What follows belongs to an exercise in optimizing a design on an open flow for small area, a short achievable clock period and few clock cycles; a production flow would make more cautious choices.
In this exercise RTL edits were held to simulation tests only and were not proved equivalent to the original.
Not every run is shown, and edits may drop behaviour that the tests do not exercise.
Power is estimated from default activity; no workload was simulated.

**design/flow/design.v**
```verilog
module jzjpcc_alu
(
	input logic [2:0] aluOperation, 
	input logic aluMod, 
	input logic [31:0] aluOperandA, 
	input logic [31:0] aluOperandB, 
	output logic [31:0] aluResult_execute
);
logic [31:0] a;
logic [31:0] b;
assign a = aluOperandA;
assign b = aluOperandB;
always_comb
begin
	unique case (aluOperation)
		3'b000: aluResult_execute = a + (aluMod ? (~b) : b) + 32'(aluMod); 
		3'b001: aluResult_execute = a << b[4:0]; 
		3'b010: aluResult_execute = (signed'(a) < signed'(b)) ? 32'd1 : 32'd0; 
		3'b011: aluResult_execute = (a < b) ? 32'd1 : 32'd0; 
		3'b100: aluResult_execute = a ^ b; 
		3'b101: aluResult_execute = aluMod ? unsigned'(signed'(a) >>> b[4:0]) : (a >> b[4:0]); 
		3'b110: aluResult_execute = a | b;
		3'b111: aluResult_execute = a & b;
	endcase
end
endmodule
module jzjpcc_alumux
#(
	parameter int PC_MAX_B
)
(
	input logic [1:0] aluMuxMode, 
	input logic [31:0] rs1,
	input logic [PC_MAX_B:2] currentPC,
	input logic [31:0] rs2,
	input logic [31:0] immediate,
	input logic [31:0] bypassValueRS1_execute,
	input logic [31:0] bypassValueRS2_execute,
	input logic bypassRS1_execute,
	input logic bypassRS2_execute,
	output logic [31:0] aluOperandA, 
	output logic [31:0] aluOperandB 
);
logic [31:0] realRS1, realRS2;
assign realRS1 = bypassRS1_execute ? bypassValueRS1_execute : rs1;
assign realRS2 = bypassRS2_execute ? bypassValueRS2_execute : rs2;
always_comb 
begin
	unique case (aluMuxMode)
		2'b00: 
		begin
			aluOperandA = realRS1;
			aluOperandB = realRS2;
		end
		2'b01: 
		begin
			aluOperandA = realRS1;
			aluOperandB = immediate;
		end
		2'b10: 
		begin
			aluOperandA = 32'({currentPC, 2'b00});
			aluOperandB = 4;
		end
		2'b11: 
		begin
			aluOperandA = 32'({currentPC, 2'b00});
			aluOperandB = immediate;
		end
	endcase
end
endmodule
module jzjpcc_mem_processor
(
	input logic [2:0] funct3,
	input logic [31:0] rs2,
	input logic [31:0] rs1,
	input logic [31:0] immediateI,
	output logic [31:0] memDataToWrite_execute,
	output logic [31:2] memAddress_execute,
	output logic [3:0] memByteMask_execute
);
logic [31:0] bytewiseAddress;
assign bytewiseAddress = rs1 + immediateI;
assign memAddress_execute = bytewiseAddress[31:2];
logic [1:0] byteOffset;
assign byteOffset = bytewiseAddress[1:0];
always_comb
begin
	unique case (funct3[1:0]) 
		2'b00: 
		begin
			unique case (byteOffset)
				2'b00: memByteMask_execute = 4'b1000; 
				2'b01: memByteMask_execute = 4'b0100; 
				2'b10: memByteMask_execute = 4'b0010; 
				2'b11: memByteMask_execute = 4'b0001; 
			endcase
		end
		2'b01: 
		begin
			memByteMask_execute = byteOffset[1] ? 4'b0011 : 4'b1100; 
		end
		2'b10:
		begin
			memByteMask_execute = 4'b1111; 
		end
		default:
		begin
			memByteMask_execute = '0;
		end
	endcase
end
always_comb
begin
	unique case (funct3[1:0]) 
		2'b00: 
		begin
			unique case (byteOffset)
				2'b00: memDataToWrite_execute = {rs2[7:0], 24'h0}; 
				2'b01: memDataToWrite_execute = {8'h0, rs2[7:0], 16'h0}; 
				2'b10: memDataToWrite_execute = {16'h0, rs2[7:0], 8'h0}; 
				2'b11: memDataToWrite_execute = {24'h0, rs2[7:0]}; 
			endcase
		end
		2'b01: 
		begin
			memDataToWrite_execute = byteOffset[1] ? {16'h0, {rs2[7:0], rs2[15:8]}} : {{rs2[7:0], rs2[15:8]}, 16'h0}; 
		end
		2'b10: 
		begin
			memDataToWrite_execute = {rs2[7:0], rs2[15:8], rs2[23:16], rs2[31:24]}; 
		end
		default:
		begin
			memDataToWrite_execute = '0;
		end
	endcase
end
endmodule
module jzjpcc_execute
#(
	parameter int PC_MAX_B
)
(
	input logic clock,
	input logic reset,
	input logic [31:0] executeIF_immediate,
	input logic [31:0] executeIF_rs1,
	input logic [31:0] executeIF_rs2,
	input logic [PC_MAX_B:2] executeIF_currentPC,
	input logic [4:0] executeIF_rdAddr,
	input logic [2:0] executeIF_aluOperation,
	input logic executeIF_aluMod,
	input logic [1:0] executeIF_aluMuxMode,
	input logic [2:0] executeIF_funct3,
	input logic executeIF_memoryWriteEnable,
	input logic executeIF_rdSource,
	input logic executeIF_rdWriteEnable,
	output logic [31:2] memoryIF_memAddress,
	output logic [31:0] memoryIF_memDataToWrite,
	output logic [31:0] memoryIF_aluResult,
	output logic [4:0] memoryIF_rdAddr,
	output logic [3:0] memoryIF_memByteMask,
	output logic memoryIF_memoryWriteEnable,
	output logic memoryIF_rdSource,
	output logic memoryIF_rdWriteEnable,
	output logic [2:0] memoryIF_funct3,
	input logic [31:0] bypassValueRS1_execute,
	input logic [31:0] bypassValueRS2_execute,
	input logic bypassRS1_execute,
	input logic bypassRS2_execute
);
logic [31:2] memAddress_execute;
assign memoryIF_memoryWriteEnable = executeIF_memoryWriteEnable;
assign memoryIF_memAddress = memAddress_execute;
logic [31:0] aluOperandA;
logic [31:0] aluOperandB;
logic [31:0] aluResult_execute;
always_ff @(posedge clock, posedge reset)
begin
	if (reset)
	begin
		memoryIF_rdWriteEnable <= 1'b0;
	end
	else if (clock)
	begin
		memoryIF_aluResult <= aluResult_execute;
		memoryIF_rdAddr <= executeIF_rdAddr;
		memoryIF_rdSource <= executeIF_rdSource;
		memoryIF_rdWriteEnable <= executeIF_rdWriteEnable;
		memoryIF_funct3 <= executeIF_funct3;
	end
end
logic [31:0] realRS1_execute, realRS2_execute;
assign realRS1_execute = bypassRS1_execute ? bypassValueRS1_execute : executeIF_rs1;
assign realRS2_execute = bypassRS2_execute ? bypassValueRS2_execute : executeIF_rs2;
jzjpcc_alu alu (.*, .aluOperation(executeIF_aluOperation), .aluMod(executeIF_aluMod));
jzjpcc_alumux #(.PC_MAX_B(PC_MAX_B)) aluMultiplexer 	(.*, .aluMuxMode(executeIF_aluMuxMode), .rs1(executeIF_rs1), .currentPC(executeIF_currentPC),
																		.rs2(executeIF_rs2), .immediate(executeIF_immediate));
jzjpcc_mem_processor memOperandProcessor (.*, .funct3(executeIF_funct3), .rs2(realRS2_execute), .rs1(realRS1_execute), .immediateI(executeIF_immediate),
														.memDataToWrite_execute(memoryIF_memDataToWrite), .memByteMask_execute(memoryIF_memByteMask));
endmodule
module jzjpcc_immediateFormer
(
	input logic [31:2] instruction_decode,
	output logic [31:0] immediateI, 
	output logic [31:0] immediateB, 
	output logic [31:0] immediateJ, 
	output logic [31:0] immediate
);
logic signBit;
assign signBit = instruction_decode[31];
logic [31:0] immediateS;
logic [31:0] immediateU;
assign immediateI = {{21{signBit}}, instruction_decode[30:20]};
assign immediateS = {{21{signBit}}, instruction_decode[30:25], instruction_decode[11:7]};
assign immediateB = {{20{signBit}}, instruction_decode[7], instruction_decode[30:25], instruction_decode[11:8], 1'b0};
assign immediateU = {signBit, instruction_decode[30:12], 12'b0};
assign immediateJ = {{12{signBit}}, instruction_decode[19:12], instruction_decode[20], instruction_decode[30:21], 1'b0};
typedef enum logic[4:0] {LOAD = 5'b00000, OP_IMM = 5'b00100, AUIPC = 5'b00101, STORE = 5'b01000, LUI = 5'b01101} opcode_t;
opcode_t opcode;
assign opcode = opcode_t'(instruction_decode[6:2]);
always_comb
begin
	unique case (opcode)
		OP_IMM, LOAD: immediate = immediateI; 
		LUI, AUIPC: immediate = immediateU; 
		STORE: immediate = immediateS; 
		default: immediate = '0; 
	endcase
end
endmodule
module jzjpcc_control
(
	input logic [31:2] instruction_decode,
	output logic [2:0] aluOperation_decode,
	output logic aluMod_decode,
	output logic [1:0] aluMuxMode_decode, 
	output logic memoryWriteEnable_decode,
	output logic rdSource_decode,
	output logic rdWriteEnable_decode
);
logic [2:0] funct3;
logic [6:0] funct7;
assign funct3 = instruction_decode[14:12];
assign funct7 = instruction_decode[31:25];
typedef enum logic[4:0]
{
	LOAD = 5'b00000, MISC_MEM = 5'b00011, OP_IMM = 5'b00100, AUIPC = 5'b00101,
	STORE = 5'b01000, OP = 5'b01100, LUI = 5'b01101, BRANCH = 5'b11000,
	JALR = 5'b11001, JAL = 5'b11011, SYSTEM = 5'b11100
} opcode_t;
opcode_t opcode;
assign opcode = opcode_t'(instruction_decode[6:2]);
always_comb
begin
	unique case (opcode)
		LOAD:
		begin
			aluOperation_decode = 3'b000; 
			aluMod_decode = 0;
			aluMuxMode_decode = '0;
			memoryWriteEnable_decode = 1'b0;
			rdSource_decode = 1'b1; 
			rdWriteEnable_decode = 1'b1;
		end
		MISC_MEM:
		begin
			aluOperation_decode = '0;
			aluMod_decode = '0;
			aluMuxMode_decode = '0;
			memoryWriteEnable_decode = 1'b0;
			rdSource_decode = '0;
			rdWriteEnable_decode = 1'b0;
		end
		OP_IMM:
		begin
			aluOperation_decode = funct3;
			if (funct3 == 3'b101) 
				aluMod_decode = funct7[5];
			else
				aluMod_decode = 1'b0; 
			aluMuxMode_decode = 2'b01;
			memoryWriteEnable_decode = 1'b0;
			rdSource_decode = 1'b0; 
			rdWriteEnable_decode = 1'b1;
		end
		AUIPC:
		begin
			aluOperation_decode = 3'b000; 
			aluMod_decode = 0;
			aluMuxMode_decode = 2'b11;
			memoryWriteEnable_decode = 1'b0;
			rdSource_decode = 1'b0; 
			rdWriteEnable_decode = 1'b1;
		end
		STORE:
		begin
			aluOperation_decode = 3'b000; 
			aluMod_decode = 0;
			aluMuxMode_decode = '0;
			memoryWriteEnable_decode = 1'b1;
			rdSource_decode = '0;
			rdWriteEnable_decode = 1'b0;
		end
		OP:
		begin
			aluOperation_decode = funct3;
			aluMod_decode = funct7[5];
			aluMuxMode_decode = 2'b00;
			memoryWriteEnable_decode = 1'b0;
			rdSource_decode = 1'b0; 
			rdWriteEnable_decode = 1'b1;
		end
		LUI:
		begin
			aluOperation_decode = 3'b000; 
			aluMod_decode = 0;
			aluMuxMode_decode = 2'b01; 
			memoryWriteEnable_decode = 1'b0;
			rdSource_decode = 1'b0; 
			rdWriteEnable_decode = 1'b1;
		end
		BRANCH:
		begin
			aluOperation_decode = '0;
			aluMod_decode = '0;
			aluMuxMode_decode = '0;
			memoryWriteEnable_decode = 1'b0;
			rdSource_decode = '0;
			rdWriteEnable_decode = 1'b0;
		end
		JALR:
		begin
			aluOperation_decode = 3'b000;
			aluMod_decode = 1'b0;
			aluMuxMode_decode = 2'b10;
			memoryWriteEnable_decode = 1'b0;
			rdSource_decode = 1'b0; 
			rdWriteEnable_decode = 1'b1;
		end
		JAL:
		begin
			aluOperation_decode = 3'b000;
			aluMod_decode = 1'b0;
			aluMuxMode_decode = 2'b10;
			memoryWriteEnable_decode = 1'b0;
			rdSource_decode = 1'b0; 
			rdWriteEnable_decode = 1'b1;
		end
		SYSTEM:
		begin
			aluOperation_decode = '0;
			aluMod_decode = '0;
			aluMuxMode_decode = '0;
			memoryWriteEnable_decode = 1'b0;
			rdSource_decode = '0;
			rdWriteEnable_decode = 1'b0;
		end
		default:
		begin
			aluOperation_decode = '0;
			aluMod_decode = '0;
			aluMuxMode_decode = '0;
			memoryWriteEnable_decode = '0;
			rdSource_decode = '0;
			rdWriteEnable_decode = '0;
		end
	endcase
end
endmodule 
module jzjpcc_branch_unit
#(
	parameter int PC_MAX_B
)
(
	input logic [31:2] instruction_decode,
	input logic [31:0] immediateI,
	input logic [31:0] immediateB,
	input logic [31:0] immediateJ,
	input logic [31:0] realRS1,
	input logic [31:0] realRS2,
	input logic [PC_MAX_B:2] currentPC_decode,
	output logic pcCTWriteEnable, 
	output logic [PC_MAX_B:2] controlTransferNewPC,
	output logic controlTransfer_decode 
);
typedef enum logic[4:0] {BRANCH = 5'b11000, JALR = 5'b11001, JAL = 5'b11011} opcode_t;
opcode_t opcode;
logic [2:0] funct3;
assign opcode = opcode_t'(instruction_decode[6:2]);
assign funct3 = instruction_decode[14:12];
assign controlTransfer_decode = (opcode == BRANCH) || (opcode == JALR) || (opcode == JAL);
always_comb
begin
	unique case (opcode)
		BRANCH:
		begin
			unique case (funct3)
				3'b000: pcCTWriteEnable = realRS1 == realRS2; 
				3'b001: pcCTWriteEnable = realRS1 != realRS2; 
				3'b100: pcCTWriteEnable = $signed(realRS1) < $signed(realRS2); 
				3'b101: pcCTWriteEnable = $signed(realRS1) >= $signed(realRS2); 
				3'b110: pcCTWriteEnable = realRS1 < realRS2; 
				3'b111: pcCTWriteEnable = realRS1 >= realRS2; 
				default: pcCTWriteEnable = '0;
			endcase
		end
		JALR: pcCTWriteEnable = 1'b1;
		JAL: pcCTWriteEnable = 1'b1;
		default: pcCTWriteEnable = 1'b0;
	endcase
end
localparam PC_BITS = PC_MAX_B - 1;
always_comb
begin
	unique case (opcode)
		BRANCH: controlTransferNewPC = currentPC_decode + PC_BITS'(immediateB >> 2);
		JALR: controlTransferNewPC = PC_BITS'((realRS1 + immediateI) >> 2);
		JAL: controlTransferNewPC = currentPC_decode + PC_BITS'(immediateJ >> 2);
		default: controlTransferNewPC = '0;
	endcase
end
endmodule
module jzjpcc_decode
#(
	parameter int PC_MAX_B
)
(
	input logic clock,
	input logic reset,
	input logic [31:2] instruction_decode,
	input logic [PC_MAX_B:2] currentPC_decode,
	output logic [31:0] executeIF_immediate,
	output logic [31:0] executeIF_rs1,
	output logic [31:0] executeIF_rs2,
	output logic [PC_MAX_B:2] executeIF_currentPC,
	output logic [4:0] executeIF_rdAddr,
	output logic [2:0] executeIF_aluOperation,
	output logic executeIF_aluMod,
	output logic [1:0] executeIF_aluMuxMode,
	output logic [2:0] executeIF_funct3,
	output logic executeIF_memoryWriteEnable,
	output logic executeIF_rdSource,
	output logic executeIF_rdWriteEnable,
	output logic [4:0] executeIF_rs1Addr,
	output logic [4:0] executeIF_rs2Addr,
	output logic [4:0] rs1Addr_decode, 
	output logic [4:0] rs2Addr_decode, 
	input logic [31:0] rs1_decode,
	input logic [31:0] rs2_decode,
	output logic pcCTWriteEnable, 
	output logic [PC_MAX_B:2] controlTransferNewPC,
	output logic controlTransfer_decode,
	input logic flush_execute,
	input logic [31:0] bypassValueRS1_decode,
	input logic [31:0] bypassValueRS2_decode,
	input logic bypassRS1_decode,
	input logic bypassRS2_decode
);
logic [31:0] realRS1, realRS2;
assign realRS1 = bypassRS1_decode ? bypassValueRS1_decode : rs1_decode;
assign realRS2 = bypassRS2_decode ? bypassValueRS2_decode : rs2_decode;
logic [31:0] immediate;
logic [31:0] immediateI;
logic [31:0] immediateB;
logic [31:0] immediateJ;
assign rs1Addr_decode = (instruction_decode[6:2] == 5'b01101) ? 5'd0 : instruction_decode[19:15];
assign rs2Addr_decode = instruction_decode[24:20];
logic [2:0] aluOperation_decode;
logic aluMod_decode;
logic [1:0] aluMuxMode_decode; 
logic memoryWriteEnable_decode;
logic rdSource_decode;
logic rdWriteEnable_decode;
always_ff @(posedge clock, posedge reset)
begin
	if (reset)
	begin
		executeIF_rdWriteEnable <= 1'b0;
		executeIF_memoryWriteEnable <= 1'b0;
	end
	else if (clock)
	begin
		if (flush_execute)
		begin
			executeIF_rdWriteEnable <= 1'b0;
			executeIF_memoryWriteEnable <= 1'b0;
		end
		else
		begin
			executeIF_rdWriteEnable <= rdWriteEnable_decode;
			executeIF_memoryWriteEnable <= memoryWriteEnable_decode;
		end
		executeIF_aluOperation <= aluOperation_decode;
		executeIF_aluMod <= aluMod_decode;
		executeIF_aluMuxMode <= aluMuxMode_decode;
		executeIF_rdSource <= rdSource_decode;
		executeIF_rdAddr <= instruction_decode[11:7];
		executeIF_funct3 <= instruction_decode[14:12];
		executeIF_immediate <= immediate;
		executeIF_currentPC <= currentPC_decode;
		executeIF_rs1 <= realRS1;
		executeIF_rs2 <= realRS2;
		executeIF_rs1Addr <= rs1Addr_decode;
		executeIF_rs2Addr <= rs2Addr_decode;
	end
end
jzjpcc_immediateFormer immediateFormer (.*);
jzjpcc_control control (.*);
jzjpcc_branch_unit #(.PC_MAX_B(PC_MAX_B)) branchUnit (.*); 
endmodule
module jzjpcc_pc 
#(
	parameter int PC_MAX_B,
	parameter logic [31:0] RESET_VECTOR
)
(
	input logic clock,
	input logic reset,
	input logic initialize, 
	input logic stall_fetch, 
	input logic pcCTWriteEnable, 
	input logic [PC_MAX_B:2] controlTransferNewPC,
	output logic [PC_MAX_B:2] currentPC_fetch, 
	output logic [PC_MAX_B:2] nextPC 
);
localparam PC_BITS = PC_MAX_B - 1;
logic [PC_MAX_B:2] nextSequentialPC;
assign nextSequentialPC = currentPC_fetch + PC_BITS'(1); 
assign nextPC = (pcCTWriteEnable && !stall_fetch) ? controlTransferNewPC : nextSequentialPC;
always_ff @(posedge clock, posedge reset)
begin
	if (reset)
	begin
		currentPC_fetch <= 0; 
	end
	else if (clock)
	begin
		if (!(initialize || stall_fetch))
		begin
			currentPC_fetch <= nextPC;
		end 
	end
end
endmodule 
module jzjpcc_fetch
#(
	parameter int PC_MAX_B,
	parameter logic [31:0] RESET_VECTOR
)
(
	input logic clock,
	input logic reset,
	output logic [31:2] instruction_decode, 
	output logic [PC_MAX_B:2] currentPC_decode,
	input logic pcCTWriteEnable, 
	input logic [PC_MAX_B:2] controlTransferNewPC,
	input logic [31:2] instruction_fetch, 
	output logic [PC_MAX_B:2] instructionAddressToLatch,
	input logic stall_fetch, 
	input logic stall_decode, 
	input logic flush_decode
);
logic initialize; 
logic [PC_MAX_B:2] currentPC_fetch; 
logic [PC_MAX_B:2] nextPC;
localparam PC_BITS = PC_MAX_B - 1;
assign instructionAddressToLatch = initialize ? PC_BITS'(RESET_VECTOR[31:2]) : (stall_fetch ? currentPC_fetch : nextPC);
always_ff @(posedge clock, posedge reset)
begin
	if (reset)
	begin
		instruction_decode <= 30'(32'h00000013 >> 2); 
		currentPC_decode <= PC_BITS'(RESET_VECTOR[31:2]);
	end
	else if (clock)
	begin
		if (initialize | flush_decode)
		begin
			instruction_decode <= 30'(32'h00000013 >> 2); 
		end
		else if (!stall_decode)
		begin
			instruction_decode <= instruction_fetch; 
			currentPC_decode <= currentPC_fetch; 
		end
	end
end
always_ff @(posedge clock, posedge reset)
begin
	if (reset)
	begin
		initialize <= 1'b1;
	end
	else if (clock)
	begin
		initialize <= 1'b0;
	end
end
jzjpcc_pc #(.PC_MAX_B(PC_MAX_B), .RESET_VECTOR(RESET_VECTOR)) programCounter (.*);
endmodule
module jzjpcc_memory
(
	input logic clock,
	input logic reset,
	input logic [31:2] memoryIF_memAddress,
	input logic [31:0] memoryIF_memDataToWrite,
	input logic [31:0] memoryIF_aluResult,
	input logic [4:0] memoryIF_rdAddr,
	input logic [3:0] memoryIF_memByteMask,
	input logic memoryIF_memoryWriteEnable,
	input logic memoryIF_rdSource,
	input logic memoryIF_rdWriteEnable,
	input logic [2:0] memoryIF_funct3,
	output logic [4:0] writebackIF_rdAddr,
	output logic writebackIF_rdWriteEnable,
	output logic writebackIF_rdSource,
	output logic [31:0] writebackIF_memoryOut,
	output logic [31:0] writebackIF_aluResult,
	output logic [2:0] writebackIF_funct3,
	output logic [3:0] writebackIF_memByteMask,
	output logic memDataBackendIF_memWriteEnable,
	output logic [31:2] memDataBackendIF_memAddress,
	output logic [31:0] memDataBackendIF_memDataToWrite,
	output logic [3:0] memDataBackendIF_memByteMask,
	input logic [31:0] memDataBackendIF_memDataRead
);
assign memDataBackendIF_memWriteEnable = memoryIF_memoryWriteEnable;
assign memDataBackendIF_memAddress = memoryIF_memAddress;
assign memDataBackendIF_memDataToWrite = memoryIF_memDataToWrite;
assign memDataBackendIF_memByteMask = memoryIF_memByteMask;
logic [3:0] memByteMaskSync; 
always_ff @(posedge clock, posedge reset)
begin
	if (reset)
	begin
		writebackIF_rdWriteEnable <= 1'b0;
	end
	else if (clock)
	begin
		writebackIF_rdAddr <= memoryIF_rdAddr;
		writebackIF_rdWriteEnable <= memoryIF_rdWriteEnable;
		writebackIF_rdSource <= memoryIF_rdSource;
		writebackIF_memoryOut <= memDataBackendIF_memDataRead;
		writebackIF_aluResult <= memoryIF_aluResult;
		writebackIF_funct3 <= memoryIF_funct3;
		memByteMaskSync <= memoryIF_memByteMask;
		writebackIF_memByteMask <= memByteMaskSync;
	end
end
endmodule
module jzjpcc_writeback
(
	input logic [4:0] writebackIF_rdAddr,
	input logic writebackIF_rdWriteEnable,
	input logic writebackIF_rdSource,
	input logic [31:0] writebackIF_memoryOut,
	input logic [31:0] writebackIF_aluResult,
	input logic [2:0] writebackIF_funct3,
	input logic [3:0] writebackIF_memByteMask,
	output logic [4:0] rdAddr_writebackEnd,
	output logic [31:0] rd_writebackEnd, 
	output logic rdWriteEnable_writebackEnd
);
assign rdWriteEnable_writebackEnd = writebackIF_rdWriteEnable; 
assign rdAddr_writebackEnd = writebackIF_rdAddr; 
logic [31:0] processedMemoryOut;
logic [15:0] memoryHalfword;
logic [7:0] memoryByte;
always_comb
begin
	unique case (writebackIF_funct3)
		3'b000: 
		begin
			processedMemoryOut = {{24{memoryByte[7]}}, memoryByte};
		end
		3'b001: 
		begin
			processedMemoryOut = {{16{memoryHalfword[15]}}, memoryHalfword};
		end
		3'b010: 
		begin
			processedMemoryOut = {writebackIF_memoryOut[7:0], writebackIF_memoryOut[15:8], writebackIF_memoryOut[23:16], writebackIF_memoryOut[31:24]};
		end
		3'b100: 
		begin
			processedMemoryOut = {24'h0, memoryByte};
		end
		3'b101: 
		begin
			processedMemoryOut = {16'h0, memoryHalfword};
		end
		default: processedMemoryOut = '0;
	endcase
end
always_comb
begin
	unique case (writebackIF_memByteMask)
		4'b1000: memoryByte = writebackIF_memoryOut[31:24];
		4'b0100: memoryByte = writebackIF_memoryOut[23:16];
		4'b0010: memoryByte = writebackIF_memoryOut[15:8];
		4'b0001: memoryByte = writebackIF_memoryOut[7:0];
		default: memoryByte = '0;
	endcase
	unique case (writebackIF_memByteMask)
		4'b1100: memoryHalfword = {writebackIF_memoryOut[23:16], writebackIF_memoryOut[31:24]};
		4'b0011: memoryHalfword = {writebackIF_memoryOut[7:0], writebackIF_memoryOut[15:8]};
		default: memoryHalfword = '0;
	endcase
end
assign rd_writebackEnd = writebackIF_rdSource ? processedMemoryOut : writebackIF_aluResult; 
endmodule
module jzjpcc_hazard_unit
(
	input logic [4:0] rs1Addr_decode,
	input logic [4:0] rs1Addr_execute,
	input logic [4:0] rs2Addr_decode,
	input logic [4:0] rs2Addr_execute,
	input logic [4:0] rdAddr_execute,
	input logic [4:0] rdAddr_memory,
	input logic [4:0] rdAddr_writeback,
	input logic rdWriteEnable_execute,
	input logic rdWriteEnable_memory,
	input logic rdWriteEnable_writeback,
	input logic rdSource_execute,
	input logic rdSource_memory,
	input logic pcCTWriteEnable,
	input logic controlTransfer_decode, 
	output logic stall_fetch,
	output logic stall_decode,
	output logic flush_decode,
	output logic flush_execute,
	input logic [31:0] aluResult_memory,
	input logic [31:0] rd_writebackEnd,
	output logic [31:0] bypassValueRS1_decode,
	output logic [31:0] bypassValueRS1_execute,
	output logic [31:0] bypassValueRS2_decode,
	output logic [31:0] bypassValueRS2_execute,
	output logic bypassRS1_decode,
	output logic bypassRS1_execute,
	output logic bypassRS2_decode,
	output logic bypassRS2_execute
);
logic memoryStall; 
logic controlStall; 
assign stall_fetch = memoryStall | controlStall;
assign stall_decode = memoryStall | controlStall;
assign flush_execute = memoryStall | controlStall;
assign flush_decode = pcCTWriteEnable && !(memoryStall | controlStall); 
always_comb
begin
	if ((rs1Addr_execute != 0) && (rs1Addr_execute == rdAddr_memory) && rdWriteEnable_memory) 
	begin
		bypassValueRS1_execute = aluResult_memory;
		bypassRS1_execute = 1'b1;
	end
	else if ((rs1Addr_execute != 0) && (rs1Addr_execute == rdAddr_writeback) && rdWriteEnable_writeback) 
	begin
		bypassValueRS1_execute = rd_writebackEnd;
		bypassRS1_execute = 1'b1;
	end
	else
	begin
		bypassValueRS1_execute = '0;
		bypassRS1_execute = 1'b0;
	end
	if ((rs2Addr_execute != 0) && (rs2Addr_execute == rdAddr_memory) && rdWriteEnable_memory) 
	begin
		bypassValueRS2_execute = aluResult_memory;
		bypassRS2_execute = 1'b1;
	end
	else if ((rs2Addr_execute != 0) && (rs2Addr_execute == rdAddr_writeback) && rdWriteEnable_writeback) 
	begin
		bypassValueRS2_execute = rd_writebackEnd;
		bypassRS2_execute = 1'b1;
	end
	else
	begin
		bypassValueRS2_execute = '0;
		bypassRS2_execute = 1'b0;
	end
end
always_comb
begin
	bypassValueRS1_decode = aluResult_memory; 
	bypassRS1_decode = (rs1Addr_decode != 0) && (rs1Addr_decode == rdAddr_memory) && rdWriteEnable_memory; 
	bypassValueRS2_decode = aluResult_memory; 
	bypassRS2_decode = (rs2Addr_decode != 0) && (rs2Addr_decode == rdAddr_memory) && rdWriteEnable_memory; 
end
assign memoryStall = (((rs1Addr_decode != 0) && (rs1Addr_decode == rdAddr_execute)) ||
							((rs2Addr_decode != 0) && (rs2Addr_decode == rdAddr_execute)))
							&& rdSource_execute && rdWriteEnable_execute;
assign controlStall = (controlTransfer_decode && rdWriteEnable_execute && ((rs1Addr_decode == rdAddr_execute) || (rs2Addr_decode == rdAddr_execute))) ||
							 (controlTransfer_decode && rdWriteEnable_memory && rdSource_memory && ((rs1Addr_decode == rdAddr_memory) || (rs2Addr_decode == rdAddr_memory)));
endmodule
module jzjpcc_regfile
(
	input logic clock,
	input logic reset,
	input logic [4:0] rs1Addr_decode,
	input logic [4:0] rs2Addr_decode,
	output logic [31:0] rs1_decode,
	output logic [31:0] rs2_decode,
	input logic [4:0] rdAddr_writebackEnd,
	input logic [31:0] rd_writebackEnd, 
	input logic rdWriteEnable_writebackEnd
);
logic [31:0] registerFile [31:1]; 
always_comb
begin
	if (rs1Addr_decode == 0)
		rs1_decode = 0;
	else if (rdWriteEnable_writebackEnd && (rdAddr_writebackEnd == rs1Addr_decode))
		rs1_decode = rd_writebackEnd;
	else
		rs1_decode = registerFile[rs1Addr_decode];
	if (rs2Addr_decode == 0)
		rs2_decode = 0;
	else if (rdWriteEnable_writebackEnd && (rdAddr_writebackEnd == rs2Addr_decode))
		rs2_decode = rd_writebackEnd;
	else
		rs2_decode = registerFile[rs2Addr_decode];
end
always_ff @(posedge clock, posedge reset)
begin
	if (reset)
	begin
		for (int i = 1; i < 32; ++i)
		begin
			registerFile[i] <= 0;
		end
	end
	else
	begin
		if (rdWriteEnable_writebackEnd && (rdAddr_writebackEnd != 0))
			registerFile[rdAddr_writebackEnd] <= rd_writebackEnd; 
	end
end
endmodule
module jzjpcc
#(
	parameter int RAM_A_WIDTH = 12, 
	parameter logic [31:0] RESET_VECTOR = 32'h00000000 
)
(
	input logic clock,
	input logic reset, 
	output logic [RAM_A_WIDTH + 1:2] imem_addr,
	input logic [31:0] imem_data, 
	output logic [RAM_A_WIDTH + 1:2] dmem_addr,
	output logic dmem_we,
	output logic [3:0] dmem_be, 
	output logic [31:0] dmem_wdata, 
	input logic [31:0] dmem_rdata 
);
localparam int PC_MAX_B = RAM_A_WIDTH + 1; 
logic pcCTWriteEnable; 
logic [PC_MAX_B:2] controlTransferNewPC; 
logic stall_fetch;
logic stall_decode;
logic flush_decode;
logic controlTransfer_decode;
logic [31:2] instruction_decode;
logic [PC_MAX_B:2] currentPC_decode;
logic flush_execute;
logic [31:0] executeIF_immediate;
logic [31:0] executeIF_rs1;
logic [31:0] executeIF_rs2;
logic [PC_MAX_B:2] executeIF_currentPC;
logic [4:0] executeIF_rdAddr;
logic [2:0] executeIF_aluOperation;
logic executeIF_aluMod;
logic [1:0] executeIF_aluMuxMode;
logic [2:0] executeIF_funct3;
logic executeIF_memoryWriteEnable;
logic executeIF_rdSource;
logic executeIF_rdWriteEnable;
logic [4:0] executeIF_rs1Addr;
logic [4:0] executeIF_rs2Addr;
logic [31:2] memoryIF_memAddress;
logic [31:0] memoryIF_memDataToWrite;
logic [31:0] memoryIF_aluResult;
logic [4:0] memoryIF_rdAddr;
logic [3:0] memoryIF_memByteMask;
logic memoryIF_memoryWriteEnable;
logic memoryIF_rdSource;
logic memoryIF_rdWriteEnable;
logic [2:0] memoryIF_funct3;
logic [4:0] writebackIF_rdAddr;
logic writebackIF_rdWriteEnable;
logic writebackIF_rdSource;
logic [31:0] writebackIF_memoryOut;
logic [31:0] writebackIF_aluResult;
logic [2:0] writebackIF_funct3;
logic [3:0] writebackIF_memByteMask;
logic [31:2] instruction_fetch;
logic [PC_MAX_B:2] instructionAddressToLatch;
logic memDataBackendIF_memWriteEnable;
logic [31:2] memDataBackendIF_memAddress;
logic [31:0] memDataBackendIF_memDataToWrite;
logic [3:0] memDataBackendIF_memByteMask;
logic [31:0] memDataBackendIF_memDataRead;
logic [4:0] rs1Addr_decode;
logic [4:0] rs2Addr_decode;
logic [31:0] rs1_decode;
logic [31:0] rs2_decode;
logic [4:0] rdAddr_writebackEnd;
logic [31:0] rd_writebackEnd; 
logic rdWriteEnable_writebackEnd;
logic [31:0] bypassValueRS1_decode;
logic [31:0] bypassValueRS1_execute;
logic [31:0] bypassValueRS2_decode;
logic [31:0] bypassValueRS2_execute;
logic bypassRS1_decode;
logic bypassRS1_execute;
logic bypassRS2_decode;
logic bypassRS2_execute;
jzjpcc_fetch #(.PC_MAX_B(PC_MAX_B), .RESET_VECTOR(RESET_VECTOR)) fetchStage (.*);
jzjpcc_decode #(.PC_MAX_B(PC_MAX_B)) decodeStage (.*);
jzjpcc_execute #(.PC_MAX_B(PC_MAX_B)) executeStage (.*);
jzjpcc_memory memoryStage (.*);
jzjpcc_writeback writebackStage (.*);
assign imem_addr = instructionAddressToLatch;
assign instruction_fetch = imem_data[31:2];
assign dmem_addr = memDataBackendIF_memAddress[PC_MAX_B:2];
assign dmem_we = memDataBackendIF_memWriteEnable;
assign dmem_be = {memDataBackendIF_memByteMask[0], memDataBackendIF_memByteMask[1], memDataBackendIF_memByteMask[2], memDataBackendIF_memByteMask[3]};
assign dmem_wdata = {memDataBackendIF_memDataToWrite[7:0], memDataBackendIF_memDataToWrite[15:8], memDataBackendIF_memDataToWrite[23:16], memDataBackendIF_memDataToWrite[31:24]};
assign memDataBackendIF_memDataRead = {dmem_rdata[7:0], dmem_rdata[15:8], dmem_rdata[23:16], dmem_rdata[31:24]};
jzjpcc_regfile registerFile (.*);
jzjpcc_hazard_unit hazardUnit (.*, .rs1Addr_execute(executeIF_rs1Addr), .rs2Addr_execute(executeIF_rs2Addr), .rdAddr_execute(executeIF_rdAddr),
										.rdAddr_memory(memoryIF_rdAddr), .rdAddr_writeback(writebackIF_rdAddr), .aluResult_memory(memoryIF_aluResult),
										.rdWriteEnable_execute(executeIF_rdWriteEnable), .rdWriteEnable_memory(memoryIF_rdWriteEnable),
										.rdWriteEnable_writeback(writebackIF_rdWriteEnable), .rdSource_execute(executeIF_rdSource), .rdSource_memory(memoryIF_rdSource));
endmodule
```
**design/flow/run.sh**
```bash
#!/bin/bash
# synth_recipe.tcl (not shown) runs the flow's synth.tcl, then flattens the netlist and writes it again
# the make line also repeats each setting of config.mk as NAME=value (left out here)
make -C /OpenROAD-flow-scripts/flow DESIGN_CONFIG=/design/flow/config.mk WORK_HOME=/design/flow/orfs CLKGATE_MAP_FILE= SYNTH_SCRIPT=/design/flow/synth_recipe.tcl finish
```
**design/flow/config.mk**
```make
export PLATFORM = sky130hd
export DESIGN_NAME = jzjpcc
export DESIGN_NICKNAME = jzjpcc
export VERILOG_FILES = /design/flow/design.v
export SDC_FILE = /design/flow/constraint.sdc
export NUM_CORES = 4
export LEC_CHECK = 0
export CAP_MARGIN = 20
export CORE_MARGIN = 2
export CORE_UTILIZATION = 35
export PLACE_DENSITY = 0.55
export SETUP_SLACK_MARGIN = 0.2
export SLEW_MARGIN = 20
```
**design/flow/constraint.sdc**
```tcl
create_clock -name core_clock -period 12.5 [get_ports {clock}]
set_input_delay 2.5000 -clock core_clock [delete_from_list [all_inputs] [get_ports {clock}]]
set_output_delay 2.5000 -clock core_clock [all_outputs]
set_load 0.01 [all_outputs]
```
**Run 1: supply network**

Scale: 1 px per um. Pins as bars on the die edge.
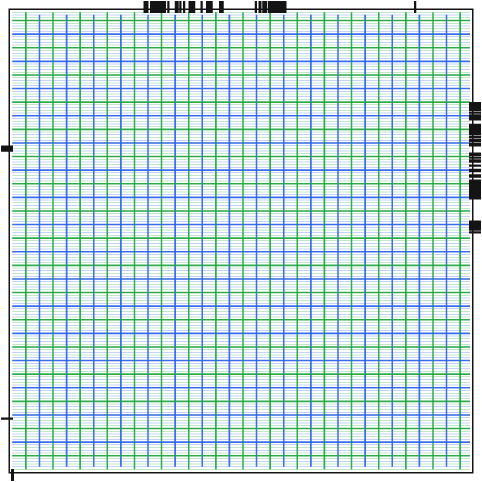
VSS -> green
VDD -> blue
met5 straps = 33
met1 rails = 169
met4 straps = 33
signal pins = 127
Max VDD drop: 0.155 mV
die width: 462 um
Die H: 462 um
CORE AREA: 0.209 sq mm

**Run 1: cells colored by class**

Scale: 1 px per um.
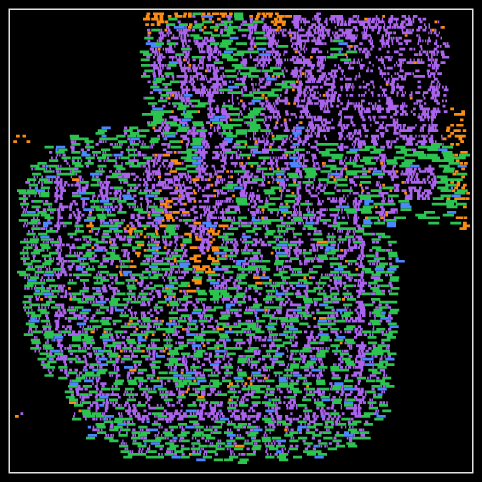
flip-flops -> green  # cells 1,306
clock drivers and dummy loads -> blue  # cells 273
other buffers and delay cells -> orange  # cells 385
all other logic -> purple  # cells 6,108

**Run 1: clock wires, drivers and flops**

Scale: 1 px per um.
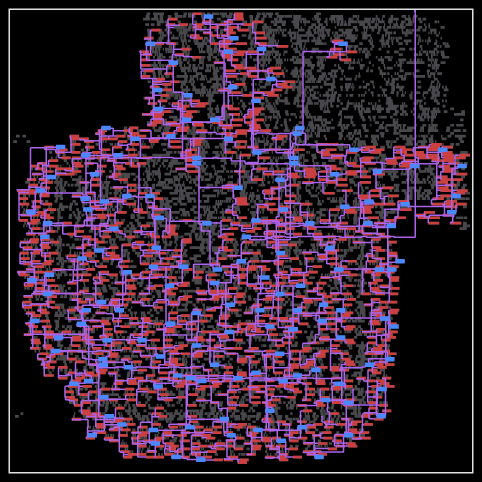
flip-flops -> red  # count 1,306
clock wires -> purple  # length 18,600 um
cells driving clock nets -> blue  # count 149
routed clock nets = 150
flops lie = spread over the die
Clk. pwr: 4.74 mW
clock latency on the worst-skew pair: 0.86 ns

**Run 1: wiring by layer**

Scale: 1 px per um.
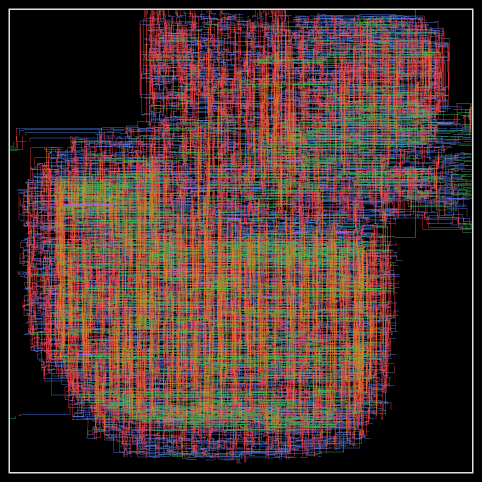
met5 -> purple  # wire length 207 um
met3 -> green  # wire length 54.3 mm
met2 -> red  # wire length 152 mm
met4 -> orange  # wire length 27.6 mm
met1 -> blue  # wire length 148 mm
WL/cell: 35.1 um
Tot GR Track Use: 34.9%
total number of vias: 72,365
Routed WL: 382 mm

[run 1: cells in the final DEF, fill, tap and decap left out, drive strengths merged, types with 115 or more instances in the layout]
cell type	count
o21ai	1223
dfrtp	1049
clkbuf	213
clkdlybuf4s50	124
mux2i	115
nor2	376
a221oi	357
edfxtp	255
inv	183
a21oi	283
buf	261
a22o	321
ha	196
nand2	1524
a22oi	216
nand4	149
[run 1: layout make-up]
cell class                      count  area [sq um]  share of cell area (%)
Multi-Input combinational cell   5929         36800                    43.8
Sequential cell                  1306         34000                    40.4
Clock buffer                      213          4360                    5.20
Timing Repair Buffer              385          3820                    4.54
Tap cell                         2805          3510                    4.18
Clock inverter                     60           875                    1.04
Inverter                          179           681                   0.810
Antenna cell                        9          22.5                  0.0268
[run 1: report_power, final]
part | total (mW) | internal, mW | switching [mW]
sequential | 5.74 | 5.03 | 0.719
clock | 4.74 | 2.73 | 2.01
combinational | 2.81 | 0.940 | 1.87
[run 1: flip-flops by register name, indices dropped and copies added (netlist names), 30 cells and up]
signal / count
decodeStage.executeIF_rs1: 32
executeStage.memoryIF_aluResult: 32
memoryStage.writebackIF_aluResult: 32
decodeStage.executeIF_rs2: 32
fetchStage.instruction_decode: 30
memoryStage.writebackIF_memoryOut: 32
registerFile.registerFile: 992
decodeStage.executeIF_immediate: 32
[run 1: stage by stage]
stage	total power, mW	setup slack (ns)	util [%]	hold slack (ns)
after CTS	13.1	0.544	40.1	0.398
after detailed placement	8.47	1.43	37.6	0.382
after global placement	8.41	1.47	37.6	0.376
after floorplan	7.25	-11.78	-	0.361
final	13.3	0.423	40.2	0.403
after global routing	13.7	0.270	40.2	0.398
[run 1: cells by family after synthesis]
group / after synthesis / share of synthesized area [%]
AO/OA/AOI/OAI: 2979 / 27.1
AND/OR/NAND/NOR: 2442 / 14.2
flip-flops: 1306 / 46.2
buffers and inverters: 902 / 4.81
adder cells (fa/ha/maj): 199 / 3.42
multiplexers: 173 / 2.53
XOR/XNOR: 135 / 1.63
other: 1 / 0.00511
[run 1: worst max path at each step]
stage          cells past startpoint  slack (ns)                                         start                                endpoint
2_1_floorplan                      1      -11.78                                         reset  decodeStage.executeIF_aluMod$_DFFE_PN_
3_3_place_gp                      27        1.47  fetchStage.instruction_decode[4]$_DFFE_PP1P_                           imem_addr[12]
3_5_place_dp                      28        1.43  fetchStage.instruction_decode[4]$_DFFE_PP1P_                           imem_addr[12]
4_1_cts                           28        0.54  fetchStage.instruction_decode[4]$_DFFE_PP1P_                           imem_addr[12]
5_1_grt                           28        0.27  fetchStage.instruction_decode[4]$_DFFE_PP1P_                            imem_addr[6]
6_report                          28        0.42  fetchStage.instruction_decode[2]$_DFFE_PP0P_                            imem_addr[5]
[run 1: repair_timing]
item / in CTS / in global routing
setup endpoints to repair: 0 / 8
hold buffers: 0 / 0
resized for setup: 0 / 3
[run 1: critical path: cells and delay by family, from the launching register on]
| family | cells | cell delay, ns |
|---|---|---|
| AO/OA/AOI/OAI | 7 | 1.78 |
| buffers and inverters | 4 | 1.77 |
| AND/OR/NAND/NOR | 16 | 4.39 |
| flip-flops | 1 | 0.51 |
| adder cells (fa/ha/maj) | 1 | 0.26 |
[run 1: per-layer routing]
metal | part of all wire, % | track usage, %
met5 | 0.054 | 0.385
met4 | 7.2 | 20.2
met3 | 14 | 12.9
met2 | 40 | 48.4
met1 | 39 | 46.1
==> flow_summary.yaml, run 1 <==
run_status:
  status: "finished clean"
route:
  vias_per_cell: 6.65
  route.detailed.drc: 0
  drt_iter0_drc: 13965
  firstDrtPassIters: 12
  postRouteAntennaNets: 0
logic_synthesis:
  ys.flop_type: "dfrtp_1"
  netlist-cell-type-count: 110
  yosys.cell_count.top_type: "nand2_1"
  ys_warn_count: 15
  synth_seq_area_share_pct: 46.2
  avgSynthCellArea_sq_um: 9.03
  synth_seq_cells: 1306
  synth_top_area_cell: "dfrtp_1"
  yosys.area.top_type_share_pct: 35.7
  synth_area_sq_mm: 0.0734
  netlist_top_cells_count: "nand2_1, o21ai_0, dfrtp_1"
  synth_edf_count: 255
  synth_fp_nets: 8402
  synthTopCellsByArea: "dfrtp_1, edfxtp_1, o21ai_0"
  synth_cells: 8137
setup_path:
  r2r_end: "fetchStage.programCounter.currentPC_fetch[6]$_DFFE_PP0N_"
  crit_top_cell: "nand4_1"
  critPathSlowestCell: "nor2_4"
  slowest_delay_ns: 0.73
  arrival_ns: 9.58
  path_class: "reg2out"
  reg2reg_depth: 27
  r2r-start: "fetchStage.instruction_decode[2]$_DFFE_PP0P_"
  crit_fanout: 26
placement:
  place_inst: 10601
  place_congestion: 0.977
  port_buffers: 124
  hpwl_mm: 238
  place_area_sq_mm: 0.0787
hold_path:
  hp-class: "reg2reg"
  min_from: "decodeStage.executeIF_rdWriteEnable$_DFF_PP0_"
  holdPathStages: 0
  hold-path-endpoint: "executeStage.memoryIF_rdWriteEnable$_DFF_PP0_"
timing:
  fin_crit_ns: 12.08
  slew_viol_final: 0
  setup_tns_ns: 0
  period_share_pct: 96.6
  hold_violations: 0
  slew_headroom_pct: 13.7
  rsz0062_at_grt: "no"
  setup_viol: 0
  fmax_mhz: 82.8
  tightestPinTransition_ns: 1.29
clocking:
  cts_tree: "yes"
  cts_buffers: 149
  htree_levels: 4
  cts-root-buf: "clkbuf_16"
  clkTransAtPathRegs_ns: 0.06
  clock_sinks: 1306
  cts_max_path_buffers: 3
  post_cts_buffers: 0
final_layout:
  fillerInstances: 20693
  drive_gt1_share_pct: 9.30
  syn2layout_area_growth_pct: 14.4
  finalNetCount: 8215
  final_area_sq_mm: 0.0840
  instances_no_fill: 10886
power_and_ir_drop:
  power.density_mw_per_mm2: 158
grt:
  grt-ovfl-total: 0
  first_global_vias: 66981
  grt_max_degree: 157
  antenna_found_initial: 27
flow_run:
  max-cap-violations: 0
floorplanning:
  die-area_sq_mm: 0.214
  rows: 168
  boundaryPins: 127
Testbench counts for the RTL of run 1, summed over its fixed seeds: cycles 61,383.
**Run 1: the clock network**

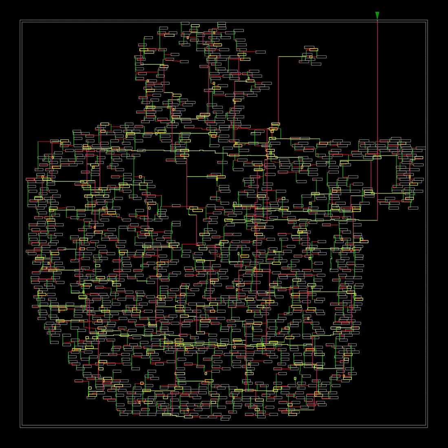

==> run 2: a larger rewrite; changed files in full <==
==> design/flow/design.v <==
module jzjpcc_alu
(
	input logic [2:0] funct3, 
	input logic subtract, 
	input logic arithmetic, 
	input logic [31:0] a,
	input logic [31:0] b,
	output logic [31:0] result,
	output logic equal, 
	output logic lessThan, 
	output logic lessThanUnsigned 
);
logic [32:0] sum;
assign sum = {1'b0, a} + {1'b0, b ^ {32{subtract}}} + 33'(subtract);
assign equal = (sum[31:0] == 32'd0);
assign lessThanUnsigned = !sum[32];
assign lessThan = (a[31] ^ b[31]) ? a[31] : sum[31];
logic [31:0] aReversed;
always_comb
	for (int i = 0; i < 32; ++i)
		aReversed[i] = a[31 - i];
logic left;
assign left = !funct3[2]; 
logic [31:0] shifterIn;
logic [31:0] shifted;
logic [31:0] shiftedReversed;
assign shifterIn = left ? aReversed : a;
assign shifted = 32'($signed({arithmetic & a[31], shifterIn}) >>> b[4:0]);
always_comb
	for (int i = 0; i < 32; ++i)
		shiftedReversed[i] = shifted[31 - i];
always_comb
begin
	unique case (funct3)
		3'b000: result = sum[31:0];
		3'b001: result = shiftedReversed;
		3'b010: result = {31'd0, lessThan};
		3'b011: result = {31'd0, lessThanUnsigned};
		3'b100: result = a ^ b;
		3'b101: result = shifted;
		3'b110: result = a | b;
		3'b111: result = a & b;
	endcase
end
endmodule
module jzjpcc_regfile
(
	input logic clock,
	input logic reset,
	input logic [4:0] rs1Addr,
	input logic [4:0] rs2Addr,
	output logic [31:0] rs1Value,
	output logic [31:0] rs2Value,
	input logic writeEnable, 
	input logic [4:0] writeAddr,
	input logic [31:0] writeData
);
logic [31:0] registers [31:1];
logic [31:1] written;
always_ff @(posedge clock)
begin
	for (int i = 1; i < 32; ++i)
		if (writeEnable && (writeAddr == 5'(i)))
			registers[i] <= writeData;
end
always_ff @(posedge clock, posedge reset)
begin
	if (reset)
		written <= '0;
	else
		for (int i = 1; i < 32; ++i)
			if (writeEnable && (writeAddr == 5'(i)))
				written[i] <= 1'b1;
end
always_comb
begin
	rs1Value = '0;
	rs2Value = '0;
	for (int i = 1; i < 32; ++i)
	begin
		rs1Value = rs1Value | ({32{(rs1Addr == 5'(i)) && written[i]}} & registers[i]);
		rs2Value = rs2Value | ({32{(rs2Addr == 5'(i)) && written[i]}} & registers[i]);
	end
end
endmodule
module jzjpcc
(
	input logic clock,
	input logic reset, 
	output logic [13:2] imem_addr,
	input logic [31:0] imem_data, 
	output logic [13:2] dmem_addr,
	output logic dmem_we,
	output logic [3:0] dmem_be, 
	output logic [31:0] dmem_wdata, 
	input logic [31:0] dmem_rdata 
);
logic started; 
logic [13:2] pcD; 
logic predictTaken; 
logic [13:2] predictPC;
logic mispredict; 
logic [13:2] mispredictPC;
logic stall; 
logic [13:2] pcPlus1D;
assign pcPlus1D = pcD + 12'd1;
always_comb
begin
	if (mispredict)
		imem_addr = mispredictPC;
	else if (predictTaken)
		imem_addr = predictPC;
	else if (stall)
		imem_addr = pcD; 
	else
		imem_addr = pcPlus1D;
end
always_ff @(posedge clock, posedge reset)
begin
	if (reset)
	begin
		started <= 1'b0;
		pcD <= '1; 
	end
	else
	begin
		started <= 1'b1;
		pcD <= imem_addr;
	end
end
logic [31:0] instr;
assign instr = imem_data;
logic validD;
assign validD = started && !predictTaken && !mispredict;
logic [4:0] opcode;
logic [2:0] funct3D;
logic [4:0] rdD, rs1D, rs2D;
assign opcode = instr[6:2];
assign funct3D = instr[14:12];
assign rdD = instr[11:7];
assign rs1D = instr[19:15];
assign rs2D = instr[24:20];
logic isLoadD, isStoreD, isBranchD, isJalD, isJalrD, isLuiD, isAuipcD, isOpImmD, isOpD;
assign isLoadD = (opcode == 5'b00000);
assign isStoreD = (opcode == 5'b01000);
assign isBranchD = (opcode == 5'b11000);
assign isJalD = (opcode == 5'b11011);
assign isJalrD = (opcode == 5'b11001);
assign isLuiD = (opcode == 5'b01101);
assign isAuipcD = (opcode == 5'b00101);
assign isOpImmD = (opcode == 5'b00100);
assign isOpD = (opcode == 5'b01100);
logic regWriteD, useRs1D, useRs2D;
assign regWriteD = (isLoadD || isOpImmD || isOpD || isLuiD || isAuipcD || isJalD || isJalrD) && (rdD != 5'd0);
assign useRs1D = isLoadD || isStoreD || isBranchD || isJalrD || isOpImmD || isOpD;
assign useRs2D = isStoreD || isBranchD || isOpD;
logic [31:0] immU;
logic [11:0] immIS; 
logic [13:2] immBJ; 
assign immU = {instr[31:12], 12'd0};
assign immIS = isStoreD ? {instr[31:25], instr[11:7]} : instr[31:20];
assign immBJ = isJalD ? {instr[13:12], instr[20], instr[30:22]} : {instr[31], instr[31], instr[7], instr[30:25], instr[11:9]};
logic predictD;
logic [13:2] targetD;
assign predictD = isJalD || (isBranchD && instr[31]);
assign targetD = pcD + immBJ;
logic weM;
logic [4:0] rdM;
logic [31:0] writeDataM;
logic [31:0] rfRs1, rfRs2, rs1ValueD, rs2ValueD;
jzjpcc_regfile registerFile (.clock, .reset, .rs1Addr(rs1D), .rs2Addr(rs2D), .rs1Value(rfRs1), .rs2Value(rfRs2),
									  .writeEnable(weM), .writeAddr(rdM), .writeData(writeDataM));
assign rs1ValueD = (weM && (rdM == rs1D)) ? writeDataM : rfRs1;
assign rs2ValueD = (weM && (rdM == rs2D)) ? writeDataM : rfRs2;
logic passD;
logic [31:0] constD;
assign passD = isJalD || isJalrD || isLuiD || isAuipcD;
always_comb
begin
	if (isJalD || isJalrD)
		constD = {18'd0, pcPlus1D, 2'b00};
	else if (isLuiD)
		constD = immU;
	else
		constD = immU + {18'd0, pcD, 2'b00};
end
logic subtractD, arithmeticD;
logic [2:0] aluFunct3D;
assign aluFunct3D = (isOpD || isOpImmD) ? funct3D : 3'b000;
assign subtractD = isBranchD || ((isOpD || isOpImmD) && (funct3D[2:1] == 2'b01)) || (isOpD && (funct3D == 3'b000) && instr[30]);
assign arithmeticD = instr[30] && funct3D[2];
logic validE;
logic regWriteE, isLoadE, isStoreE, isBranchE, isJalrE, predictE, passE, useImmE, subtractE, arithmeticE;
logic [4:0] rdE;
logic [2:0] funct3E, aluFunct3E;
logic forwardAE, forwardBE; 
logic [31:0] rs1E, rs2E;
logic [11:0] immE;
logic [13:2] altPCE; 
logic loadM;
logic [31:0] aluOutM;
assign stall = validE && loadM && (forwardAE || forwardBE);
logic [31:0] opA, rs2Forwarded, opB;
assign opA = forwardAE ? aluOutM : rs1E;
assign rs2Forwarded = forwardBE ? aluOutM : rs2E;
assign opB = useImmE ? {{20{immE[11]}}, immE} : rs2Forwarded;
logic [31:0] aluResult;
logic equal, lessThan, lessThanUnsigned;
jzjpcc_alu alu (.funct3(aluFunct3E), .subtract(subtractE), .arithmetic(arithmeticE), .a(opA), .b(opB),
					 .result(aluResult), .equal, .lessThan, .lessThanUnsigned);
logic [13:0] addressE;
assign addressE = opA[13:0] + {{2{immE[11]}}, immE};
logic takenE, mispredictE;
assign takenE = (funct3E[2] ? (funct3E[1] ? lessThanUnsigned : lessThan) : equal) ^ funct3E[0];
assign mispredictE = validE && !stall && ((isBranchE && (takenE != predictE)) || isJalrE);
assign dmem_addr = addressE[13:2];
assign dmem_we = validE && isStoreE && !stall;
always_comb
begin
	unique case (funct3E[1:0])
		2'b00:
		begin
			dmem_be = 4'b0001 << addressE[1:0];
			dmem_wdata = {4{rs2Forwarded[7:0]}};
		end
		2'b01:
		begin
			dmem_be = addressE[1] ? 4'b1100 : 4'b0011;
			dmem_wdata = {2{rs2Forwarded[15:0]}};
		end
		default:
		begin
			dmem_be = 4'b1111;
			dmem_wdata = rs2Forwarded;
		end
	endcase
end
always_ff @(posedge clock, posedge reset)
begin
	if (reset)
	begin
		validE <= 1'b0;
		predictTaken <= 1'b0;
		mispredict <= 1'b0;
	end
	else
	begin
		if (!stall)
			validE <= validD && !mispredictE;
		predictTaken <= validD && predictD && !stall && !mispredictE;
		mispredict <= mispredictE;
	end
end
always_ff @(posedge clock)
begin
	predictPC <= targetD;
	mispredictPC <= isJalrE ? addressE[13:2] : altPCE;
	if (!stall)
	begin
		regWriteE <= regWriteD;
		isLoadE <= isLoadD;
		isStoreE <= isStoreD;
		isBranchE <= isBranchD;
		isJalrE <= isJalrD;
		predictE <= predictD;
		passE <= passD;
		useImmE <= isOpImmD;
		subtractE <= subtractD;
		arithmeticE <= arithmeticD;
		rdE <= rdD;
		funct3E <= funct3D;
		aluFunct3E <= aluFunct3D;
		forwardAE <= useRs1D && validE && regWriteE && (rdE == rs1D);
		forwardBE <= useRs2D && validE && regWriteE && (rdE == rs2D);
		rs1E <= rs1ValueD;
		rs2E <= passD ? constD : rs2ValueD;
		immE <= immIS;
		altPCE <= predictD ? pcPlus1D : targetD;
	end
	else
	begin
		forwardAE <= 1'b0;
		forwardBE <= 1'b0;
		if (forwardAE)
			rs1E <= writeDataM;
		if (forwardBE)
			rs2E <= writeDataM;
	end
end
logic [2:0] funct3M;
logic [1:0] offsetM;
always_ff @(posedge clock, posedge reset)
begin
	if (reset)
		weM <= 1'b0;
	else
		weM <= validE && regWriteE && !stall;
end
always_ff @(posedge clock)
begin
	loadM <= validE && isLoadE && !stall;
	rdM <= rdE;
	aluOutM <= passE ? rs2Forwarded : aluResult;
	funct3M <= funct3E;
	offsetM <= addressE[1:0];
end
logic [7:0] loadByte;
logic [15:0] loadHalf;
logic [31:0] loadValue;
always_comb
begin
	unique case (offsetM)
		2'b00: loadByte = dmem_rdata[7:0];
		2'b01: loadByte = dmem_rdata[15:8];
		2'b10: loadByte = dmem_rdata[23:16];
		2'b11: loadByte = dmem_rdata[31:24];
	endcase
	loadHalf = offsetM[1] ? dmem_rdata[31:16] : dmem_rdata[15:0];
	unique case (funct3M[1:0])
		2'b00: loadValue = {{24{loadByte[7] & !funct3M[2]}}, loadByte};
		2'b01: loadValue = {{16{loadHalf[15] & !funct3M[2]}}, loadHalf};
		default: loadValue = dmem_rdata;
	endcase
end
assign writeDataM = loadM ? loadValue : aluOutM;
endmodule
**Run 2: the clock network**

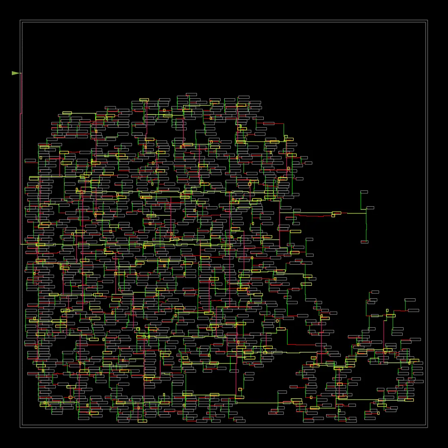
seq_cells: 1,218
final worst clock skew: 0.0867 ns
Num CTS Buffers: 120
clock sinks: 1,218
Clk. pwr: 3.78 mW

**Run 2: supply network**

Scale: 1 px per um. Pins as bars on the die edge.
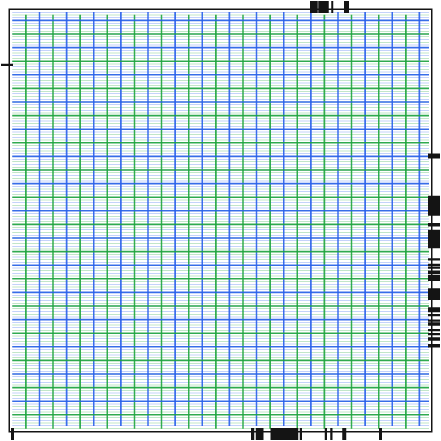
die width: 421 um
CORE AREA: 0.173 sq mm
Max VDD drop: 0.130 mV

==> flow_summary.yaml, run 2 <==
timing:
  setup_tns_ns: 0
  slew_viol_final: 0
  tightestPinTransition_ns: 1.18
  hold_violations: 0
  period_share_pct: 66.6
  fin_crit_ns: 8.33
  slew_headroom_pct: 19.5
  fmax_mhz: 120
  rsz0062_at_grt: "no"
  setup_viol: 0
setup_path:
  crit_fanout: 43
  arrival_ns: 5.83
  end_kind: "output port"
  worstSetupStartpointType: "register"
  path_class: "reg2out"
  cp_data_required_time_ns: 10.00
  rrSetupSlack_ns: 5.31
  r2r-start: "forwardBE$_SDFF_PP0_"
  r2r_end: "mispredict$_DFF_PP0_"
  reg2reg_depth: 19
logic_synthesis:
  netlist_top_cells_count: "edfxtp_1, a22oi_1, clkbuf_1"
  synth_seq_area_share_pct: 58.6
  ys.flop_type: "edfxtp_1"
  yosys.cell_count.top_type: "edfxtp_1"
  synth_top_area_cell: "edfxtp_1"
  avgSynthCellArea_sq_um: 12.3
  netlist-cell-type-count: 93
  ys_warn_count: 4
  synthArstFlopShare_pct: 3.94
  yosys.area.top_type_share_pct: 54.3
  synth_fp_nets: 5151
  synth_seq_cells: 1218
  synth_cells: 4959
  synth_edf_count: 1101
  synth_area_sq_mm: 0.0609
  synthTopCellsByArea: "edfxtp_1, a22oi_1, a221oi_1"
final_layout:
  final_common_cell: "edfxtp_1"
  most-common-layout-cells: "edfxtp_1, a22oi_1, a221oi_1, a22o_1, a21oi_1"
  largest-register: "registerFile.registers"
  finalNetCount: 5156
  syn2layout_area_growth_pct: 14.1
  drive_gt1_share_pct: 14.0
  largest_reg_flops: 992
placement:
  hpwl_mm: 187
  port_buffers: 124
  place_congestion: 0.972
route:
  vias_per_cell: 7.11
  firstDrtPassIters: 11
  wire_per_inst_um: 42.3
  drt-total-wl_mm: 313
  vias: 52615
  drt_iter0_drc: 11699
  route.detailed.drc: 0
  postRouteAntennaNets: 0
clocking:
  cts_tree: "yes"
  clock_latency_ns: 0.82
  clkTransAtPathRegs_ns: 0.06
  cts-root-buf: "clkbuf_16"
  cts_resized: 0
  htree_levels: 3
  cts_max_path_buffers: 3
  cts_hold_buf: 0
  post_cts_buffers: 0
grt:
  grt_pass1_wl_mm: 419
  grt_max_degree: 50
  grt.total_usage_pct: 34.0
  first_global_vias: 49195
  antenna_found_initial: 16
  grt-ovfl-total: 0
hold_path:
  hold-path-endpoint: "pcD[11]$_DFF_PP1_"
  min_from: "mispredictPC[11]$_DFF_P_"
  hp-class: "reg2reg"
  holdPathStages: 2
floorplanning:
  boundaryPins: 127
  rows: 153
  die-area_sq_mm: 0.177
  start_util_pct: 35.1
power_and_ir_drop:
  p_leak_nw: 24.3
  power.total_mw: 10.6
  power.density_mw_per_mm2: 152
flow_run:
  max-cap-violations: 0
run_status:
  status: "finished clean"
Testbench counts for the RTL of run 2, summed over its fixed seeds: cycles 57,961.
-- run 2: layout make-up --
class,count,area [sq um]
multi-input combinational,3193,23700
clock inverter,75,855
clock buffer,150,3170
antenna,12,30.0
fill,16351,104000
tap,2325,2910
sequential,1218,35700
timing repair buffer,316,2700
inverter,115,433
-- run 2: cells by family after synthesis --
| logic type | synth area share [%] |
|---|---|
| compound gates | 20.8 |
| flops | 58.6 |
| simple gates | 8.16 |
| buf+inv | 3.49 |
| mux | 4.34 |
| xor+xnor | 1.97 |
| fa+ha+maj | 2.64 |
| other cells | 0.00616 |
-- run 2: routing by layer --
| metal | share of wire, % | global-route usage [%] | vias to the layer above |
|---|---|---|---|
| li1 | - | - | 20041 |
| met1 | 34 | 41.4 | 25993 |
| met2 | 42 | 49.5 | 5185 |
| met3 | 16 | 13.5 | 1382 |
| met4 | 8.4 | 22.4 | 14 |
| met5 | 0.052 | 0.215 | - |
-- run 2: report_power, final --
group,switching (mW),internal [mW]
combinational,1.21,0.581
sequential,0.153,4.85
clock,1.69,2.09
-- run 2: worst max path at each step --
stage,from,slack [ns],endpoint
after global routing,forwardAE$_SDFF_PP0_,3.92,dmem_addr[12]
after global placement,forwardAE$_SDFF_PP0_,5.01,dmem_addr[12]
final,forwardAE$_SDFF_PP0_,4.17,dmem_addr[12]
after CTS,forwardAE$_SDFF_PP0_,4.16,dmem_addr[12]
after detailed placement,forwardAE$_SDFF_PP0_,5.00,dmem_addr[12]
after floorplan,imem_data[2],6.58,altPCE[13]$_DFFE_PN_
-- run 2: worst max-delay path, stage by stage, from the launching register on --
cell and delay, ns:
dfxtp_2 0.31, buf_4 0.55, mux2i_4 0.50, inv_1 0.20
ha_1 0.26, fa_1 0.44, a21o_1 0.20, a21oi_1 0.23
o21bai_1 0.14, a21oi_1 0.28, o21bai_1 0.11, a21oi_1 0.23
nor2_1 0.07, o21a_1 0.18, o41a_1 0.33, xor2_1 0.37
clkdlybuf4s50_1 0.62
-- run 2: per-stage QoR --
step                      instance area, sq um  std cells  utilization [%]  setup WS [ns]  hold WS [ns]
final                                    69500       7404             40.0           4.17         0.459
after global routing                     69400       7394             40.0           3.92         0.487
after CTS                                69400       7390             40.0           4.16         0.458
after detailed placement                 65300       7165             37.7           5.00         0.441
after global placement                   65300       7163             37.7           5.01         0.436
after floorplan                          60900       4959                -           6.58         0.346
**Run 2: clock wires, drivers and flops**

Scale: 1.5 px per um.
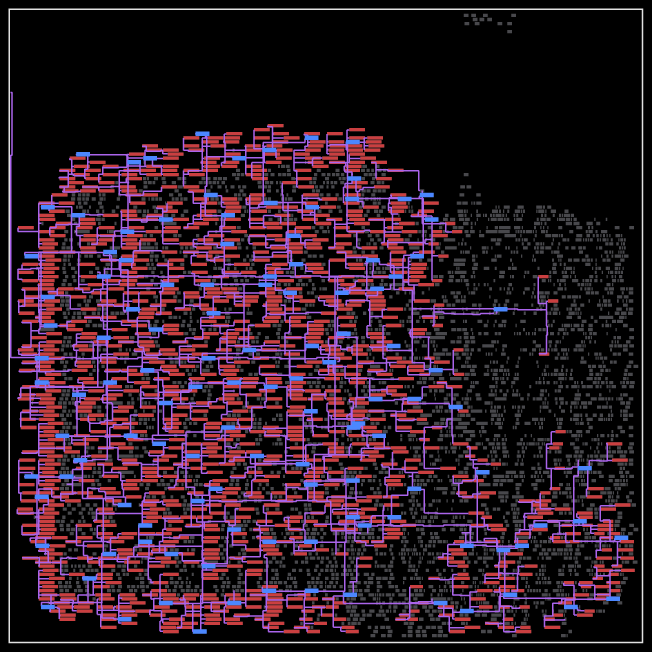

==> run 3, diff against run 2 <==
--- a/design/flow/design.v
+++ b/design/flow/design.v
@@ -74,12 +74,22 @@
 end
+logic [31:0] group1 [0:3];
+logic [31:0] group2 [0:3];
 always_comb
 begin
-	rs1Value = '0;
-	rs2Value = '0;
-	for (int i = 1; i < 32; ++i)
+	for (int g = 0; g < 4; ++g)
 	begin
-		rs1Value = rs1Value | ({32{(rs1Addr == 5'(i)) && written[i]}} & registers[i]);
-		rs2Value = rs2Value | ({32{(rs2Addr == 5'(i)) && written[i]}} & registers[i]);
+		group1[g] = '0;
+		group2[g] = '0;
+		for (int j = 0; j < 8; ++j)
+		begin
+			if (g * 8 + j > 0)
+			begin
+				group1[g] = group1[g] | ({32{(rs1Addr[2:0] == 3'(j)) && written[g * 8 + j]}} & registers[g * 8 + j]);
+				group2[g] = group2[g] | ({32{(rs2Addr[2:0] == 3'(j)) && written[g * 8 + j]}} & registers[g * 8 + j]);
+			end
+		end
 	end
 end
+assign rs1Value = group1[rs1Addr[4:3]];
+assign rs2Value = group2[rs2Addr[4:3]];
 endmodule
@@ -101,3 +111,3 @@
 logic [13:2] predictPC;
-logic mispredict; 
+logic mispredictE; 
 logic [13:2] mispredictPC;
@@ -108,3 +118,3 @@
 begin
-	if (mispredict)
+	if (mispredictE)
 		imem_addr = mispredictPC;
@@ -133,3 +143,3 @@
 logic validD;
-assign validD = started && !predictTaken && !mispredict;
+assign validD = started && !predictTaken;
 logic [4:0] opcode;
@@ -158,10 +168,12 @@
 logic [11:0] immIS; 
-logic [13:2] immBJ; 
+logic [13:2] immB, immJ; 
 assign immU = {instr[31:12], 12'd0};
 assign immIS = isStoreD ? {instr[31:25], instr[11:7]} : instr[31:20];
-assign immBJ = isJalD ? {instr[13:12], instr[20], instr[30:22]} : {instr[31], instr[31], instr[7], instr[30:25], instr[11:9]};
+assign immJ = {instr[13:12], instr[20], instr[30:22]};
+assign immB = {instr[31], instr[31], instr[7], instr[30:25], instr[11:9]};
 logic predictD;
-logic [13:2] targetD;
+logic [13:2] branchTargetD, jalTargetD;
 assign predictD = isJalD || (isBranchD && instr[31]);
-assign targetD = pcD + immBJ;
+assign branchTargetD = pcD + immB;
+assign jalTargetD = pcD + immJ;
 logic weM;
@@ -212,5 +224,9 @@
 assign addressE = opA[13:0] + {{2{immE[11]}}, immE};
-logic takenE, mispredictE;
-assign takenE = (funct3E[2] ? (funct3E[1] ? lessThanUnsigned : lessThan) : equal) ^ funct3E[0];
+logic takenE, branchEqual, branchLess, branchLessUnsigned;
+assign branchEqual = (opA == rs2Forwarded);
+assign branchLess = $signed(opA) < $signed(rs2Forwarded);
+assign branchLessUnsigned = opA < rs2Forwarded;
+assign takenE = (funct3E[2] ? (funct3E[1] ? branchLessUnsigned : branchLess) : branchEqual) ^ funct3E[0];
 assign mispredictE = validE && !stall && ((isBranchE && (takenE != predictE)) || isJalrE);
+assign mispredictPC = isJalrE ? addressE[13:2] : altPCE;
 assign dmem_addr = addressE[13:2];
@@ -243,3 +259,2 @@
 		predictTaken <= 1'b0;
-		mispredict <= 1'b0;
 	end
@@ -250,3 +265,2 @@
 		predictTaken <= validD && predictD && !stall && !mispredictE;
-		mispredict <= mispredictE;
 	end
@@ -255,4 +269,3 @@
 begin
-	predictPC <= targetD;
-	mispredictPC <= isJalrE ? addressE[13:2] : altPCE;
+	predictPC <= isJalD ? jalTargetD : branchTargetD;
 	if (!stall)
@@ -277,3 +290,3 @@
 		immE <= immIS;
-		altPCE <= predictD ? pcPlus1D : targetD;
+		altPCE <= instr[31] ? pcPlus1D : branchTargetD; 
 	end
--- a/design/flow/config.mk
+++ b/design/flow/config.mk
@@ -11,3 +11,3 @@
 export PLACE_DENSITY = 0.55
-export SETUP_SLACK_MARGIN = 0.2
+export SETUP_SLACK_MARGIN = 5
 export SLEW_MARGIN = 20
**Run 3: clock wires, drivers and flops**

Scale: 1.5 px per um.
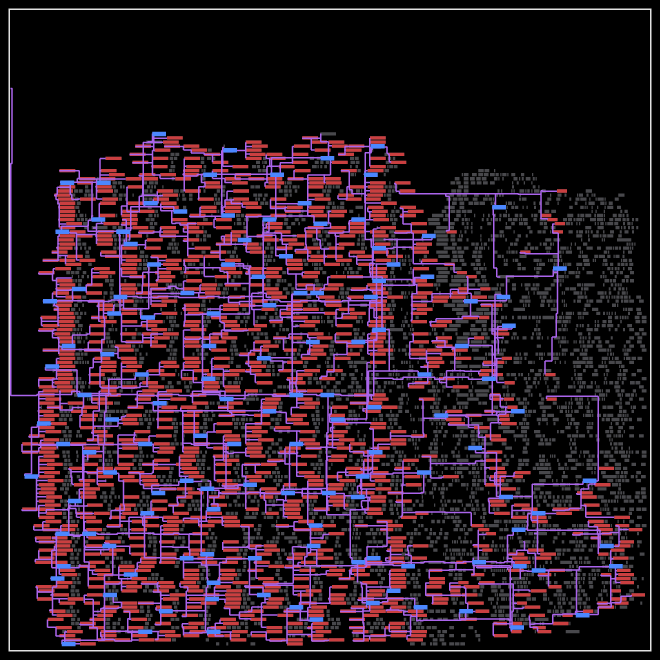
cells driving clock nets -> blue  # count 132
clock wires -> purple  # length 15,600 um
flip-flops -> red  # count 1,205
routed clock nets = 133

**Run 3: cells colored by class**

Scale: 1 px per um.
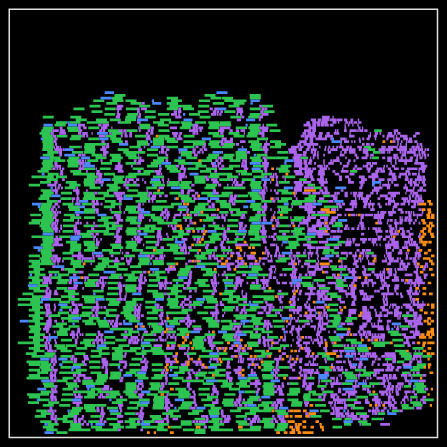
clock drivers and dummy loads -> blue  # cells 243
other buffers and delay cells -> orange  # cells 316
all other logic -> purple  # cells 3,583
flip-flops -> green  # cells 1,205

==> flow_summary.yaml, run 3 <==
run_status:
  status: "finished clean"
clocking:
  clkTransAtPathRegs_ns: 0.07
  clock_sinks: 1205
  clock_latency_ns: 0.83
  cts-root-buf: "clkbuf_16"
  cts_buffers: 132
  cts_max_path_buffers: 3
  cts_tree: "yes"
  htree_levels: 4
setup_path:
  startpoint: "forwardAE$_SDFF_PP0_"
  cp-endpoint: "imem_addr[5]"
  crit_fanout: 6
  arrival_ns: 4.98
  r2r_end: "aluOutM[25]$_DFF_P_"
  rrSetupSlack_ns: 6.94
  reg2reg_depth: 16
  r2r-start: "forwardBE$_SDFF_PP0_"
  path_class: "reg2out"
  end_kind: "output port"
  cp_data_required_time_ns: 10.00
  worstSetupStartpointType: "register"
route:
  drt-total-wl_mm: 271
  firstDrtPassIters: 12
  route.detailed.drc: 0
  vias: 51074
  postRouteAntennaNets: 0
  vias_per_cell: 6.62
  wire_per_inst_um: 35.2
  drt_iter0_drc: 8919
timing:
  fin_crit_ns: 7.48
  fin_ws_ns: 5.02
  setup_viol: 0
  slew_headroom_pct: 8.48
  clock-skew-final_ns: 0.0714
  tightestPinTransition_ns: 1.36
  setup_tns_ns: 0
  hold_violations: 0
  rsz0062_at_grt: "yes"
  fmax_mhz: 134
  slew_viol_final: 0
  period_share_pct: 59.8
floorplanning:
  start_util_pct: 35.1
  die_h_um: 427
  rows: 155
  die-area_sq_mm: 0.182
  die_x_um: 427
  core-area_sq_mm: 0.178
  boundaryPins: 127
logic_synthesis:
  synthTopCellsByArea: "edfxtp_1, a22oi_1, a221oi_1"
  synthArstFlopShare_pct: 3.90
  netlist-cell-type-count: 103
  netlist_top_cells_count: "edfxtp_1, a22oi_1, nand2_1"
  synth_fp_nets: 5459
  synth_area_sq_mm: 0.0625
  synth_edf_count: 1101
  ys.flop_type: "edfxtp_1"
  synth_seq_area_share_pct: 56.6
  synth_seq_cells: 1205
  yosys.area.top_type_share_pct: 52.9
  yosys.cell_count.top_type: "edfxtp_1"
  avgSynthCellArea_sq_um: 12.0
  synth_cells: 5230
  synth_top_area_cell: "edfxtp_1"
  ys_warn_count: 6
placement:
  port_buffers: 124
  place_area_sq_mm: 0.0666
  hpwl_mm: 172
  place_ws_ns: 4.07
  place_congestion: 1.01
power_and_ir_drop:
  p_leak_nw: 24.5
  power.density_mw_per_mm2: 161
  irDropWorstVdd_mv: 0.137
final_layout:
  largest-register: "registerFile.registers"
  syn2layout_area_growth_pct: 14.6
  fillerInstances: 16693
  drive_gt1_share_pct: 12.1
  final_common_cell: "edfxtp_1"
  register_area_sq_mm: 0.0354
  final_area_sq_mm: 0.0716
  most-common-layout-cells: "edfxtp_1, a22oi_1, nand2_1"
  largest_reg_flops: 992
  finalNetCount: 5467
  multi_input_area_sq_mm: 0.0257
grt:
  first_global_vias: 46601
  grt_pass1_wl_mm: 372
  grt.total_usage_pct: 28.8
  grt_max_degree: 62
  antenna_found_initial: 11
  grt-ovfl-total: 0
hold_path:
  min_from: "rdE[2]$_DFFE_PN_"
  hp-class: "reg2reg"
flow_run:
  max-cap-violations: 0
Testbench counts for the RTL of run 3, summed over its fixed seeds: cycles 54,764.
run 3: cell types whose count changed after synthesis, sizes merged, moves of 48 or more:
cell   before  now
nand2     208  394
and3       82   34
mux2       90    9
nor3       82   29
mux2i     111  195
a22o      284  227
nor2      265  213
buf        76  124
a22oi     372  434
nand3     102  159
run 3: routing by layer:
metal	wire (um)	GRT usage, %	vias up	share of wire, %
li1	-	-	20976	-
met1	104000	38.0	25562	38
met2	121000	44.1	3844	44
met3	31000	7.06	680	11
met4	15300	14.2	12	5.6
met5	312	0	-	0.11
run 3: how the worst min path moves through the flow:
| stage | endpoint | slack [ns] | cells past startpoint |
|---|---|---|---|
| floorplan | funct3M[1]$_DFF_P_ | 0.39 | 0 |
| global placement | rdM[2]$_DFF_P_ | 0.43 | 0 |
| detailed placement | rdM[2]$_DFF_P_ | 0.44 | 0 |
| CTS | rdM[2]$_DFF_P_ | 0.45 | 0 |
| global route | rdM[2]$_DFF_P_ | 0.47 | 0 |
| finish | rdM[2]$_DFF_P_ | 0.45 | 0 |
run 3: cell families after synthesis:
family | Yosys count | synth area share, %
AO/OA/AOI/OAI | 1755 | 20.8
other | 1 | 0.00600
buffers and inverters | 587 | 3.86
adder cells (fa/ha/maj) | 163 | 3.32
multiplexers | 234 | 4.47
AND/OR/NAND/NOR | 1130 | 8.76
flip-flops | 1205 | 56.6
XOR/XNOR | 155 | 2.18
run 3: critical path, stage by stage, from the launching register on:
cell       delay (ns)
dfxtp_4          0.47
clkbuf_16        0.23
mux2i_4          0.31
inv_2            0.13
ha_1             0.35
a21oi_1          0.17
o21ai_1          0.12
a2111oi_2        0.43
a211oi_2         0.14
nand2b_1         0.16
a311o_2          0.47
mux2i_4          0.24
and2_2           0.29
buf_4            0.17
a221oi_4         0.28
clkbuf_2         0.18
run 3: report_power, final:
part / internal [mW] / total, mW / switching [mW]
Sequential: 4.91 / 5.14 / 0.239
Combinational: 0.753 / 2.48 / 1.73
Clock: 2.19 / 3.92 / 1.73
run 3: final cells by class:
type / count / share of cell area (%)
flip-flops and latches: 1205 / 49.4
multi-input cells: 3439 / 35.9
clock buffers: 168 / 4.91
well taps: 2355 / 4.11
repair buffers: 316 / 3.78
clock inverters: 75 / 1.10
inverters: 144 / 0.775
diodes: 9 / 0.0314
run 3: per-stage QoR:
step           hold WS [ns]  std cells  total power, mW  utilization (%)
2_1_floorplan         0.385       5230             6.42                -
3_3_place_gp          0.431       7442             7.55             37.4
3_5_place_dp          0.438       7442             7.56             37.4
4_1_cts               0.452       7695             11.5             40.1
5_1_grt               0.467       7705             11.9             40.2
6_report              0.450       7711             11.5             40.2
run 3: timing repair:
action,4_1_cts,5_1_grt
gates resized for setup,106,42
setup endpoints to repair,18,13
pin swaps,2,3
gates cloned,2,2
buffers inserted,8,4
hold buffers,0,0
**Run 3: IR drop map**

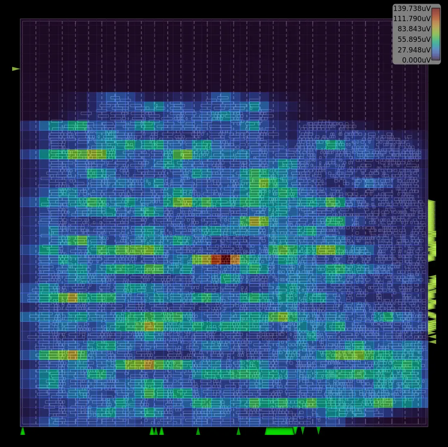

==> run 4, diff against run 3 <==
--- a/design/flow/design.v
+++ b/design/flow/design.v
@@ -45,51 +45,9 @@
 endmodule
-module jzjpcc_regfile
+module jzjpcc_regfile_read_bit
 (
-	input logic clock,
-	input logic reset,
-	input logic [4:0] rs1Addr,
-	input logic [4:0] rs2Addr,
-	output logic [31:0] rs1Value,
-	output logic [31:0] rs2Value,
-	input logic writeEnable, 
-	input logic [4:0] writeAddr,
-	input logic [31:0] writeData
+	input logic [31:1] select,
+	input logic [31:1] bits,
+	output logic value
 );
-logic [31:0] registers [31:1];
-logic [31:1] written;
-always_ff @(posedge clock)
-begin
-	for (int i = 1; i < 32; ++i)
-		if (writeEnable && (writeAddr == 5'(i)))
-			registers[i] <= writeData;
-end
-always_ff @(posedge clock, posedge reset)
-begin
-	if (reset)
-		written <= '0;
-	else
-		for (int i = 1; i < 32; ++i)
-			if (writeEnable && (writeAddr == 5'(i)))
-				written[i] <= 1'b1;
-end
-logic [31:0] group1 [0:3];
-logic [31:0] group2 [0:3];
-always_comb
-begin
-	for (int g = 0; g < 4; ++g)
-	begin
-		group1[g] = '0;
-		group2[g] = '0;
-		for (int j = 0; j < 8; ++j)
-		begin
-			if (g * 8 + j > 0)
-			begin
-				group1[g] = group1[g] | ({32{(rs1Addr[2:0] == 3'(j)) && written[g * 8 + j]}} & registers[g * 8 + j]);
-				group2[g] = group2[g] | ({32{(rs2Addr[2:0] == 3'(j)) && written[g * 8 + j]}} & registers[g * 8 + j]);
-			end
-		end
-	end
-end
-assign rs1Value = group1[rs1Addr[4:3]];
-assign rs2Value = group2[rs2Addr[4:3]];
+assign value = |(select & bits);
 endmodule
@@ -116,2 +74,21 @@
 assign pcPlus1D = pcD + 12'd1;
+localparam int BTB_ENTRIES = 2;
+logic [BTB_ENTRIES-1:0] btbValid;
+logic [13:2] btbTag [BTB_ENTRIES];
+logic [13:2] btbTarget [BTB_ENTRIES];
+logic btbHit;
+logic [13:2] btbHitTarget;
+always_comb
+begin
+	btbHit = 1'b0;
+	btbHitTarget = '0;
+	for (int i = 0; i < BTB_ENTRIES; ++i)
+	begin
+		if (btbValid[i] && (btbTag[i] == pcD))
+		begin
+			btbHit = 1'b1;
+			btbHitTarget = btbHitTarget | btbTarget[i];
+		end
+	end
+end
 always_comb
@@ -124,2 +101,4 @@
 		imem_addr = pcD; 
+	else if (btbHit)
+		imem_addr = btbHitTarget;
 	else
@@ -178,2 +157,8 @@
 assign jalTargetD = pcD + immJ;
+logic [13:2] predictTargetD;
+assign predictTargetD = isJalD ? jalTargetD : branchTargetD;
+localparam int BTB_INDEX_BITS = 1; 
+logic [BTB_INDEX_BITS-1:0] btbNext;
+logic btbInsert;
+assign btbInsert = started && predictD && !btbHit;
 logic weM;
@@ -182,4 +167,37 @@
 logic [31:0] rfRs1, rfRs2, rs1ValueD, rs2ValueD;
-jzjpcc_regfile registerFile (.clock, .reset, .rs1Addr(rs1D), .rs2Addr(rs2D), .rs1Value(rfRs1), .rs2Value(rfRs2),
-									  .writeEnable(weM), .writeAddr(rdM), .writeData(writeDataM));
+logic [31:0] registers [31:1];
+logic [31:1] written;
+always_ff @(posedge clock)
+begin
+	for (int i = 1; i < 32; ++i)
+		if (weM && (rdM == 5'(i)))
+			registers[i] <= writeDataM;
+end
+always_ff @(posedge clock, posedge reset)
+begin
+	if (reset)
+		written <= '0;
+	else
+		for (int i = 1; i < 32; ++i)
+			if (weM && (rdM == 5'(i)))
+				written[i] <= 1'b1;
+end
+logic [31:1] select1, select2;
+logic [31:1] registerBits [0:31];
+always_comb
+begin
+	for (int i = 1; i < 32; ++i)
+	begin
+		select1[i] = (rs1D == 5'(i)) && written[i];
+		select2[i] = (rs2D == 5'(i)) && written[i];
+	end
+	for (int b = 0; b < 32; ++b)
+		for (int i = 1; i < 32; ++i)
+			registerBits[b][i] = registers[i][b];
+end
+for (genvar b = 0; b < 32; ++b)
+begin : readBits
+	jzjpcc_regfile_read_bit read1 (.select(select1), .bits(registerBits[b]), .value(rfRs1[b]));
+	jzjpcc_regfile_read_bit read2 (.select(select2), .bits(registerBits[b]), .value(rfRs2[b]));
+end
 assign rs1ValueD = (weM && (rdM == rs1D)) ? writeDataM : rfRs1;
@@ -222,4 +240,6 @@
 					 .result(aluResult), .equal, .lessThan, .lessThanUnsigned);
-logic [13:0] addressE;
-assign addressE = opA[13:0] + {{2{immE[11]}}, immE};
+logic [13:0] addressE, addressRegisterE, addressForwardedE;
+assign addressRegisterE = rs1E[13:0] + {{2{immE[11]}}, immE};
+assign addressForwardedE = aluOutM[13:0] + {{2{immE[11]}}, immE};
+assign addressE = forwardAE ? addressForwardedE : addressRegisterE;
 logic takenE, branchEqual, branchLess, branchLessUnsigned;
@@ -259,2 +279,4 @@
 		predictTaken <= 1'b0;
+		btbValid <= '0;
+		btbNext <= '0;
 	end
@@ -264,3 +286,8 @@
 			validE <= validD && !mispredictE;
-		predictTaken <= validD && predictD && !stall && !mispredictE;
+		predictTaken <= validD && !stall && !mispredictE && (btbHit ? !(predictD && (predictTargetD == btbHitTarget)) : predictD);
+		if (btbInsert)
+		begin
+			btbValid[btbNext] <= 1'b1;
+			btbNext <= (btbNext == BTB_INDEX_BITS'(BTB_ENTRIES - 1)) ? '0 : btbNext + 1'b1;
+		end
 	end
@@ -269,3 +296,8 @@
 begin
-	predictPC <= isJalD ? jalTargetD : branchTargetD;
+	predictPC <= (btbHit && !predictD) ? pcPlus1D : predictTargetD;
+	if (btbInsert)
+	begin
+		btbTag[btbNext] <= pcD;
+		btbTarget[btbNext] <= predictTargetD;
+	end
 	if (!stall)
--- a/design/flow/config.mk
+++ b/design/flow/config.mk
@@ -13 +13,3 @@
 export SLEW_MARGIN = 20
+export SYNTH_HIERARCHICAL = 1
+export SYNTH_MINIMUM_KEEP_SIZE = 0
**Run 4: IR drop map**

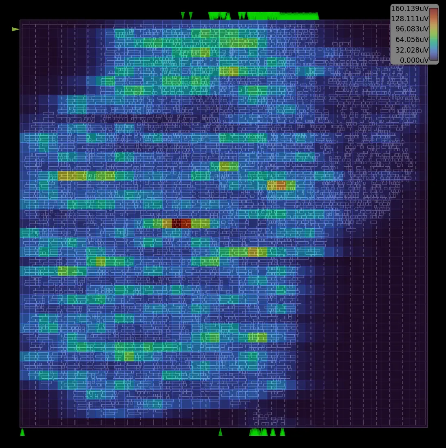
PD cells: 156 mW/mm^2
internal power: 7.89 mW
Net Sw Power: 3.48 mW

**Run 4: cells colored by class**

Scale: 1 px per um.
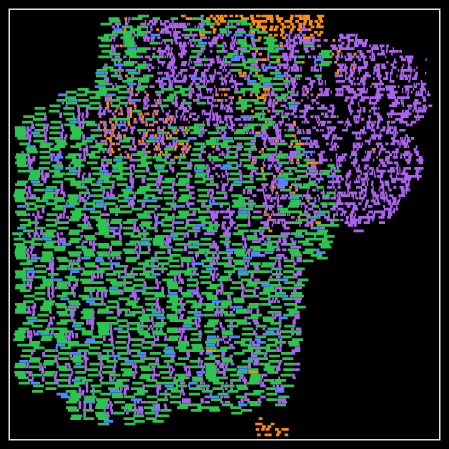
CORE AREA: 0.179 sq mm
post-route design area: 0.0730 sq mm
Std-Cell Rows: 155

==> flow_summary.yaml, run 4 <==
run_status:
  status: "finished clean"
placement:
  place_congestion: 0.924
  hpwl_mm: 168
final_layout:
  drive_gt1_share_pct: 14.2
  fillerInstances: 16853
  largest_reg_flops: 992
  most-common-layout-cells: "edfxtp_1, a22oi_1, a21oi_1"
  fin_util_pct: 40.8
  largest-register: "registers"
  syn2layout_area_growth_pct: 15.4
setup_path:
  critPathSlowestCell: "mux2i_1"
  crit_fanout: 35
  arrival_ns: 4.90
  path_class: "reg2out"
  worstSetupStartpointType: "register"
  slowest_delay_ns: 0.58
  rrSetupSlack_ns: 6.89
  end_kind: "output port"
  cp_num_buf_inv: 3
route:
  route.detailed.drc: 0
  vias_per_cell: 6.40
  drt-total-wl_mm: 256
  postRouteAntennaNets: 0
  drt_iter0_drc: 7586
  vias: 49334
  firstDrtPassIters: 7
clocking:
  cts_tree: "yes"
  cts-root-buf: "clkbuf_16"
  clock_latency_ns: 0.81
  cts_buffers: 134
  cts_max_path_buffers: 3
  htree_levels: 4
  clock_sinks: 1256
  clkTransAtPathRegs_ns: 0.06
power_and_ir_drop:
  power.total_mw: 11.4
  irDropWorstVdd_mv: 0.118
  p_leak_nw: 25.5
  clock_power_share_pct: 34.0
  p_comb_share_pct: 20.0
  swShare_pct: 30.6
grt:
  antenna_found_initial: 21
  grt_max_degree: 65
  grt_pass1_wl_mm: 354
  first_global_vias: 45824
  grt.total_usage_pct: 26.8
timing:
  clock-skew-final_ns: 0.0531
  rsz0062_at_grt: "yes"
  setup_tns_ns: 0
  hold_violations: 0
  fin_crit_ns: 7.40
  slew_headroom_pct: 21.5
  slew_viol_final: 0
  setup_viol: 0
  tightestPinTransition_ns: 1.18
  fmax_mhz: 135
logic_synthesis:
  avgSynthCellArea_sq_um: 12.7
  synth_cells: 4993
  ys_warn_count: 12
  synth_fp_nets: 5222
floorplanning:
  die_x_um: 429
  boundaryPins: 127
flow_run:
  max-cap-violations: 0
Testbench counts for the RTL of run 4, summed over its fixed seeds: cycles 51,324.
-- run 4: metal layers --
layer | GRT usage, % | wire, um | vias to the layer above
met2 | 41.4 | 115000 | 2991
met1 | 36.4 | 102000 | 25000
met3 | 5.69 | 27300 | 465
li1 | - | - | 20876
met5 | 0 | 12 | -
met4 | 11.5 | 12100 | 2
-- run 4: final timing paths --
path	start	end	cells after the start
worst max-delay path	forwardBE$_SDFF_PP0_	imem_addr[10]	12
worst min-delay path	rdE[3]$_DFFE_PN_	rdM[3]$_DFF_P_	0
worst max register to register	forwardBE$_SDFF_PP0_	aluOutM[0]$_DFF_P_	18
worst min register to register	rdE[3]$_DFFE_PN_	rdM[3]$_DFF_P_	0
max in group asynchronous	reset	written[17]$_DFFE_PP0P_	3
min in group asynchronous	reset	validE$_DFFE_PP0N_	3
-- run 4: area by class of cell --
class | instances | area [sq um] | area share (%)
multi-input combinational | 3415 | 25700 | 35.2
clock inverter | 64 | 624 | 0.856
clock buffer | 177 | 3570 | 4.90
tap | 2355 | 2950 | 4.04
timing repair buffer | 298 | 2670 | 3.66
inverter | 122 | 462 | 0.633
antenna | 16 | 40.0 | 0.0549
sequential | 1256 | 36900 | 50.6
-- run 4: power groups by stage --
| stage | Sequential, mW | Clock (mW) | Combinational, mW |
|---|---|---|---|
| finish | 5.22 | 3.87 | 2.28 |
| global route | 5.24 | 4.07 | 2.41 |
| CTS | 5.21 | 3.90 | 2.20 |
| detailed placement | 5.29 | 0 | 2.17 |
| global placement | 5.29 | 0 | 2.15 |
| floorplan | 5.17 | 0 | 1.32 |
-- run 4: through the flow --
step,hold WS (ns),worst slack [ns],area (sq um),std cells
final,0.433,5.10,73000,7703
after global routing,0.475,4.88,72900,7692
after CTS,0.450,4.98,72700,7679
after detailed placement,0.430,4.73,68100,7429
after global placement,0.440,4.78,68100,7429
after floorplan,0.386,6.10,63200,4993
-- run 4: what timing repair did --
action / CTS / global route
gates cloned: 2 / 1
buffers inserted: 7 / 5
setup endpoints to repair: 15 / 12
gates resized for setup: 55 / 27
pin swaps: 1 / 2
**Run 4: supply network**

Scale: 1 px per um. Pins as bars on the die edge.
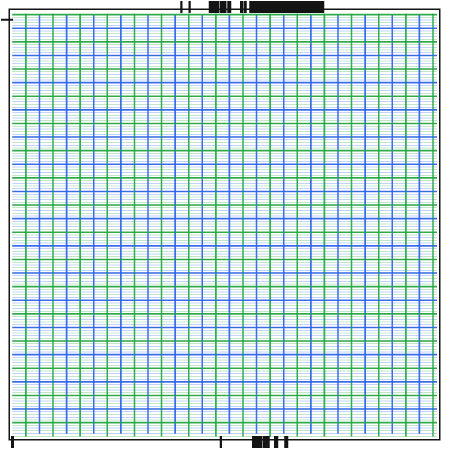

==> run 5, diff against run 4 <==
--- a/design/flow/design.v
+++ b/design/flow/design.v
@@ -70,3 +70,2 @@
 logic mispredictE; 
-logic [13:2] mispredictPC;
 logic stall; 
@@ -93,14 +92,26 @@
 end
+logic [13:2] nextFetch;
 always_comb
 begin
-	if (mispredictE)
-		imem_addr = mispredictPC;
-	else if (predictTaken)
-		imem_addr = predictPC;
+	if (predictTaken)
+		nextFetch = predictPC;
 	else if (stall)
-		imem_addr = pcD; 
+		nextFetch = pcD; 
 	else if (btbHit)
-		imem_addr = btbHitTarget;
+		nextFetch = btbHitTarget;
 	else
-		imem_addr = pcPlus1D;
+		nextFetch = pcPlus1D;
+end
+logic branchInE, jalrInE, takenE;
+logic [13:2] fetchIfTaken, fetchIfNotTaken;
+assign fetchIfTaken = predictE ? nextFetch : altPCE;
+assign fetchIfNotTaken = predictE ? altPCE : nextFetch;
+always_comb
+begin
+	if (branchInE)
+		imem_addr = takenE ? fetchIfTaken : fetchIfNotTaken;
+	else if (jalrInE)
+		imem_addr = addressE[13:2];
+	else
+		imem_addr = nextFetch;
 end
@@ -243,10 +254,26 @@
 assign addressForwardedE = aluOutM[13:0] + {{2{immE[11]}}, immE};
-assign addressE = forwardAE ? addressForwardedE : addressRegisterE;
-logic takenE, branchEqual, branchLess, branchLessUnsigned;
-assign branchEqual = (opA == rs2Forwarded);
-assign branchLess = $signed(opA) < $signed(rs2Forwarded);
-assign branchLessUnsigned = opA < rs2Forwarded;
+assign addressE = ({14{forwardAE}} & addressForwardedE) | ({14{!forwardAE}} & addressRegisterE);
+logic equalRR, lessRR, lessUnsignedRR, equalMR, lessMR, lessUnsignedMR, equalRM, lessRM, lessUnsignedRM;
+assign equalRR = (rs1E == rs2E);
+assign lessRR = $signed(rs1E) < $signed(rs2E);
+assign lessUnsignedRR = rs1E < rs2E;
+assign equalMR = (aluOutM == rs2E);
+assign lessMR = $signed(aluOutM) < $signed(rs2E);
+assign lessUnsignedMR = aluOutM < rs2E;
+assign equalRM = (rs1E == aluOutM);
+assign lessRM = $signed(rs1E) < $signed(aluOutM);
+assign lessUnsignedRM = rs1E < aluOutM;
+logic useRR, useMR, useRM, useMM;
+assign useRR = !forwardAE && !forwardBE;
+assign useMR = forwardAE && !forwardBE;
+assign useRM = !forwardAE && forwardBE;
+assign useMM = forwardAE && forwardBE;
+logic branchEqual, branchLess, branchLessUnsigned;
+assign branchEqual = (useRR && equalRR) || (useMR && equalMR) || (useRM && equalRM) || useMM;
+assign branchLess = (useRR && lessRR) || (useMR && lessMR) || (useRM && lessRM);
+assign branchLessUnsigned = (useRR && lessUnsignedRR) || (useMR && lessUnsignedMR) || (useRM && lessUnsignedRM);
 assign takenE = (funct3E[2] ? (funct3E[1] ? branchLessUnsigned : branchLess) : branchEqual) ^ funct3E[0];
-assign mispredictE = validE && !stall && ((isBranchE && (takenE != predictE)) || isJalrE);
-assign mispredictPC = isJalrE ? addressE[13:2] : altPCE;
+assign branchInE = validE && !stall && isBranchE;
+assign jalrInE = validE && !stall && isJalrE;
+assign mispredictE = (branchInE && (takenE != predictE)) || jalrInE;
 assign dmem_addr = addressE[13:2];
==> design/flow/flow/run.sh (new file) <==
#!/bin/bash
set -euo pipefail
export BUFFER_PORTS_ARGS="-buffer_cell sky130_fd_sc_hd__buf_4"
export SETUP_SLACK_MARGIN=7
bash standard.sh > standard.log 2>&1
==> design/flow/standard.sh (new file) <==
#!/bin/bash
# synth_recipe.tcl (not shown) runs the flow's synth.tcl, then flattens the netlist and writes it again
# the make line also repeats each setting of config.mk as NAME=value (left out here)
make -C /OpenROAD-flow-scripts/flow DESIGN_CONFIG=/design/flow/config.mk WORK_HOME=/design/flow/orfs CLKGATE_MAP_FILE= SYNTH_SCRIPT=/design/flow/synth_recipe.tcl "${@:-finish}"
--- a/design/flow/config.mk
+++ b/design/flow/config.mk
@@ -11,3 +11,2 @@
 export PLACE_DENSITY = 0.55
-export SETUP_SLACK_MARGIN = 5
 export SLEW_MARGIN = 20
removed: design/flow/run.sh
**Run 5: supply network**

Scale: 1 px per um. Pins as bars on the die edge.
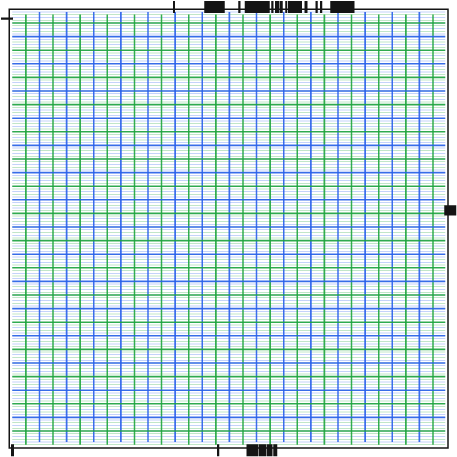
VDD -> blue
VSS -> green
met5 straps = 31
rows = 159
met4 straps = 31
signal pins = 127

==> flow_summary.yaml, run 5 <==
clocking:
  clkTransAtPathRegs_ns: 0.06
  cts_tree: "yes"
  htree_levels: 4
  clock_latency_ns: 0.81
  cts-root-buf: "clkbuf_16"
  cts_max_path_buffers: 3
  cts_buffers: 137
  clock_sinks: 1256
hold_path:
  holdPathStages: 0
  hp-class: "reg2reg"
run_status:
  status: "finished clean"
setup_path:
  worstSetupStartpointType: "register"
  cp-endpoint: "imem_addr[11]"
  path_class: "reg2out"
  crit_fanout: 6
  startpoint: "aluOutM[13]$_DFF_P_"
  end_kind: "output port"
  r2r-start: "forwardBE$_SDFF_PP0_"
  reg2reg_depth: 14
  rrSetupSlack_ns: 7.15
  arrival_ns: 4.30
timing:
  setup_viol: 0
  rsz0062_at_grt: "yes"
  period_share_pct: 54.4
  fmax_mhz: 147
  hold_violations: 0
  clock-skew-final_ns: 0.0306
  slew_viol_final: 0
  setup_tns_ns: 0
  fin_crit_ns: 6.80
placement:
  hpwl_mm: 177
  place_inst: 7941
  place_congestion: 0.961
  port_buffers: 124
grt:
  grt_pass1_wl_mm: 368
  antenna_found_initial: 44
  grt.total_usage_pct: 26.6
  grt_max_degree: 65
final_layout:
  syn2layout_area_growth_pct: 17.1
  finalNetCount: 6003
  drive_gt1_share_pct: 18.9
  largest_reg_flops: 992
  final_common_cell: "edfxtp_1"
route:
  postRouteAntennaNets: 0
  vias_per_cell: 6.30
  route.detailed.drc: 0
  wire_per_inst_um: 31.8
  vias: 52430
  firstDrtPassIters: 9
  drt-total-wl_mm: 265
logic_synthesis:
  synth_fp_nets: 5687
  synth_cells: 5380
  synth_area_sq_mm: 0.0657
flow_run:
  max-cap-violations: 0
power_and_ir_drop:
  power.density_mw_per_mm2: 157
  p_leak_nw: 27.3
  irDropWorstVdd_mv: 0.123
floorplanning:
  start_util_pct: 35.1
  rows: 159
  core-area_sq_mm: 0.187
  die-area_sq_mm: 0.191
  die_x_um: 437
Testbench counts for the RTL of run 5, summed over its fixed seeds: cycles 51,324.
**Run 5: clock wires, drivers and flops**

Scale: 1 px per um.
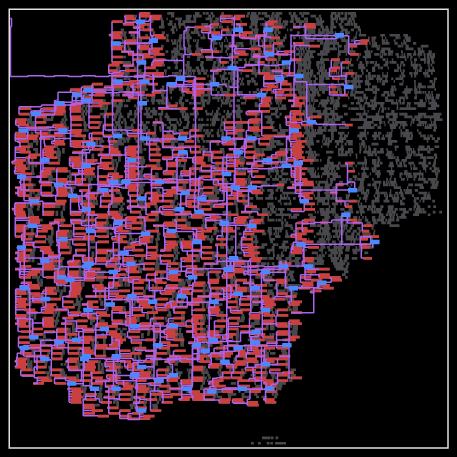
clock wires -> purple  # length 15,900 um
cells driving clock nets -> blue  # count 137
flip-flops -> red  # count 1,256
routed clock nets = 138

==> run 5: what timing repair did <==
| action | 4_1_cts | 5_1_grt |
|---|---|---|
| hold endpoints to repair | 0 | 0 |
| setup buffers | 77 | 30 |
| hold buffers | 0 | 0 |
| resized for setup | 162 | 62 |
| cloned | 3 | 1 |
| pin swaps | 63 | 49 |
| setup endpoints to repair | 48 | 37 |
==> run 5: worst min-delay path by stage <==
stage	from	to	slack [ns]
floorplan	funct3E[1]$_DFFE_PN_	funct3M[1]$_DFF_P_	0.37
global placement	rdE[3]$_DFFE_PN_	rdM[3]$_DFF_P_	0.44
detailed placement	rdE[2]$_DFFE_PN_	rdM[2]$_DFF_P_	0.44
CTS	rdE[2]$_DFFE_PN_	rdM[2]$_DFF_P_	0.46
global route	btbValid[1]$_DFFE_PP0P_	btbValid[1]$_DFFE_PP0P_	0.48
finish	rdE[2]$_DFFE_PN_	rdM[2]$_DFF_P_	0.46
==> run 5: power by group <==
part	internal, mW	total [mW]	switching [mW]
registers	5.03	5.28	0.251
logic	0.985	2.75	1.76
clock network	2.28	4.05	1.76
total	8.30	12.1	3.77
==> run 5: per-stage QoR <==
step | hold WS (ns) | power (mW) | setup WS [ns] | utilization, % | area, sq um
after floorplan | 0.369 | 6.76 | 7.01 | - | 65800
after global placement | 0.443 | 7.76 | 5.49 | 37.7 | 70600
after detailed placement | 0.442 | 7.78 | 5.51 | 37.7 | 70700
after CTS | 0.464 | 12.0 | 5.73 | 40.8 | 76400
after global routing | 0.479 | 12.5 | 5.57 | 41.1 | 76900
final | 0.465 | 12.1 | 5.70 | 41.1 | 77000
==> run 5: critical path, cell delays in order (launching register included) <==
cell	delay [ns]
dfxtp_4	0.44
inv_1	0.12
ha_1	0.31
nand4_1	0.13
nor3_2	0.07
a21boi_0	0.13
o41a_1	0.49
o211ai_1	0.29
o31ai_4	0.13
o31ai_4	0.29
buf_12	0.17
a21oi_4	0.09
or2_4	0.34
o311a_4	0.33
buf_4	0.15
==> run 5: cell type report <==
type,instances,area (sq um)
well taps,2495,3120
clock buffers,171,3650
inverters,205,779
fillers,17506,110000
flip-flops and latches,1256,37000
diodes,19,47.5
clock inverters,83,774
repair buffers,380,2980
multi-input cells,3716,28600
==> run 5: metal layers <==
layer  track usage [%]  part of all wire, %  routed length [um]
met2              39.3                   43              115000
met5             0.504                0.087                 230
met4              13.9                  5.6               14800
met3              5.91                   10               26900
met1              36.5                   41              108000
**Run 5: the clock network**

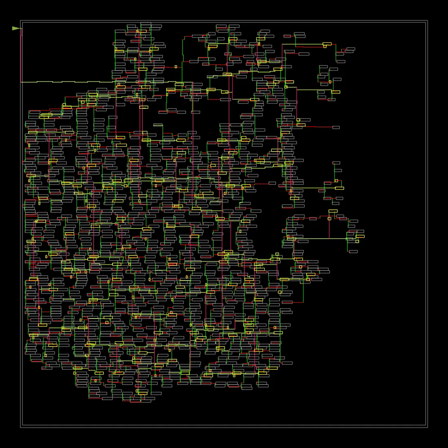

==> run 6, diff against run 5 <==
--- a/design/flow/design.v
+++ b/design/flow/design.v
@@ -45,2 +45,31 @@
 endmodule
+module jzjpcc_address_adder
+(
+	input logic [13:0] a,
+	input logic [13:0] b,
+	output logic [13:0] sum
+);
+logic [13:0] generateBits [0:4];
+logic [13:0] propagateBits [0:4];
+assign generateBits[0] = a & b;
+assign propagateBits[0] = a ^ b;
+for (genvar level = 1; level <= 4; ++level)
+begin : prefixLevels
+	localparam int SPAN = 1 << (level - 1);
+	for (genvar i = 0; i < 14; ++i)
+	begin : prefixBits
+		if (i >= SPAN)
+		begin : combine
+			assign generateBits[level][i] = generateBits[level - 1][i] | (propagateBits[level - 1][i] & generateBits[level - 1][i - SPAN]);
+			assign propagateBits[level][i] = propagateBits[level - 1][i] & propagateBits[level - 1][i - SPAN];
+		end
+		else
+		begin : pass
+			assign generateBits[level][i] = generateBits[level - 1][i];
+			assign propagateBits[level][i] = propagateBits[level - 1][i];
+		end
+	end
+end
+assign sum = propagateBits[0] ^ {generateBits[4][12:0], 1'b0};
+endmodule
 module jzjpcc_regfile_read_bit
@@ -67,2 +96,3 @@
 logic [13:2] pcD; 
+logic [13:2] pcCopyD; 
 logic predictTaken; 
@@ -72,3 +102,3 @@
 logic [13:2] pcPlus1D;
-assign pcPlus1D = pcD + 12'd1;
+assign pcPlus1D = pcD + {11'd0, started}; 
 localparam int BTB_ENTRIES = 2;
@@ -85,3 +115,3 @@
 	begin
-		if (btbValid[i] && (btbTag[i] == pcD))
+		if (btbValid[i] && (btbTag[i] == pcCopyD))
 		begin
@@ -104,4 +134,6 @@
 end
-logic branchInE, jalrInE, takenE;
-logic [13:2] fetchIfTaken, fetchIfNotTaken;
+logic branchInE, equalityBranchInE, jalrInE, takenEqualityE, branchEqual;
+logic lateRedirect; 
+logic [13:2] lateRedirectPC;
+logic [13:2] fetchIfTaken, fetchIfNotTaken, fetchIfEqual, fetchIfNotEqual;
 assign fetchIfTaken = predictE ? nextFetch : altPCE;
@@ -110,9 +142,19 @@
 begin
-	if (branchInE)
-		imem_addr = takenE ? fetchIfTaken : fetchIfNotTaken;
-	else if (jalrInE)
-		imem_addr = addressE[13:2];
+	if (lateRedirect)
+	begin
+		fetchIfEqual = lateRedirectPC;
+		fetchIfNotEqual = lateRedirectPC;
+	end
+	else if (equalityBranchInE)
+	begin
+		fetchIfEqual = funct3E[0] ? fetchIfNotTaken : fetchIfTaken;
+		fetchIfNotEqual = funct3E[0] ? fetchIfTaken : fetchIfNotTaken;
+	end
 	else
-		imem_addr = nextFetch;
+	begin
+		fetchIfEqual = nextFetch;
+		fetchIfNotEqual = nextFetch;
+	end
 end
+assign imem_addr = branchEqual ? fetchIfEqual : fetchIfNotEqual;
 always_ff @(posedge clock, posedge reset)
@@ -122,3 +164,3 @@
 		started <= 1'b0;
-		pcD <= '1; 
+		pcD <= '0;
 	end
@@ -130,2 +172,4 @@
 end
+always_ff @(posedge clock)
+	pcCopyD <= imem_addr;
 logic [31:0] instr;
@@ -133,3 +177,3 @@
 logic validD;
-assign validD = started && !predictTaken;
+assign validD = started && !predictTaken && !lateRedirect;
 logic [4:0] opcode;
@@ -252,28 +296,21 @@
 logic [13:0] addressE, addressRegisterE, addressForwardedE;
-assign addressRegisterE = rs1E[13:0] + {{2{immE[11]}}, immE};
-assign addressForwardedE = aluOutM[13:0] + {{2{immE[11]}}, immE};
+jzjpcc_address_adder addressRegisterAdder (.a(rs1E[13:0]), .b({{2{immE[11]}}, immE}), .sum(addressRegisterE));
+jzjpcc_address_adder addressForwardedAdder (.a(aluOutM[13:0]), .b({{2{immE[11]}}, immE}), .sum(addressForwardedE));
 assign addressE = ({14{forwardAE}} & addressForwardedE) | ({14{!forwardAE}} & addressRegisterE);
-logic equalRR, lessRR, lessUnsignedRR, equalMR, lessMR, lessUnsignedMR, equalRM, lessRM, lessUnsignedRM;
+logic equalRR, equalMR, equalRM;
 assign equalRR = (rs1E == rs2E);
-assign lessRR = $signed(rs1E) < $signed(rs2E);
-assign lessUnsignedRR = rs1E < rs2E;
 assign equalMR = (aluOutM == rs2E);
-assign lessMR = $signed(aluOutM) < $signed(rs2E);
-assign lessUnsignedMR = aluOutM < rs2E;
 assign equalRM = (rs1E == aluOutM);
-assign lessRM = $signed(rs1E) < $signed(aluOutM);
-assign lessUnsignedRM = rs1E < aluOutM;
-logic useRR, useMR, useRM, useMM;
-assign useRR = !forwardAE && !forwardBE;
-assign useMR = forwardAE && !forwardBE;
-assign useRM = !forwardAE && forwardBE;
-assign useMM = forwardAE && forwardBE;
-logic branchEqual, branchLess, branchLessUnsigned;
-assign branchEqual = (useRR && equalRR) || (useMR && equalMR) || (useRM && equalRM) || useMM;
-assign branchLess = (useRR && lessRR) || (useMR && lessMR) || (useRM && lessRM);
-assign branchLessUnsigned = (useRR && lessUnsignedRR) || (useMR && lessUnsignedMR) || (useRM && lessUnsignedRM);
-assign takenE = (funct3E[2] ? (funct3E[1] ? branchLessUnsigned : branchLess) : branchEqual) ^ funct3E[0];
+assign branchEqual = (!forwardAE && !forwardBE && equalRR) || (forwardAE && !forwardBE && equalMR) ||
+							(!forwardAE && forwardBE && equalRM) || (forwardAE && forwardBE);
+assign takenEqualityE = branchEqual ^ funct3E[0];
+logic takenLessE;
+assign takenLessE = (funct3E[1] ? lessThanUnsigned : lessThan) ^ funct3E[0];
 assign branchInE = validE && !stall && isBranchE;
+assign equalityBranchInE = branchInE && !funct3E[2];
 assign jalrInE = validE && !stall && isJalrE;
-assign mispredictE = (branchInE && (takenE != predictE)) || jalrInE;
+assign mispredictE = equalityBranchInE && (takenEqualityE != predictE);
+logic mispredictLateE, killD;
+assign mispredictLateE = (branchInE && funct3E[2] && (takenLessE != predictE)) || jalrInE;
+assign killD = mispredictE || mispredictLateE; 
 assign dmem_addr = addressE[13:2];
@@ -306,2 +343,3 @@
 		predictTaken <= 1'b0;
+		lateRedirect <= 1'b0;
 		btbValid <= '0;
@@ -312,4 +350,5 @@
 		if (!stall)
-			validE <= validD && !mispredictE;
-		predictTaken <= validD && !stall && !mispredictE && (btbHit ? !(predictD && (predictTargetD == btbHitTarget)) : predictD);
+			validE <= validD && !killD;
+		lateRedirect <= mispredictLateE;
+		predictTaken <= validD && !stall && !killD && (btbHit ? !(predictD && (predictTargetD == btbHitTarget)) : predictD);
 		if (btbInsert)
@@ -324,2 +363,3 @@
 	predictPC <= (btbHit && !predictD) ? pcPlus1D : predictTargetD;
+	lateRedirectPC <= isJalrE ? addressE[13:2] : altPCE;
 	if (btbInsert)
--- a/design/flow/config.mk
+++ b/design/flow/config.mk
@@ -9,4 +9,4 @@
 export CORE_MARGIN = 2
-export CORE_UTILIZATION = 35
-export PLACE_DENSITY = 0.55
+export CORE_UTILIZATION = 60
+export PLACE_DENSITY = 0.75
 export SLEW_MARGIN = 20
**Run 6: the clock network**

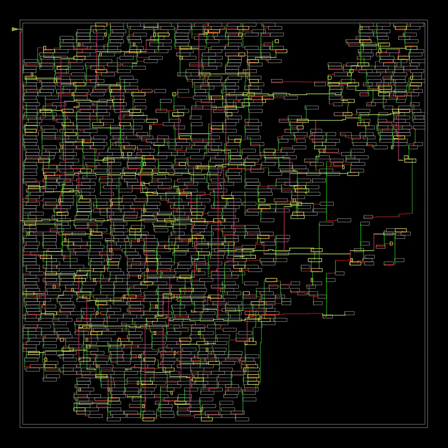
Num CTS Buffers: 132
final worst clock skew: 0.0461 ns
seq_cells: 1,281
clock latency on the worst-skew pair: 0.80 ns
clock sinks: 1,281

**Run 6: supply network**

Scale: 1.5 px per um. Pins as bars on the die edge.
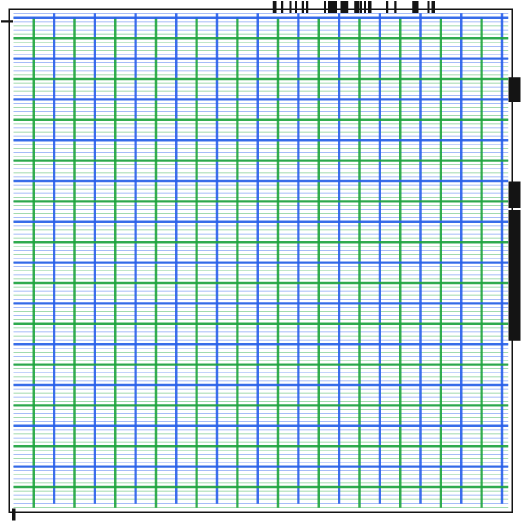
VDD -> blue
VSS -> green
met4 straps = 24
rows = 121
signal pins = 127
met1 rails = 122
met5 straps = 24
die width: 334 um
CORE AREA: 0.109 sq mm
Max VDD drop: 0.140 mV
Die H: 334 um

==> flow_summary.yaml, run 6 <==
final_layout:
  fillerInstances: 7617
  largest-register: "registers"
  drive_gt1_share_pct: 19.2
  final_common_cell: "edfxtp_1"
  register_area_sq_mm: 0.0374
  finalNetCount: 5725
  syn2layout_area_growth_pct: 14.0
  most-common-layout-cells: "edfxtp_1, a22oi_1, buf_4"
  multi_input_area_sq_mm: 0.0278
  largest_reg_flops: 992
  instances_no_fill: 7037
timing:
  rsz0062_at_grt: "yes"
  period_share_pct: 49.0
  fmax_mhz: 163
  hold_violations: 0
  fin_ws_ns: 6.37
  setup_viol: 0
  fin_crit_ns: 6.13
  slew_headroom_pct: 21.0
  slew_viol_final: 0
  setup_tns_ns: 0
  tightestPinTransition_ns: 1.18
clocking:
  clkTransAtPathRegs_ns: 0.06
  cts_hold_buf: 0
  cts_max_path_buffers: 3
  cts_tree: "yes"
  htree_levels: 4
  cts-root-buf: "clkbuf_16"
power_and_ir_drop:
  p_leak_nw: 26.4
  switchingPower_mw: 3.62
  clock_power_share_pct: 33.3
  p_int_mw: 8.24
  swShare_pct: 30.5
  power_frac_seq_pct: 45.5
  power.density_mw_per_mm2: 159
  p_comb_share_pct: 21.2
setup_path:
  cp_num_buf_inv: 2
  path_depth: 10
  path_class: "reg2out"
  cp-endpoint: "imem_addr[4]"
  end_kind: "output port"
  critPathSlowestCell: "edfxtp_1"
  cp_data_required_time_ns: 10.00
  r2r-start: "useImmE$_DFFE_PN_"
  crit_path_cell_trace: "xnor2_1 > nand4_1 > nor4_2 > a21oi_1 > o221ai_2 > xnor2_2 > buf_6 > or2_4 > o221ai_2 > buf_4"
  slowest_delay_ns: 0.56
  arrival_ns: 3.63
  crit_top_cell: "o221ai_2"
  startpoint: "rs1E[6]$_DFFE_PP_"
  worstSetupStartpointType: "register"
  reg2reg_depth: 21
  r2r_end: "predictTaken$_DFF_PP0_"
  rrSetupSlack_ns: 7.19
  path_delay_family: "compound AO/OA/AOI/OAI gates"
  crit_fanout: 7
floorplanning:
  die-area_sq_mm: 0.112
  start_util_pct: 60.3
  boundaryPins: 127
  rows: 121
hold_path:
  holdPathStages: 0
  hp-class: "reg2reg"
grt:
  grt-ovfl-total: 0
  first_global_vias: 50295
  grt.total_usage_pct: 44.0
  grt_max_degree: 65
  antenna_found_initial: 13
  grt_pass1_wl_mm: 353
placement:
  hpwl_mm: 162
  place_ws_ns: 6.12
  port_buffers: 124
  place_inst: 6708
  place_congestion: 1.01
logic_synthesis:
  avgSynthCellArea_sq_um: 12.5
  synth_area_sq_mm: 0.0655
  synth_fp_nets: 5429
  ys_warn_count: 15
  synth_cells: 5217
route:
  drt_iter0_drc: 10605
  wire_per_inst_um: 35.8
  postRouteAntennaNets: 0
  vias: 54065
  route.detailed.drc: 0
  firstDrtPassIters: 9
  vias_per_cell: 7.68
  drt-total-wl_mm: 252
run_status:
  status: "finished clean"
flow_run:
  max-cap-violations: 0
Testbench counts for the RTL of run 6, summed over its fixed seeds: cycles 53,324.
## run 6: timing repair
action                     CTS  global route
pin swaps                   18            36
setup endpoints to repair   27            26
gates resized for setup    104            93
setup buffers               51            31
cloned                       2             1
## run 6: per-stage QoR
stage          util, %  hold slack, ns  instance area, sq um  total power [mW]
5_1_grt           68.7           0.409                 74600              12.1
4_1_cts           68.1           0.400                 73900              11.6
2_1_floorplan        -           0.362                 65500              6.77
6_report          68.7           0.402                 74600              11.9
3_5_place_dp      63.4           0.390                 68800              7.67
3_3_place_gp      63.4           0.382                 68800              7.64
## run 6: worst min path at each step
stage                         start                 end  slack, ns
2_1_floorplan  funct3E[2]$_DFFE_PN_  funct3M[2]$_DFF_P_       0.36
3_3_place_gp   funct3E[2]$_DFFE_PN_  funct3M[2]$_DFF_P_       0.38
3_5_place_dp   funct3E[2]$_DFFE_PN_  funct3M[2]$_DFF_P_       0.39
4_1_cts        funct3E[2]$_DFFE_PN_  funct3M[2]$_DFF_P_       0.40
5_1_grt        funct3E[2]$_DFFE_PN_  funct3M[2]$_DFF_P_       0.41
6_report       funct3E[2]$_DFFE_PN_  funct3M[2]$_DFF_P_       0.40
## run 6: cell type report
type / instances / area share (%)
Clock buffer: 170 / 4.88
Inverter: 119 / 0.610
Clock inverter: 71 / 0.897
Tap cell: 1414 / 2.37
Sequential cell: 1281 / 50.2
Timing Repair Buffer: 353 / 3.75
Antenna cell: 3 / 0.0101
Multi-Input combinational cell: 3626 / 37.3
## run 6: layer usage
| metal | track usage [%] | vias up | routed length [um] |
|---|---|---|---|
| met5 | 0 | - | 112 |
| met3 | 13.6 | 1088 | 39200 |
| met2 | 65.2 | 5027 | 108000 |
| li1 | - | 21845 | - |
| met4 | 25.4 | 16 | 18600 |
| met1 | 57.5 | 26089 | 85800 |
## run 6: worst register-to-register path: stages, from the launching register on
cell        delay [ns]
edfxtp_1          0.53
clkinvlp_4        0.24
buf_6             0.27
mux2_2            0.38
buf_4             0.25
xor2_1            0.22
ha_1              0.37
a21oi_1           0.19
o221ai_2          0.17
o211ai_1          0.24
nand2_1           0.19
o2bb2ai_1         0.23
a211oi_2          0.38
xnor2_1           0.15
mux2_2            0.31
mux2i_4           0.25
xnor2_1           0.16
a31oi_1           0.10
nor2_1            0.21
nor2_1            0.09
o211ai_1          0.17
a21oi_1           0.07
## run 6: power by group through the flow
| stage | registers, mW | logic, mW | clock network (mW) |
|---|---|---|---|
| floorplan | 5.32 | 1.45 | 0 |
| global placement | 5.46 | 2.18 | 0 |
| detailed placement | 5.46 | 2.21 | 0 |
| CTS | 5.38 | 2.33 | 3.94 |
| global route | 5.40 | 2.64 | 4.11 |
| finish | 5.40 | 2.52 | 3.95 |
**Run 6: IR drop map**

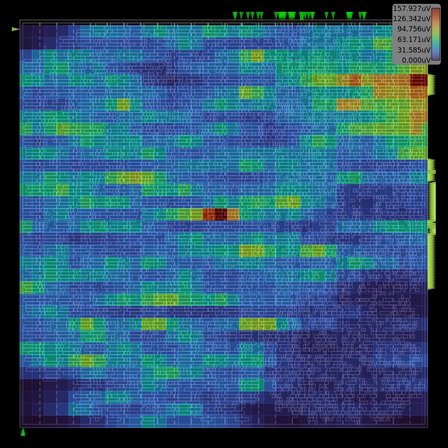

==> run 7, diff against run 6 <==
==> design/flow/flow/run.sh (replaced) <==
#!/bin/bash
set -euo pipefail
export BUFFER_PORTS_ARGS="-buffer_cell sky130_fd_sc_hd__buf_4"
export SETUP_SLACK_MARGIN=6.5
bash standard.sh > standard.log 2>&1
--- a/design/flow/config.mk
+++ b/design/flow/config.mk
@@ -10,2 +10,4 @@
 export CORE_UTILIZATION = 60
+export CTS_CLUSTER_DIAMETER = 80
+export CTS_CLUSTER_SIZE = 30
 export PLACE_DENSITY = 0.75
**Run 7: IR drop map**

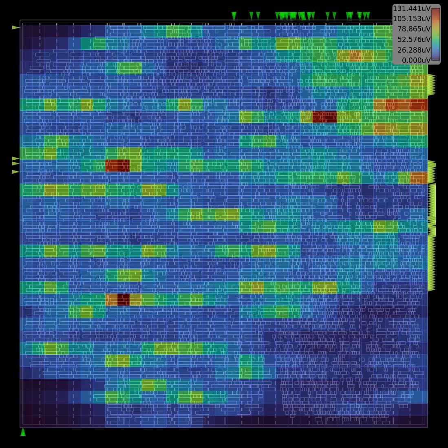
Net Sw Power: 3.18 mW
PD cells: 141 mW/mm^2
internal power: 6.83 mW
Pwr Total: 10.0 mW

**Run 7: supply network**

Scale: 1.5 px per um. Pins as bars on the die edge.
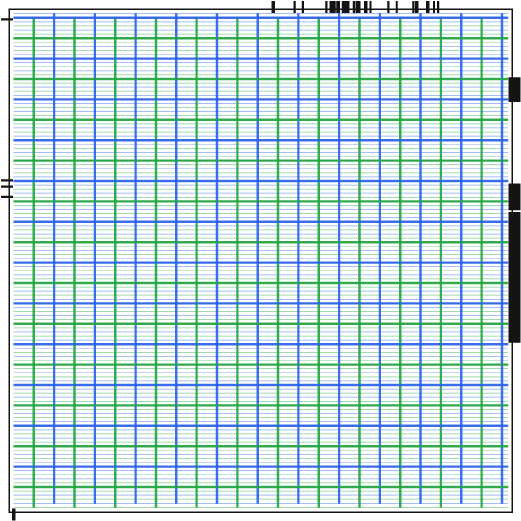
VDD -> blue
VSS -> green
met1 rails = 122
met5 straps = 24
met4 straps = 24
Max VDD drop: 0.125 mV

==> flow_summary.yaml, run 7 <==
route:
  postRouteAntennaNets: 0
  firstDrtPassIters: 9
  drt_iter0_drc: 9681
  route.detailed.drc: 0
  wire_per_inst_um: 34.9
  vias_per_cell: 7.68
  vias: 52590
  drt-total-wl_mm: 239
logic_synthesis:
  avgSynthCellArea_sq_um: 12.5
  synth_cells: 5217
  synth_area_sq_mm: 0.0655
  ys_warn_count: 15
  synth_fp_nets: 5429
timing:
  rsz0062_at_grt: "yes"
  fin_crit_ns: 6.02
  setup_tns_ns: 0
  setup_viol: 0
  clock-skew-final_ns: 0.0878
  slew_viol_final: 0
  period_share_pct: 48.1
  tightestPinTransition_ns: 1.12
  hold-worst-slack_ns: 0.410
  hold_violations: 0
  slew_headroom_pct: 25.2
  fin_ws_ns: 6.48
  fmax_mhz: 166
clocking:
  clock_latency_ns: 0.76
  cts_max_path_buffers: 3
  htree_levels: 2
  clock_sinks: 1281
  clkTransAtPathRegs_ns: 0.10
  cts-root-buf: "clkbuf_16"
  cts_tree: "yes"
  cts_buffers: 54
  cts_hold_buf: 0
setup_path:
  crit_path_cell_trace: "xnor2_1 > nand4_1 > nor4_1 > a21oi_1 > o221ai_2 > xnor2_1 > buf_6 > or2_4 > o311a_4 > buf_4"
  path_class: "reg2out"
  worstSetupStartpointType: "register"
  end_kind: "output port"
  cp_num_buf_inv: 2
  crit_fanout: 16
  arrival_ns: 3.52
  crit_top_cell: "xnor2_1"
  path_delay_family: "compound AO/OA/AOI/OAI gates"
  r2r-start: "forwardBE$_SDFF_PP0_"
  critPathSlowestCell: "edfxtp_1"
  cp_data_required_time_ns: 10.00
  startpoint: "rs1E[13]$_DFFE_PP_"
  slowest_delay_ns: 0.63
final_layout:
  finalNetCount: 5610
  fin_util_pct: 65.6
  syn2layout_area_growth_pct: 8.78
  fillerInstances: 7986
  largest_reg_flops: 992
  drive_gt1_share_pct: 16.1
  most-common-layout-cells: "edfxtp_1, a22oi_1, buf_4"
  largest-register: "registers"
  final_common_cell: "edfxtp_1"
floorplanning:
  die-area_sq_mm: 0.112
  core-area_sq_mm: 0.109
  die_x_um: 334
  die_h_um: 334
  start_util_pct: 60.3
  rows: 121
  boundaryPins: 127
hold_path:
  hp-class: "reg2reg"
  min_from: "funct3E[2]$_DFFE_PN_"
placement:
  port_buffers: 124
  hpwl_mm: 156
  place_congestion: 1.03
  place_ws_ns: 6.11
grt:
  grt-ovfl-total: 0
  first_global_vias: 48238
  grt.total_usage_pct: 41.4
  antenna_found_initial: 22
  grt_pass1_wl_mm: 335
  grt_max_degree: 88
power_and_ir_drop:
  p_leak_nw: 24.9
run_status:
  status: "finished clean"
flow_run:
  max-cap-violations: 0
[run 7: where the power goes]
part | total, mW | switching (mW) | internal, mW
Sequential | 5.37 | 0.271 | 5.10
Combinational | 2.39 | 1.52 | 0.866
Clock | 2.25 | 1.38 | 0.866
Total | 10.0 | 3.18 | 6.83
[run 7: metrics by stage]
stage / std cells / total power, mW / instance area, sq um
floorplan: 5217 / 6.77 / 65500
global placement: 6704 / 7.59 / 68700
detailed placement: 6704 / 7.63 / 68700
CTS: 6821 / 9.82 / 70800
global route: 6844 / 10.3 / 71200
finish: 6851 / 10.0 / 71200
[run 7: final timing paths]
kind	endpoint	slack, ns	cells past startpoint
setup reg to reg	predictTaken$_DFF_PP0_	6.69	22
setup / recovery	imem_addr[3]	6.48	10
hold / removal	funct3M[2]$_DFF_P_	0.41	0
min in group asynchronous	written[5]$_DFFE_PP0P_	2.00	3
max in group asynchronous	pcD[12]$_DFF_PP0_	9.90	3
hold reg to reg	funct3M[2]$_DFF_P_	0.41	0
[run 7: metal layers]
metal  vias up  track usage, %  part of all wire [%]  routed length, um
li1      21523               -                     -                  -
met1     25663            54.8                    34              82400
met2      4562            63.3                    44             106000
met3       820            12.1                    15              36500
met4        22            18.8                   5.8              13800
met5         -           0.738                 0.099                237
[run 7: repair_timing]
| item | CTS | global route |
|---|---|---|
| hold endpoints to repair | 0 | 0 |
| resized for setup | 35 | 40 |
| endpoints found under the setup margin | 16 | 17 |
| pin swaps | 6 | 10 |
| gates cloned | 1 | 2 |
| buffers inserted | 28 | 21 |
[run 7: layout make-up]
class	count	area, sq um	area share, %
flip-flops and latches	1281	37400	52.6
multi-input cells	3625	27400	38.5
repair buffers	317	2400	3.38
well taps	1414	1770	2.48
clock buffers	68	1400	1.97
inverters	119	450	0.633
clock inverters	20	318	0.446
diodes	7	17.5	0.0246
**Run 7: the clock network**

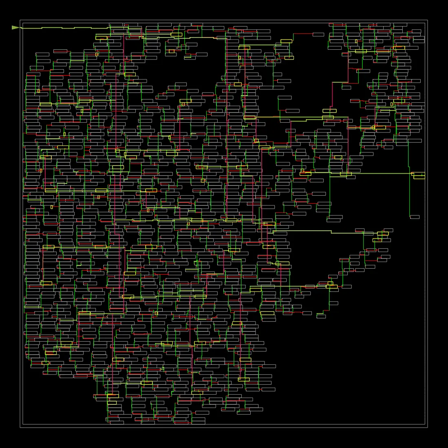

==> run 8, diff against run 7 <==
--- a/design/flow/design.v
+++ b/design/flow/design.v
@@ -74,2 +74,27 @@
 endmodule
+module jzjpcc_branch_equal
+(
+	input logic [31:0] rs1,
+	input logic [31:0] rs2,
+	input logic [31:0] forwarded,
+	input logic forwardA,
+	input logic forwardB,
+	output logic equal
+);
+logic equalRR, equalFR, equalRF;
+assign equalRR = (rs1 == rs2);
+assign equalFR = (forwarded == rs2);
+assign equalRF = (rs1 == forwarded);
+assign equal = (!forwardA && !forwardB && equalRR) || (forwardA && !forwardB && equalFR) ||
+					(!forwardA && forwardB && equalRF) || (forwardA && forwardB);
+endmodule
+module jzjpcc_fetch_select
+(
+	input logic equal,
+	input logic [13:2] addressIfEqual,
+	input logic [13:2] addressIfNotEqual,
+	output logic [13:2] address
+);
+assign address = equal ? addressIfEqual : addressIfNotEqual;
+endmodule
 module jzjpcc_regfile_read_bit
@@ -96,3 +121,2 @@
 logic [13:2] pcD; 
-logic [13:2] pcCopyD; 
 logic predictTaken; 
@@ -101,4 +125,3 @@
 logic stall; 
-logic [13:2] pcPlus1D;
-assign pcPlus1D = pcD + {11'd0, started}; 
+logic [13:2] pcPlus1D; 
 localparam int BTB_ENTRIES = 2;
@@ -107,2 +130,3 @@
 logic [13:2] btbTarget [BTB_ENTRIES];
+logic [BTB_ENTRIES-1:0] btbMatch; 
 logic btbHit;
@@ -115,3 +139,3 @@
 	begin
-		if (btbValid[i] && (btbTag[i] == pcCopyD))
+		if (btbMatch[i])
 		begin
@@ -158,3 +182,4 @@
 end
-assign imem_addr = branchEqual ? fetchIfEqual : fetchIfNotEqual;
+jzjpcc_fetch_select fetchSelect (.equal(branchEqual), .addressIfEqual(fetchIfEqual), .addressIfNotEqual(fetchIfNotEqual),
+											  .address(imem_addr));
 always_ff @(posedge clock, posedge reset)
@@ -164,3 +189,3 @@
 		started <= 1'b0;
-		pcD <= '0;
+		pcPlus1D <= '0;
 	end
@@ -169,3 +194,3 @@
 		started <= 1'b1;
-		pcD <= imem_addr;
+		pcPlus1D <= imem_addr + 12'd1;
 	end
@@ -173,3 +198,3 @@
 always_ff @(posedge clock)
-	pcCopyD <= imem_addr;
+	pcD <= imem_addr;
 logic [31:0] instr;
@@ -286,3 +311,5 @@
 logic [31:0] aluOutM;
-assign stall = validE && loadM && (forwardAE || forwardBE);
+logic liveE;
+assign liveE = validE && !lateRedirect;
+assign stall = liveE && loadM && (forwardAE || forwardBE);
 logic [31:0] opA, rs2Forwarded, opB;
@@ -299,8 +326,4 @@
 assign addressE = ({14{forwardAE}} & addressForwardedE) | ({14{!forwardAE}} & addressRegisterE);
-logic equalRR, equalMR, equalRM;
-assign equalRR = (rs1E == rs2E);
-assign equalMR = (aluOutM == rs2E);
-assign equalRM = (rs1E == aluOutM);
-assign branchEqual = (!forwardAE && !forwardBE && equalRR) || (forwardAE && !forwardBE && equalMR) ||
-							(!forwardAE && forwardBE && equalRM) || (forwardAE && forwardBE);
+jzjpcc_branch_equal branchEqualUnit (.rs1(rs1E), .rs2(rs2E), .forwarded(aluOutM), .forwardA(forwardAE), .forwardB(forwardBE),
+												.equal(branchEqual));
 assign takenEqualityE = branchEqual ^ funct3E[0];
@@ -308,5 +331,5 @@
 assign takenLessE = (funct3E[1] ? lessThanUnsigned : lessThan) ^ funct3E[0];
-assign branchInE = validE && !stall && isBranchE;
+assign branchInE = liveE && !stall && isBranchE;
 assign equalityBranchInE = branchInE && !funct3E[2];
-assign jalrInE = validE && !stall && isJalrE;
+assign jalrInE = liveE && !stall && isJalrE;
 assign mispredictE = equalityBranchInE && (takenEqualityE != predictE);
@@ -314,5 +337,5 @@
 assign mispredictLateE = (branchInE && funct3E[2] && (takenLessE != predictE)) || jalrInE;
-assign killD = mispredictE || mispredictLateE; 
+assign killD = mispredictE; 
 assign dmem_addr = addressE[13:2];
-assign dmem_we = validE && isStoreE && !stall;
+assign dmem_we = liveE && isStoreE && !stall;
 always_comb
@@ -346,2 +369,3 @@
 		btbNext <= '0;
+		btbMatch <= '0;
 	end
@@ -353,2 +377,9 @@
 		predictTaken <= validD && !stall && !killD && (btbHit ? !(predictD && (predictTargetD == btbHitTarget)) : predictD);
+		for (int i = 0; i < BTB_ENTRIES; ++i)
+		begin
+			if (btbInsert && (btbNext == BTB_INDEX_BITS'(i)))
+				btbMatch[i] <= (imem_addr == pcD); 
+			else
+				btbMatch[i] <= btbValid[i] && (btbTag[i] == imem_addr);
+		end
 		if (btbInsert)
@@ -384,4 +415,4 @@
 		aluFunct3E <= aluFunct3D;
-		forwardAE <= useRs1D && validE && regWriteE && (rdE == rs1D);
-		forwardBE <= useRs2D && validE && regWriteE && (rdE == rs2D);
+		forwardAE <= useRs1D && liveE && regWriteE && (rdE == rs1D);
+		forwardBE <= useRs2D && liveE && regWriteE && (rdE == rs2D);
 		rs1E <= rs1ValueD;
@@ -408,3 +439,3 @@
 	else
-		weM <= validE && regWriteE && !stall;
+		weM <= liveE && regWriteE && !stall;
 end
@@ -412,3 +443,3 @@
 begin
-	loadM <= validE && isLoadE && !stall;
+	loadM <= liveE && isLoadE && !stall;
 	rdM <= rdE;
==> design/flow/flow/run.sh (replaced) <==
#!/bin/bash
set -euo pipefail
export BUFFER_PORTS_ARGS="-buffer_cell sky130_fd_sc_hd__buf_4"
export SETUP_SLACK_MARGIN=7
bash standard.sh > standard.log 2>&1
--- a/design/flow/config.mk
+++ b/design/flow/config.mk
@@ -10,3 +10,3 @@
 export CORE_UTILIZATION = 60
-export CTS_CLUSTER_DIAMETER = 80
+export CTS_CLUSTER_DIAMETER = 70
 export CTS_CLUSTER_SIZE = 30
**Run 8: the clock network**

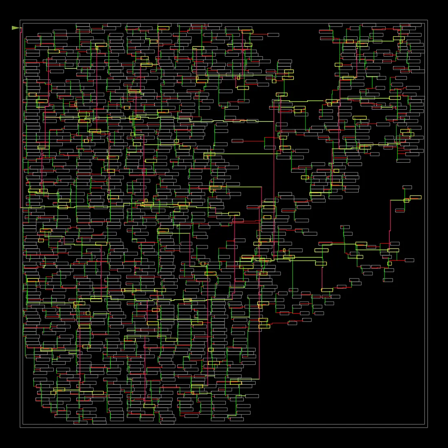
layout clock buffer count: 77
clock sinks: 1,283
final worst clock skew: 0.0885 ns
seq_cells: 1,283

==> flow_summary.yaml, run 8 <==
setup_path:
  end_kind: "output port"
  rrSetupSlack_ns: 7.12
  reg2reg_depth: 19
  critPathSlowestCell: "edfxtp_1"
  cp_data_required_time_ns: 10.00
  slowest_delay_ns: 0.58
  arrival_ns: 3.16
  cp_num_buf_inv: 2
  worstSetupStartpointType: "register"
  path_class: "reg2out"
  r2r_end: "lateRedirect$_DFF_PP0_"
  crit_fanout: 13
logic_synthesis:
  synth_area_sq_mm: 0.0656
  avgSynthCellArea_sq_um: 12.4
  ys_warn_count: 15
  synth_cells: 5276
power_and_ir_drop:
  p_leak_nw: 26.2
  irDropWorstVdd_mv: 0.156
  power.total_mw: 10.8
clocking:
  clkTransAtPathRegs_ns: 0.10
  htree_levels: 3
  clock_latency_ns: 0.73
  cts_tree: "yes"
  cts_max_path_buffers: 3
  cts_buffers: 73
placement:
  port_buffers: 124
  place_congestion: 1.09
  place_inst: 6752
  hpwl_mm: 163
timing:
  rsz0062_at_grt: "yes"
  setup_viol: 0
  slew_viol_final: 0
  fmax_mhz: 177
  fin_crit_ns: 5.66
  setup_tns_ns: 0
hold_path:
  hold-path-endpoint: "funct3M[2]$_DFF_P_"
  min_from: "funct3E[2]$_DFFE_PN_"
  hp-class: "reg2reg"
  holdPathStages: 0
floorplanning:
  die-area_sq_mm: 0.112
  rows: 121
  boundaryPins: 127
  core-area_sq_mm: 0.109
  start_util_pct: 60.4
  die_h_um: 335
grt:
  grt_max_degree: 89
  antenna_found_initial: 19
  grt_pass1_wl_mm: 351
route:
  firstDrtPassIters: 12
  postRouteAntennaNets: 0
  drt_iter0_drc: 9447
  vias_per_cell: 7.57
final_layout:
  largest-register: "registers"
  fin_util_pct: 66.8
  largest_reg_flops: 992
  instances_no_fill: 6973
  final_area_sq_mm: 0.0725
  syn2layout_area_growth_pct: 10.6
  drive_gt1_share_pct: 16.5
run_status:
  status: "finished clean"
Testbench counts for the RTL of run 8, summed over its fixed seeds: cycles 53,324.
**Run 8: wiring by layer**

Scale: 1.5 px per um.
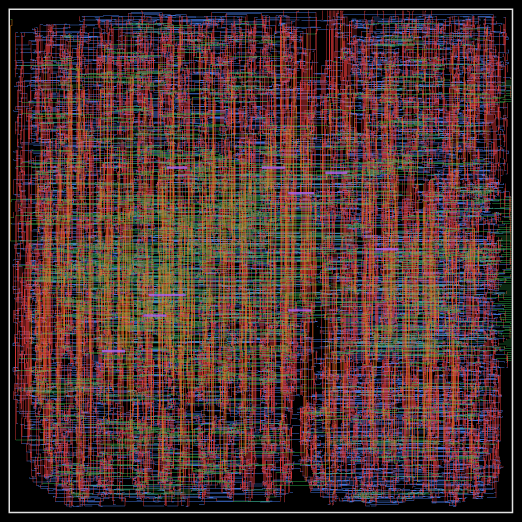
Tot GR Track Use: 44.2%
total number of vias: 52,792
WL/cell: 36.4 um
Routed WL: 254 mm

## run 8: timing repair
action                                  in CTS  in global routing
buffers inserted                            54                 18
cloned                                       0                  7
endpoints found under the setup margin      21                 32
hold endpoints to repair                     0                  0
pin swaps                                   17                 14
resized for setup                           79                 46
hold buffers                                 0                  0
## run 8: metrics by stage
step,hold slack [ns],worst slack [ns]
global placement,0.410,6.46
detailed placement,0.409,6.37
floorplan,0.362,7.16
CTS,0.432,6.86
finish,0.433,6.84
global route,0.451,6.79
## run 8: worst max-delay path by stage
| stage | startpoint | to | depth (start not counted) |
|---|---|---|---|
| after floorplan | imem_data[21] | rs2E[2]$_DFFE_PP_ | 9 |
| after global placement | lateRedirect$_DFF_PP0_ | imem_addr[11] | 11 |
| after detailed placement | lateRedirect$_DFF_PP0_ | imem_addr[9] | 11 |
| after CTS | rs2E[13]$_DFFE_PP_ | imem_addr[11] | 8 |
| after global routing | rs2E[10]$_DFFE_PP_ | imem_addr[11] | 9 |
| final | rs1E[8]$_DFFE_PP_ | imem_addr[11] | 8 |
## run 8: worst reg2reg max path: stages, from the launching register on
cell	delay, ns
dfxtp_4	0.43
buf_12	0.19
mux2i_1	0.39
inv_1	0.18
mux2_2	0.30
buf_4	0.29
mux2i_4	0.31
fa_1	0.45
nand2b_1	0.20
a21oi_2	0.32
o211ai_1	0.23
a211oi_2	0.39
o31ai_1	0.13
nor2b_1	0.15
o21ai_1	0.30
a21oi_1	0.19
mux2i_2	0.42
xnor2_1	0.18
a31oi_1	0.10
nor3_1	0.17
## run 8: where the power goes
group	internal [mW]	total, mW	switching, mW
registers	5.10	5.39	0.290
clock network	1.22	2.79	1.58
logic	0.921	2.57	1.65
total	7.24	10.8	3.52
## run 8: metal layers
| metal | track usage (%) | vias to the layer above | part of all wire, % |
|---|---|---|---|
| met4 | 32.3 | 18 | 9.1 |
| met2 | 66.0 | 4312 | 44 |
| met1 | 54.7 | 25784 | 34 |
| met5 | 0.217 | - | 0.052 |
| li1 | - | 21758 | - |
| met3 | 13.7 | 920 | 14 |
## run 8: cell type report
class	count	area, sq um
Antenna cell	15	37.5
Clock buffer	77	1850
Clock inverter	50	676
Fill cell	7975	36000
Inverter	135	519
Multi-Input combinational cell	3653	27400
Sequential cell	1283	37500
Tap cell	1414	1770
Timing Repair Buffer	345	2770
Timing Repair inverter	1	8.76

==> afterwards: timing with drivers on the ports <==
The results above use ideal ports. As a check the final layouts listed here were re-extracted and re-timed, cells and wires unchanged.
Step 1: set_driving_cell puts a clkbuf_16 on clock and a buf_2 on each other input, an assumption about the parent block.
Step 2, shift: input delay + t, output delay - t, t = (earliest + latest rising clock arrival at the registers) / 2. This alone moves slack from input paths to output paths.
a / b / c = no drivers / after step 1 / after step 2; a / b = the first two.
| run | t, ns | setup slack, ns | worst data-port slew with drivers (ns) |
|---|---|---|---|
| run 1 | 0.923 | 0.423 / 0.328 / 1.251 | 0.04 |
| run 2 | 0.863 | 4.171 / 4.085 / 4.824 | 0.15 |
| run 3 | 0.869 | 5.024 / 4.944 / 4.777 | 0.08 |
| run 4 | 0.867 | 5.099 / 5.018 / 5.377 | 0.26 |
| run 5 | 0.869 | 5.705 / 5.625 / 6.132 | 0.26 |
| run 6 | 0.845 | 6.374 / 6.302 / 6.122 | 0.08 |
| run 7 | 0.792 | 6.482 / 6.401 / 5.791 | 0.17 |
| run 8 | 0.766 | 6.840 / 6.764 / 6.217 | 0.21 |
After both steps every run listed still meets setup and hold. The setup slack of run 7, which loses most, moves by -0.081 ns with the drivers and by -0.691 ns with both steps.
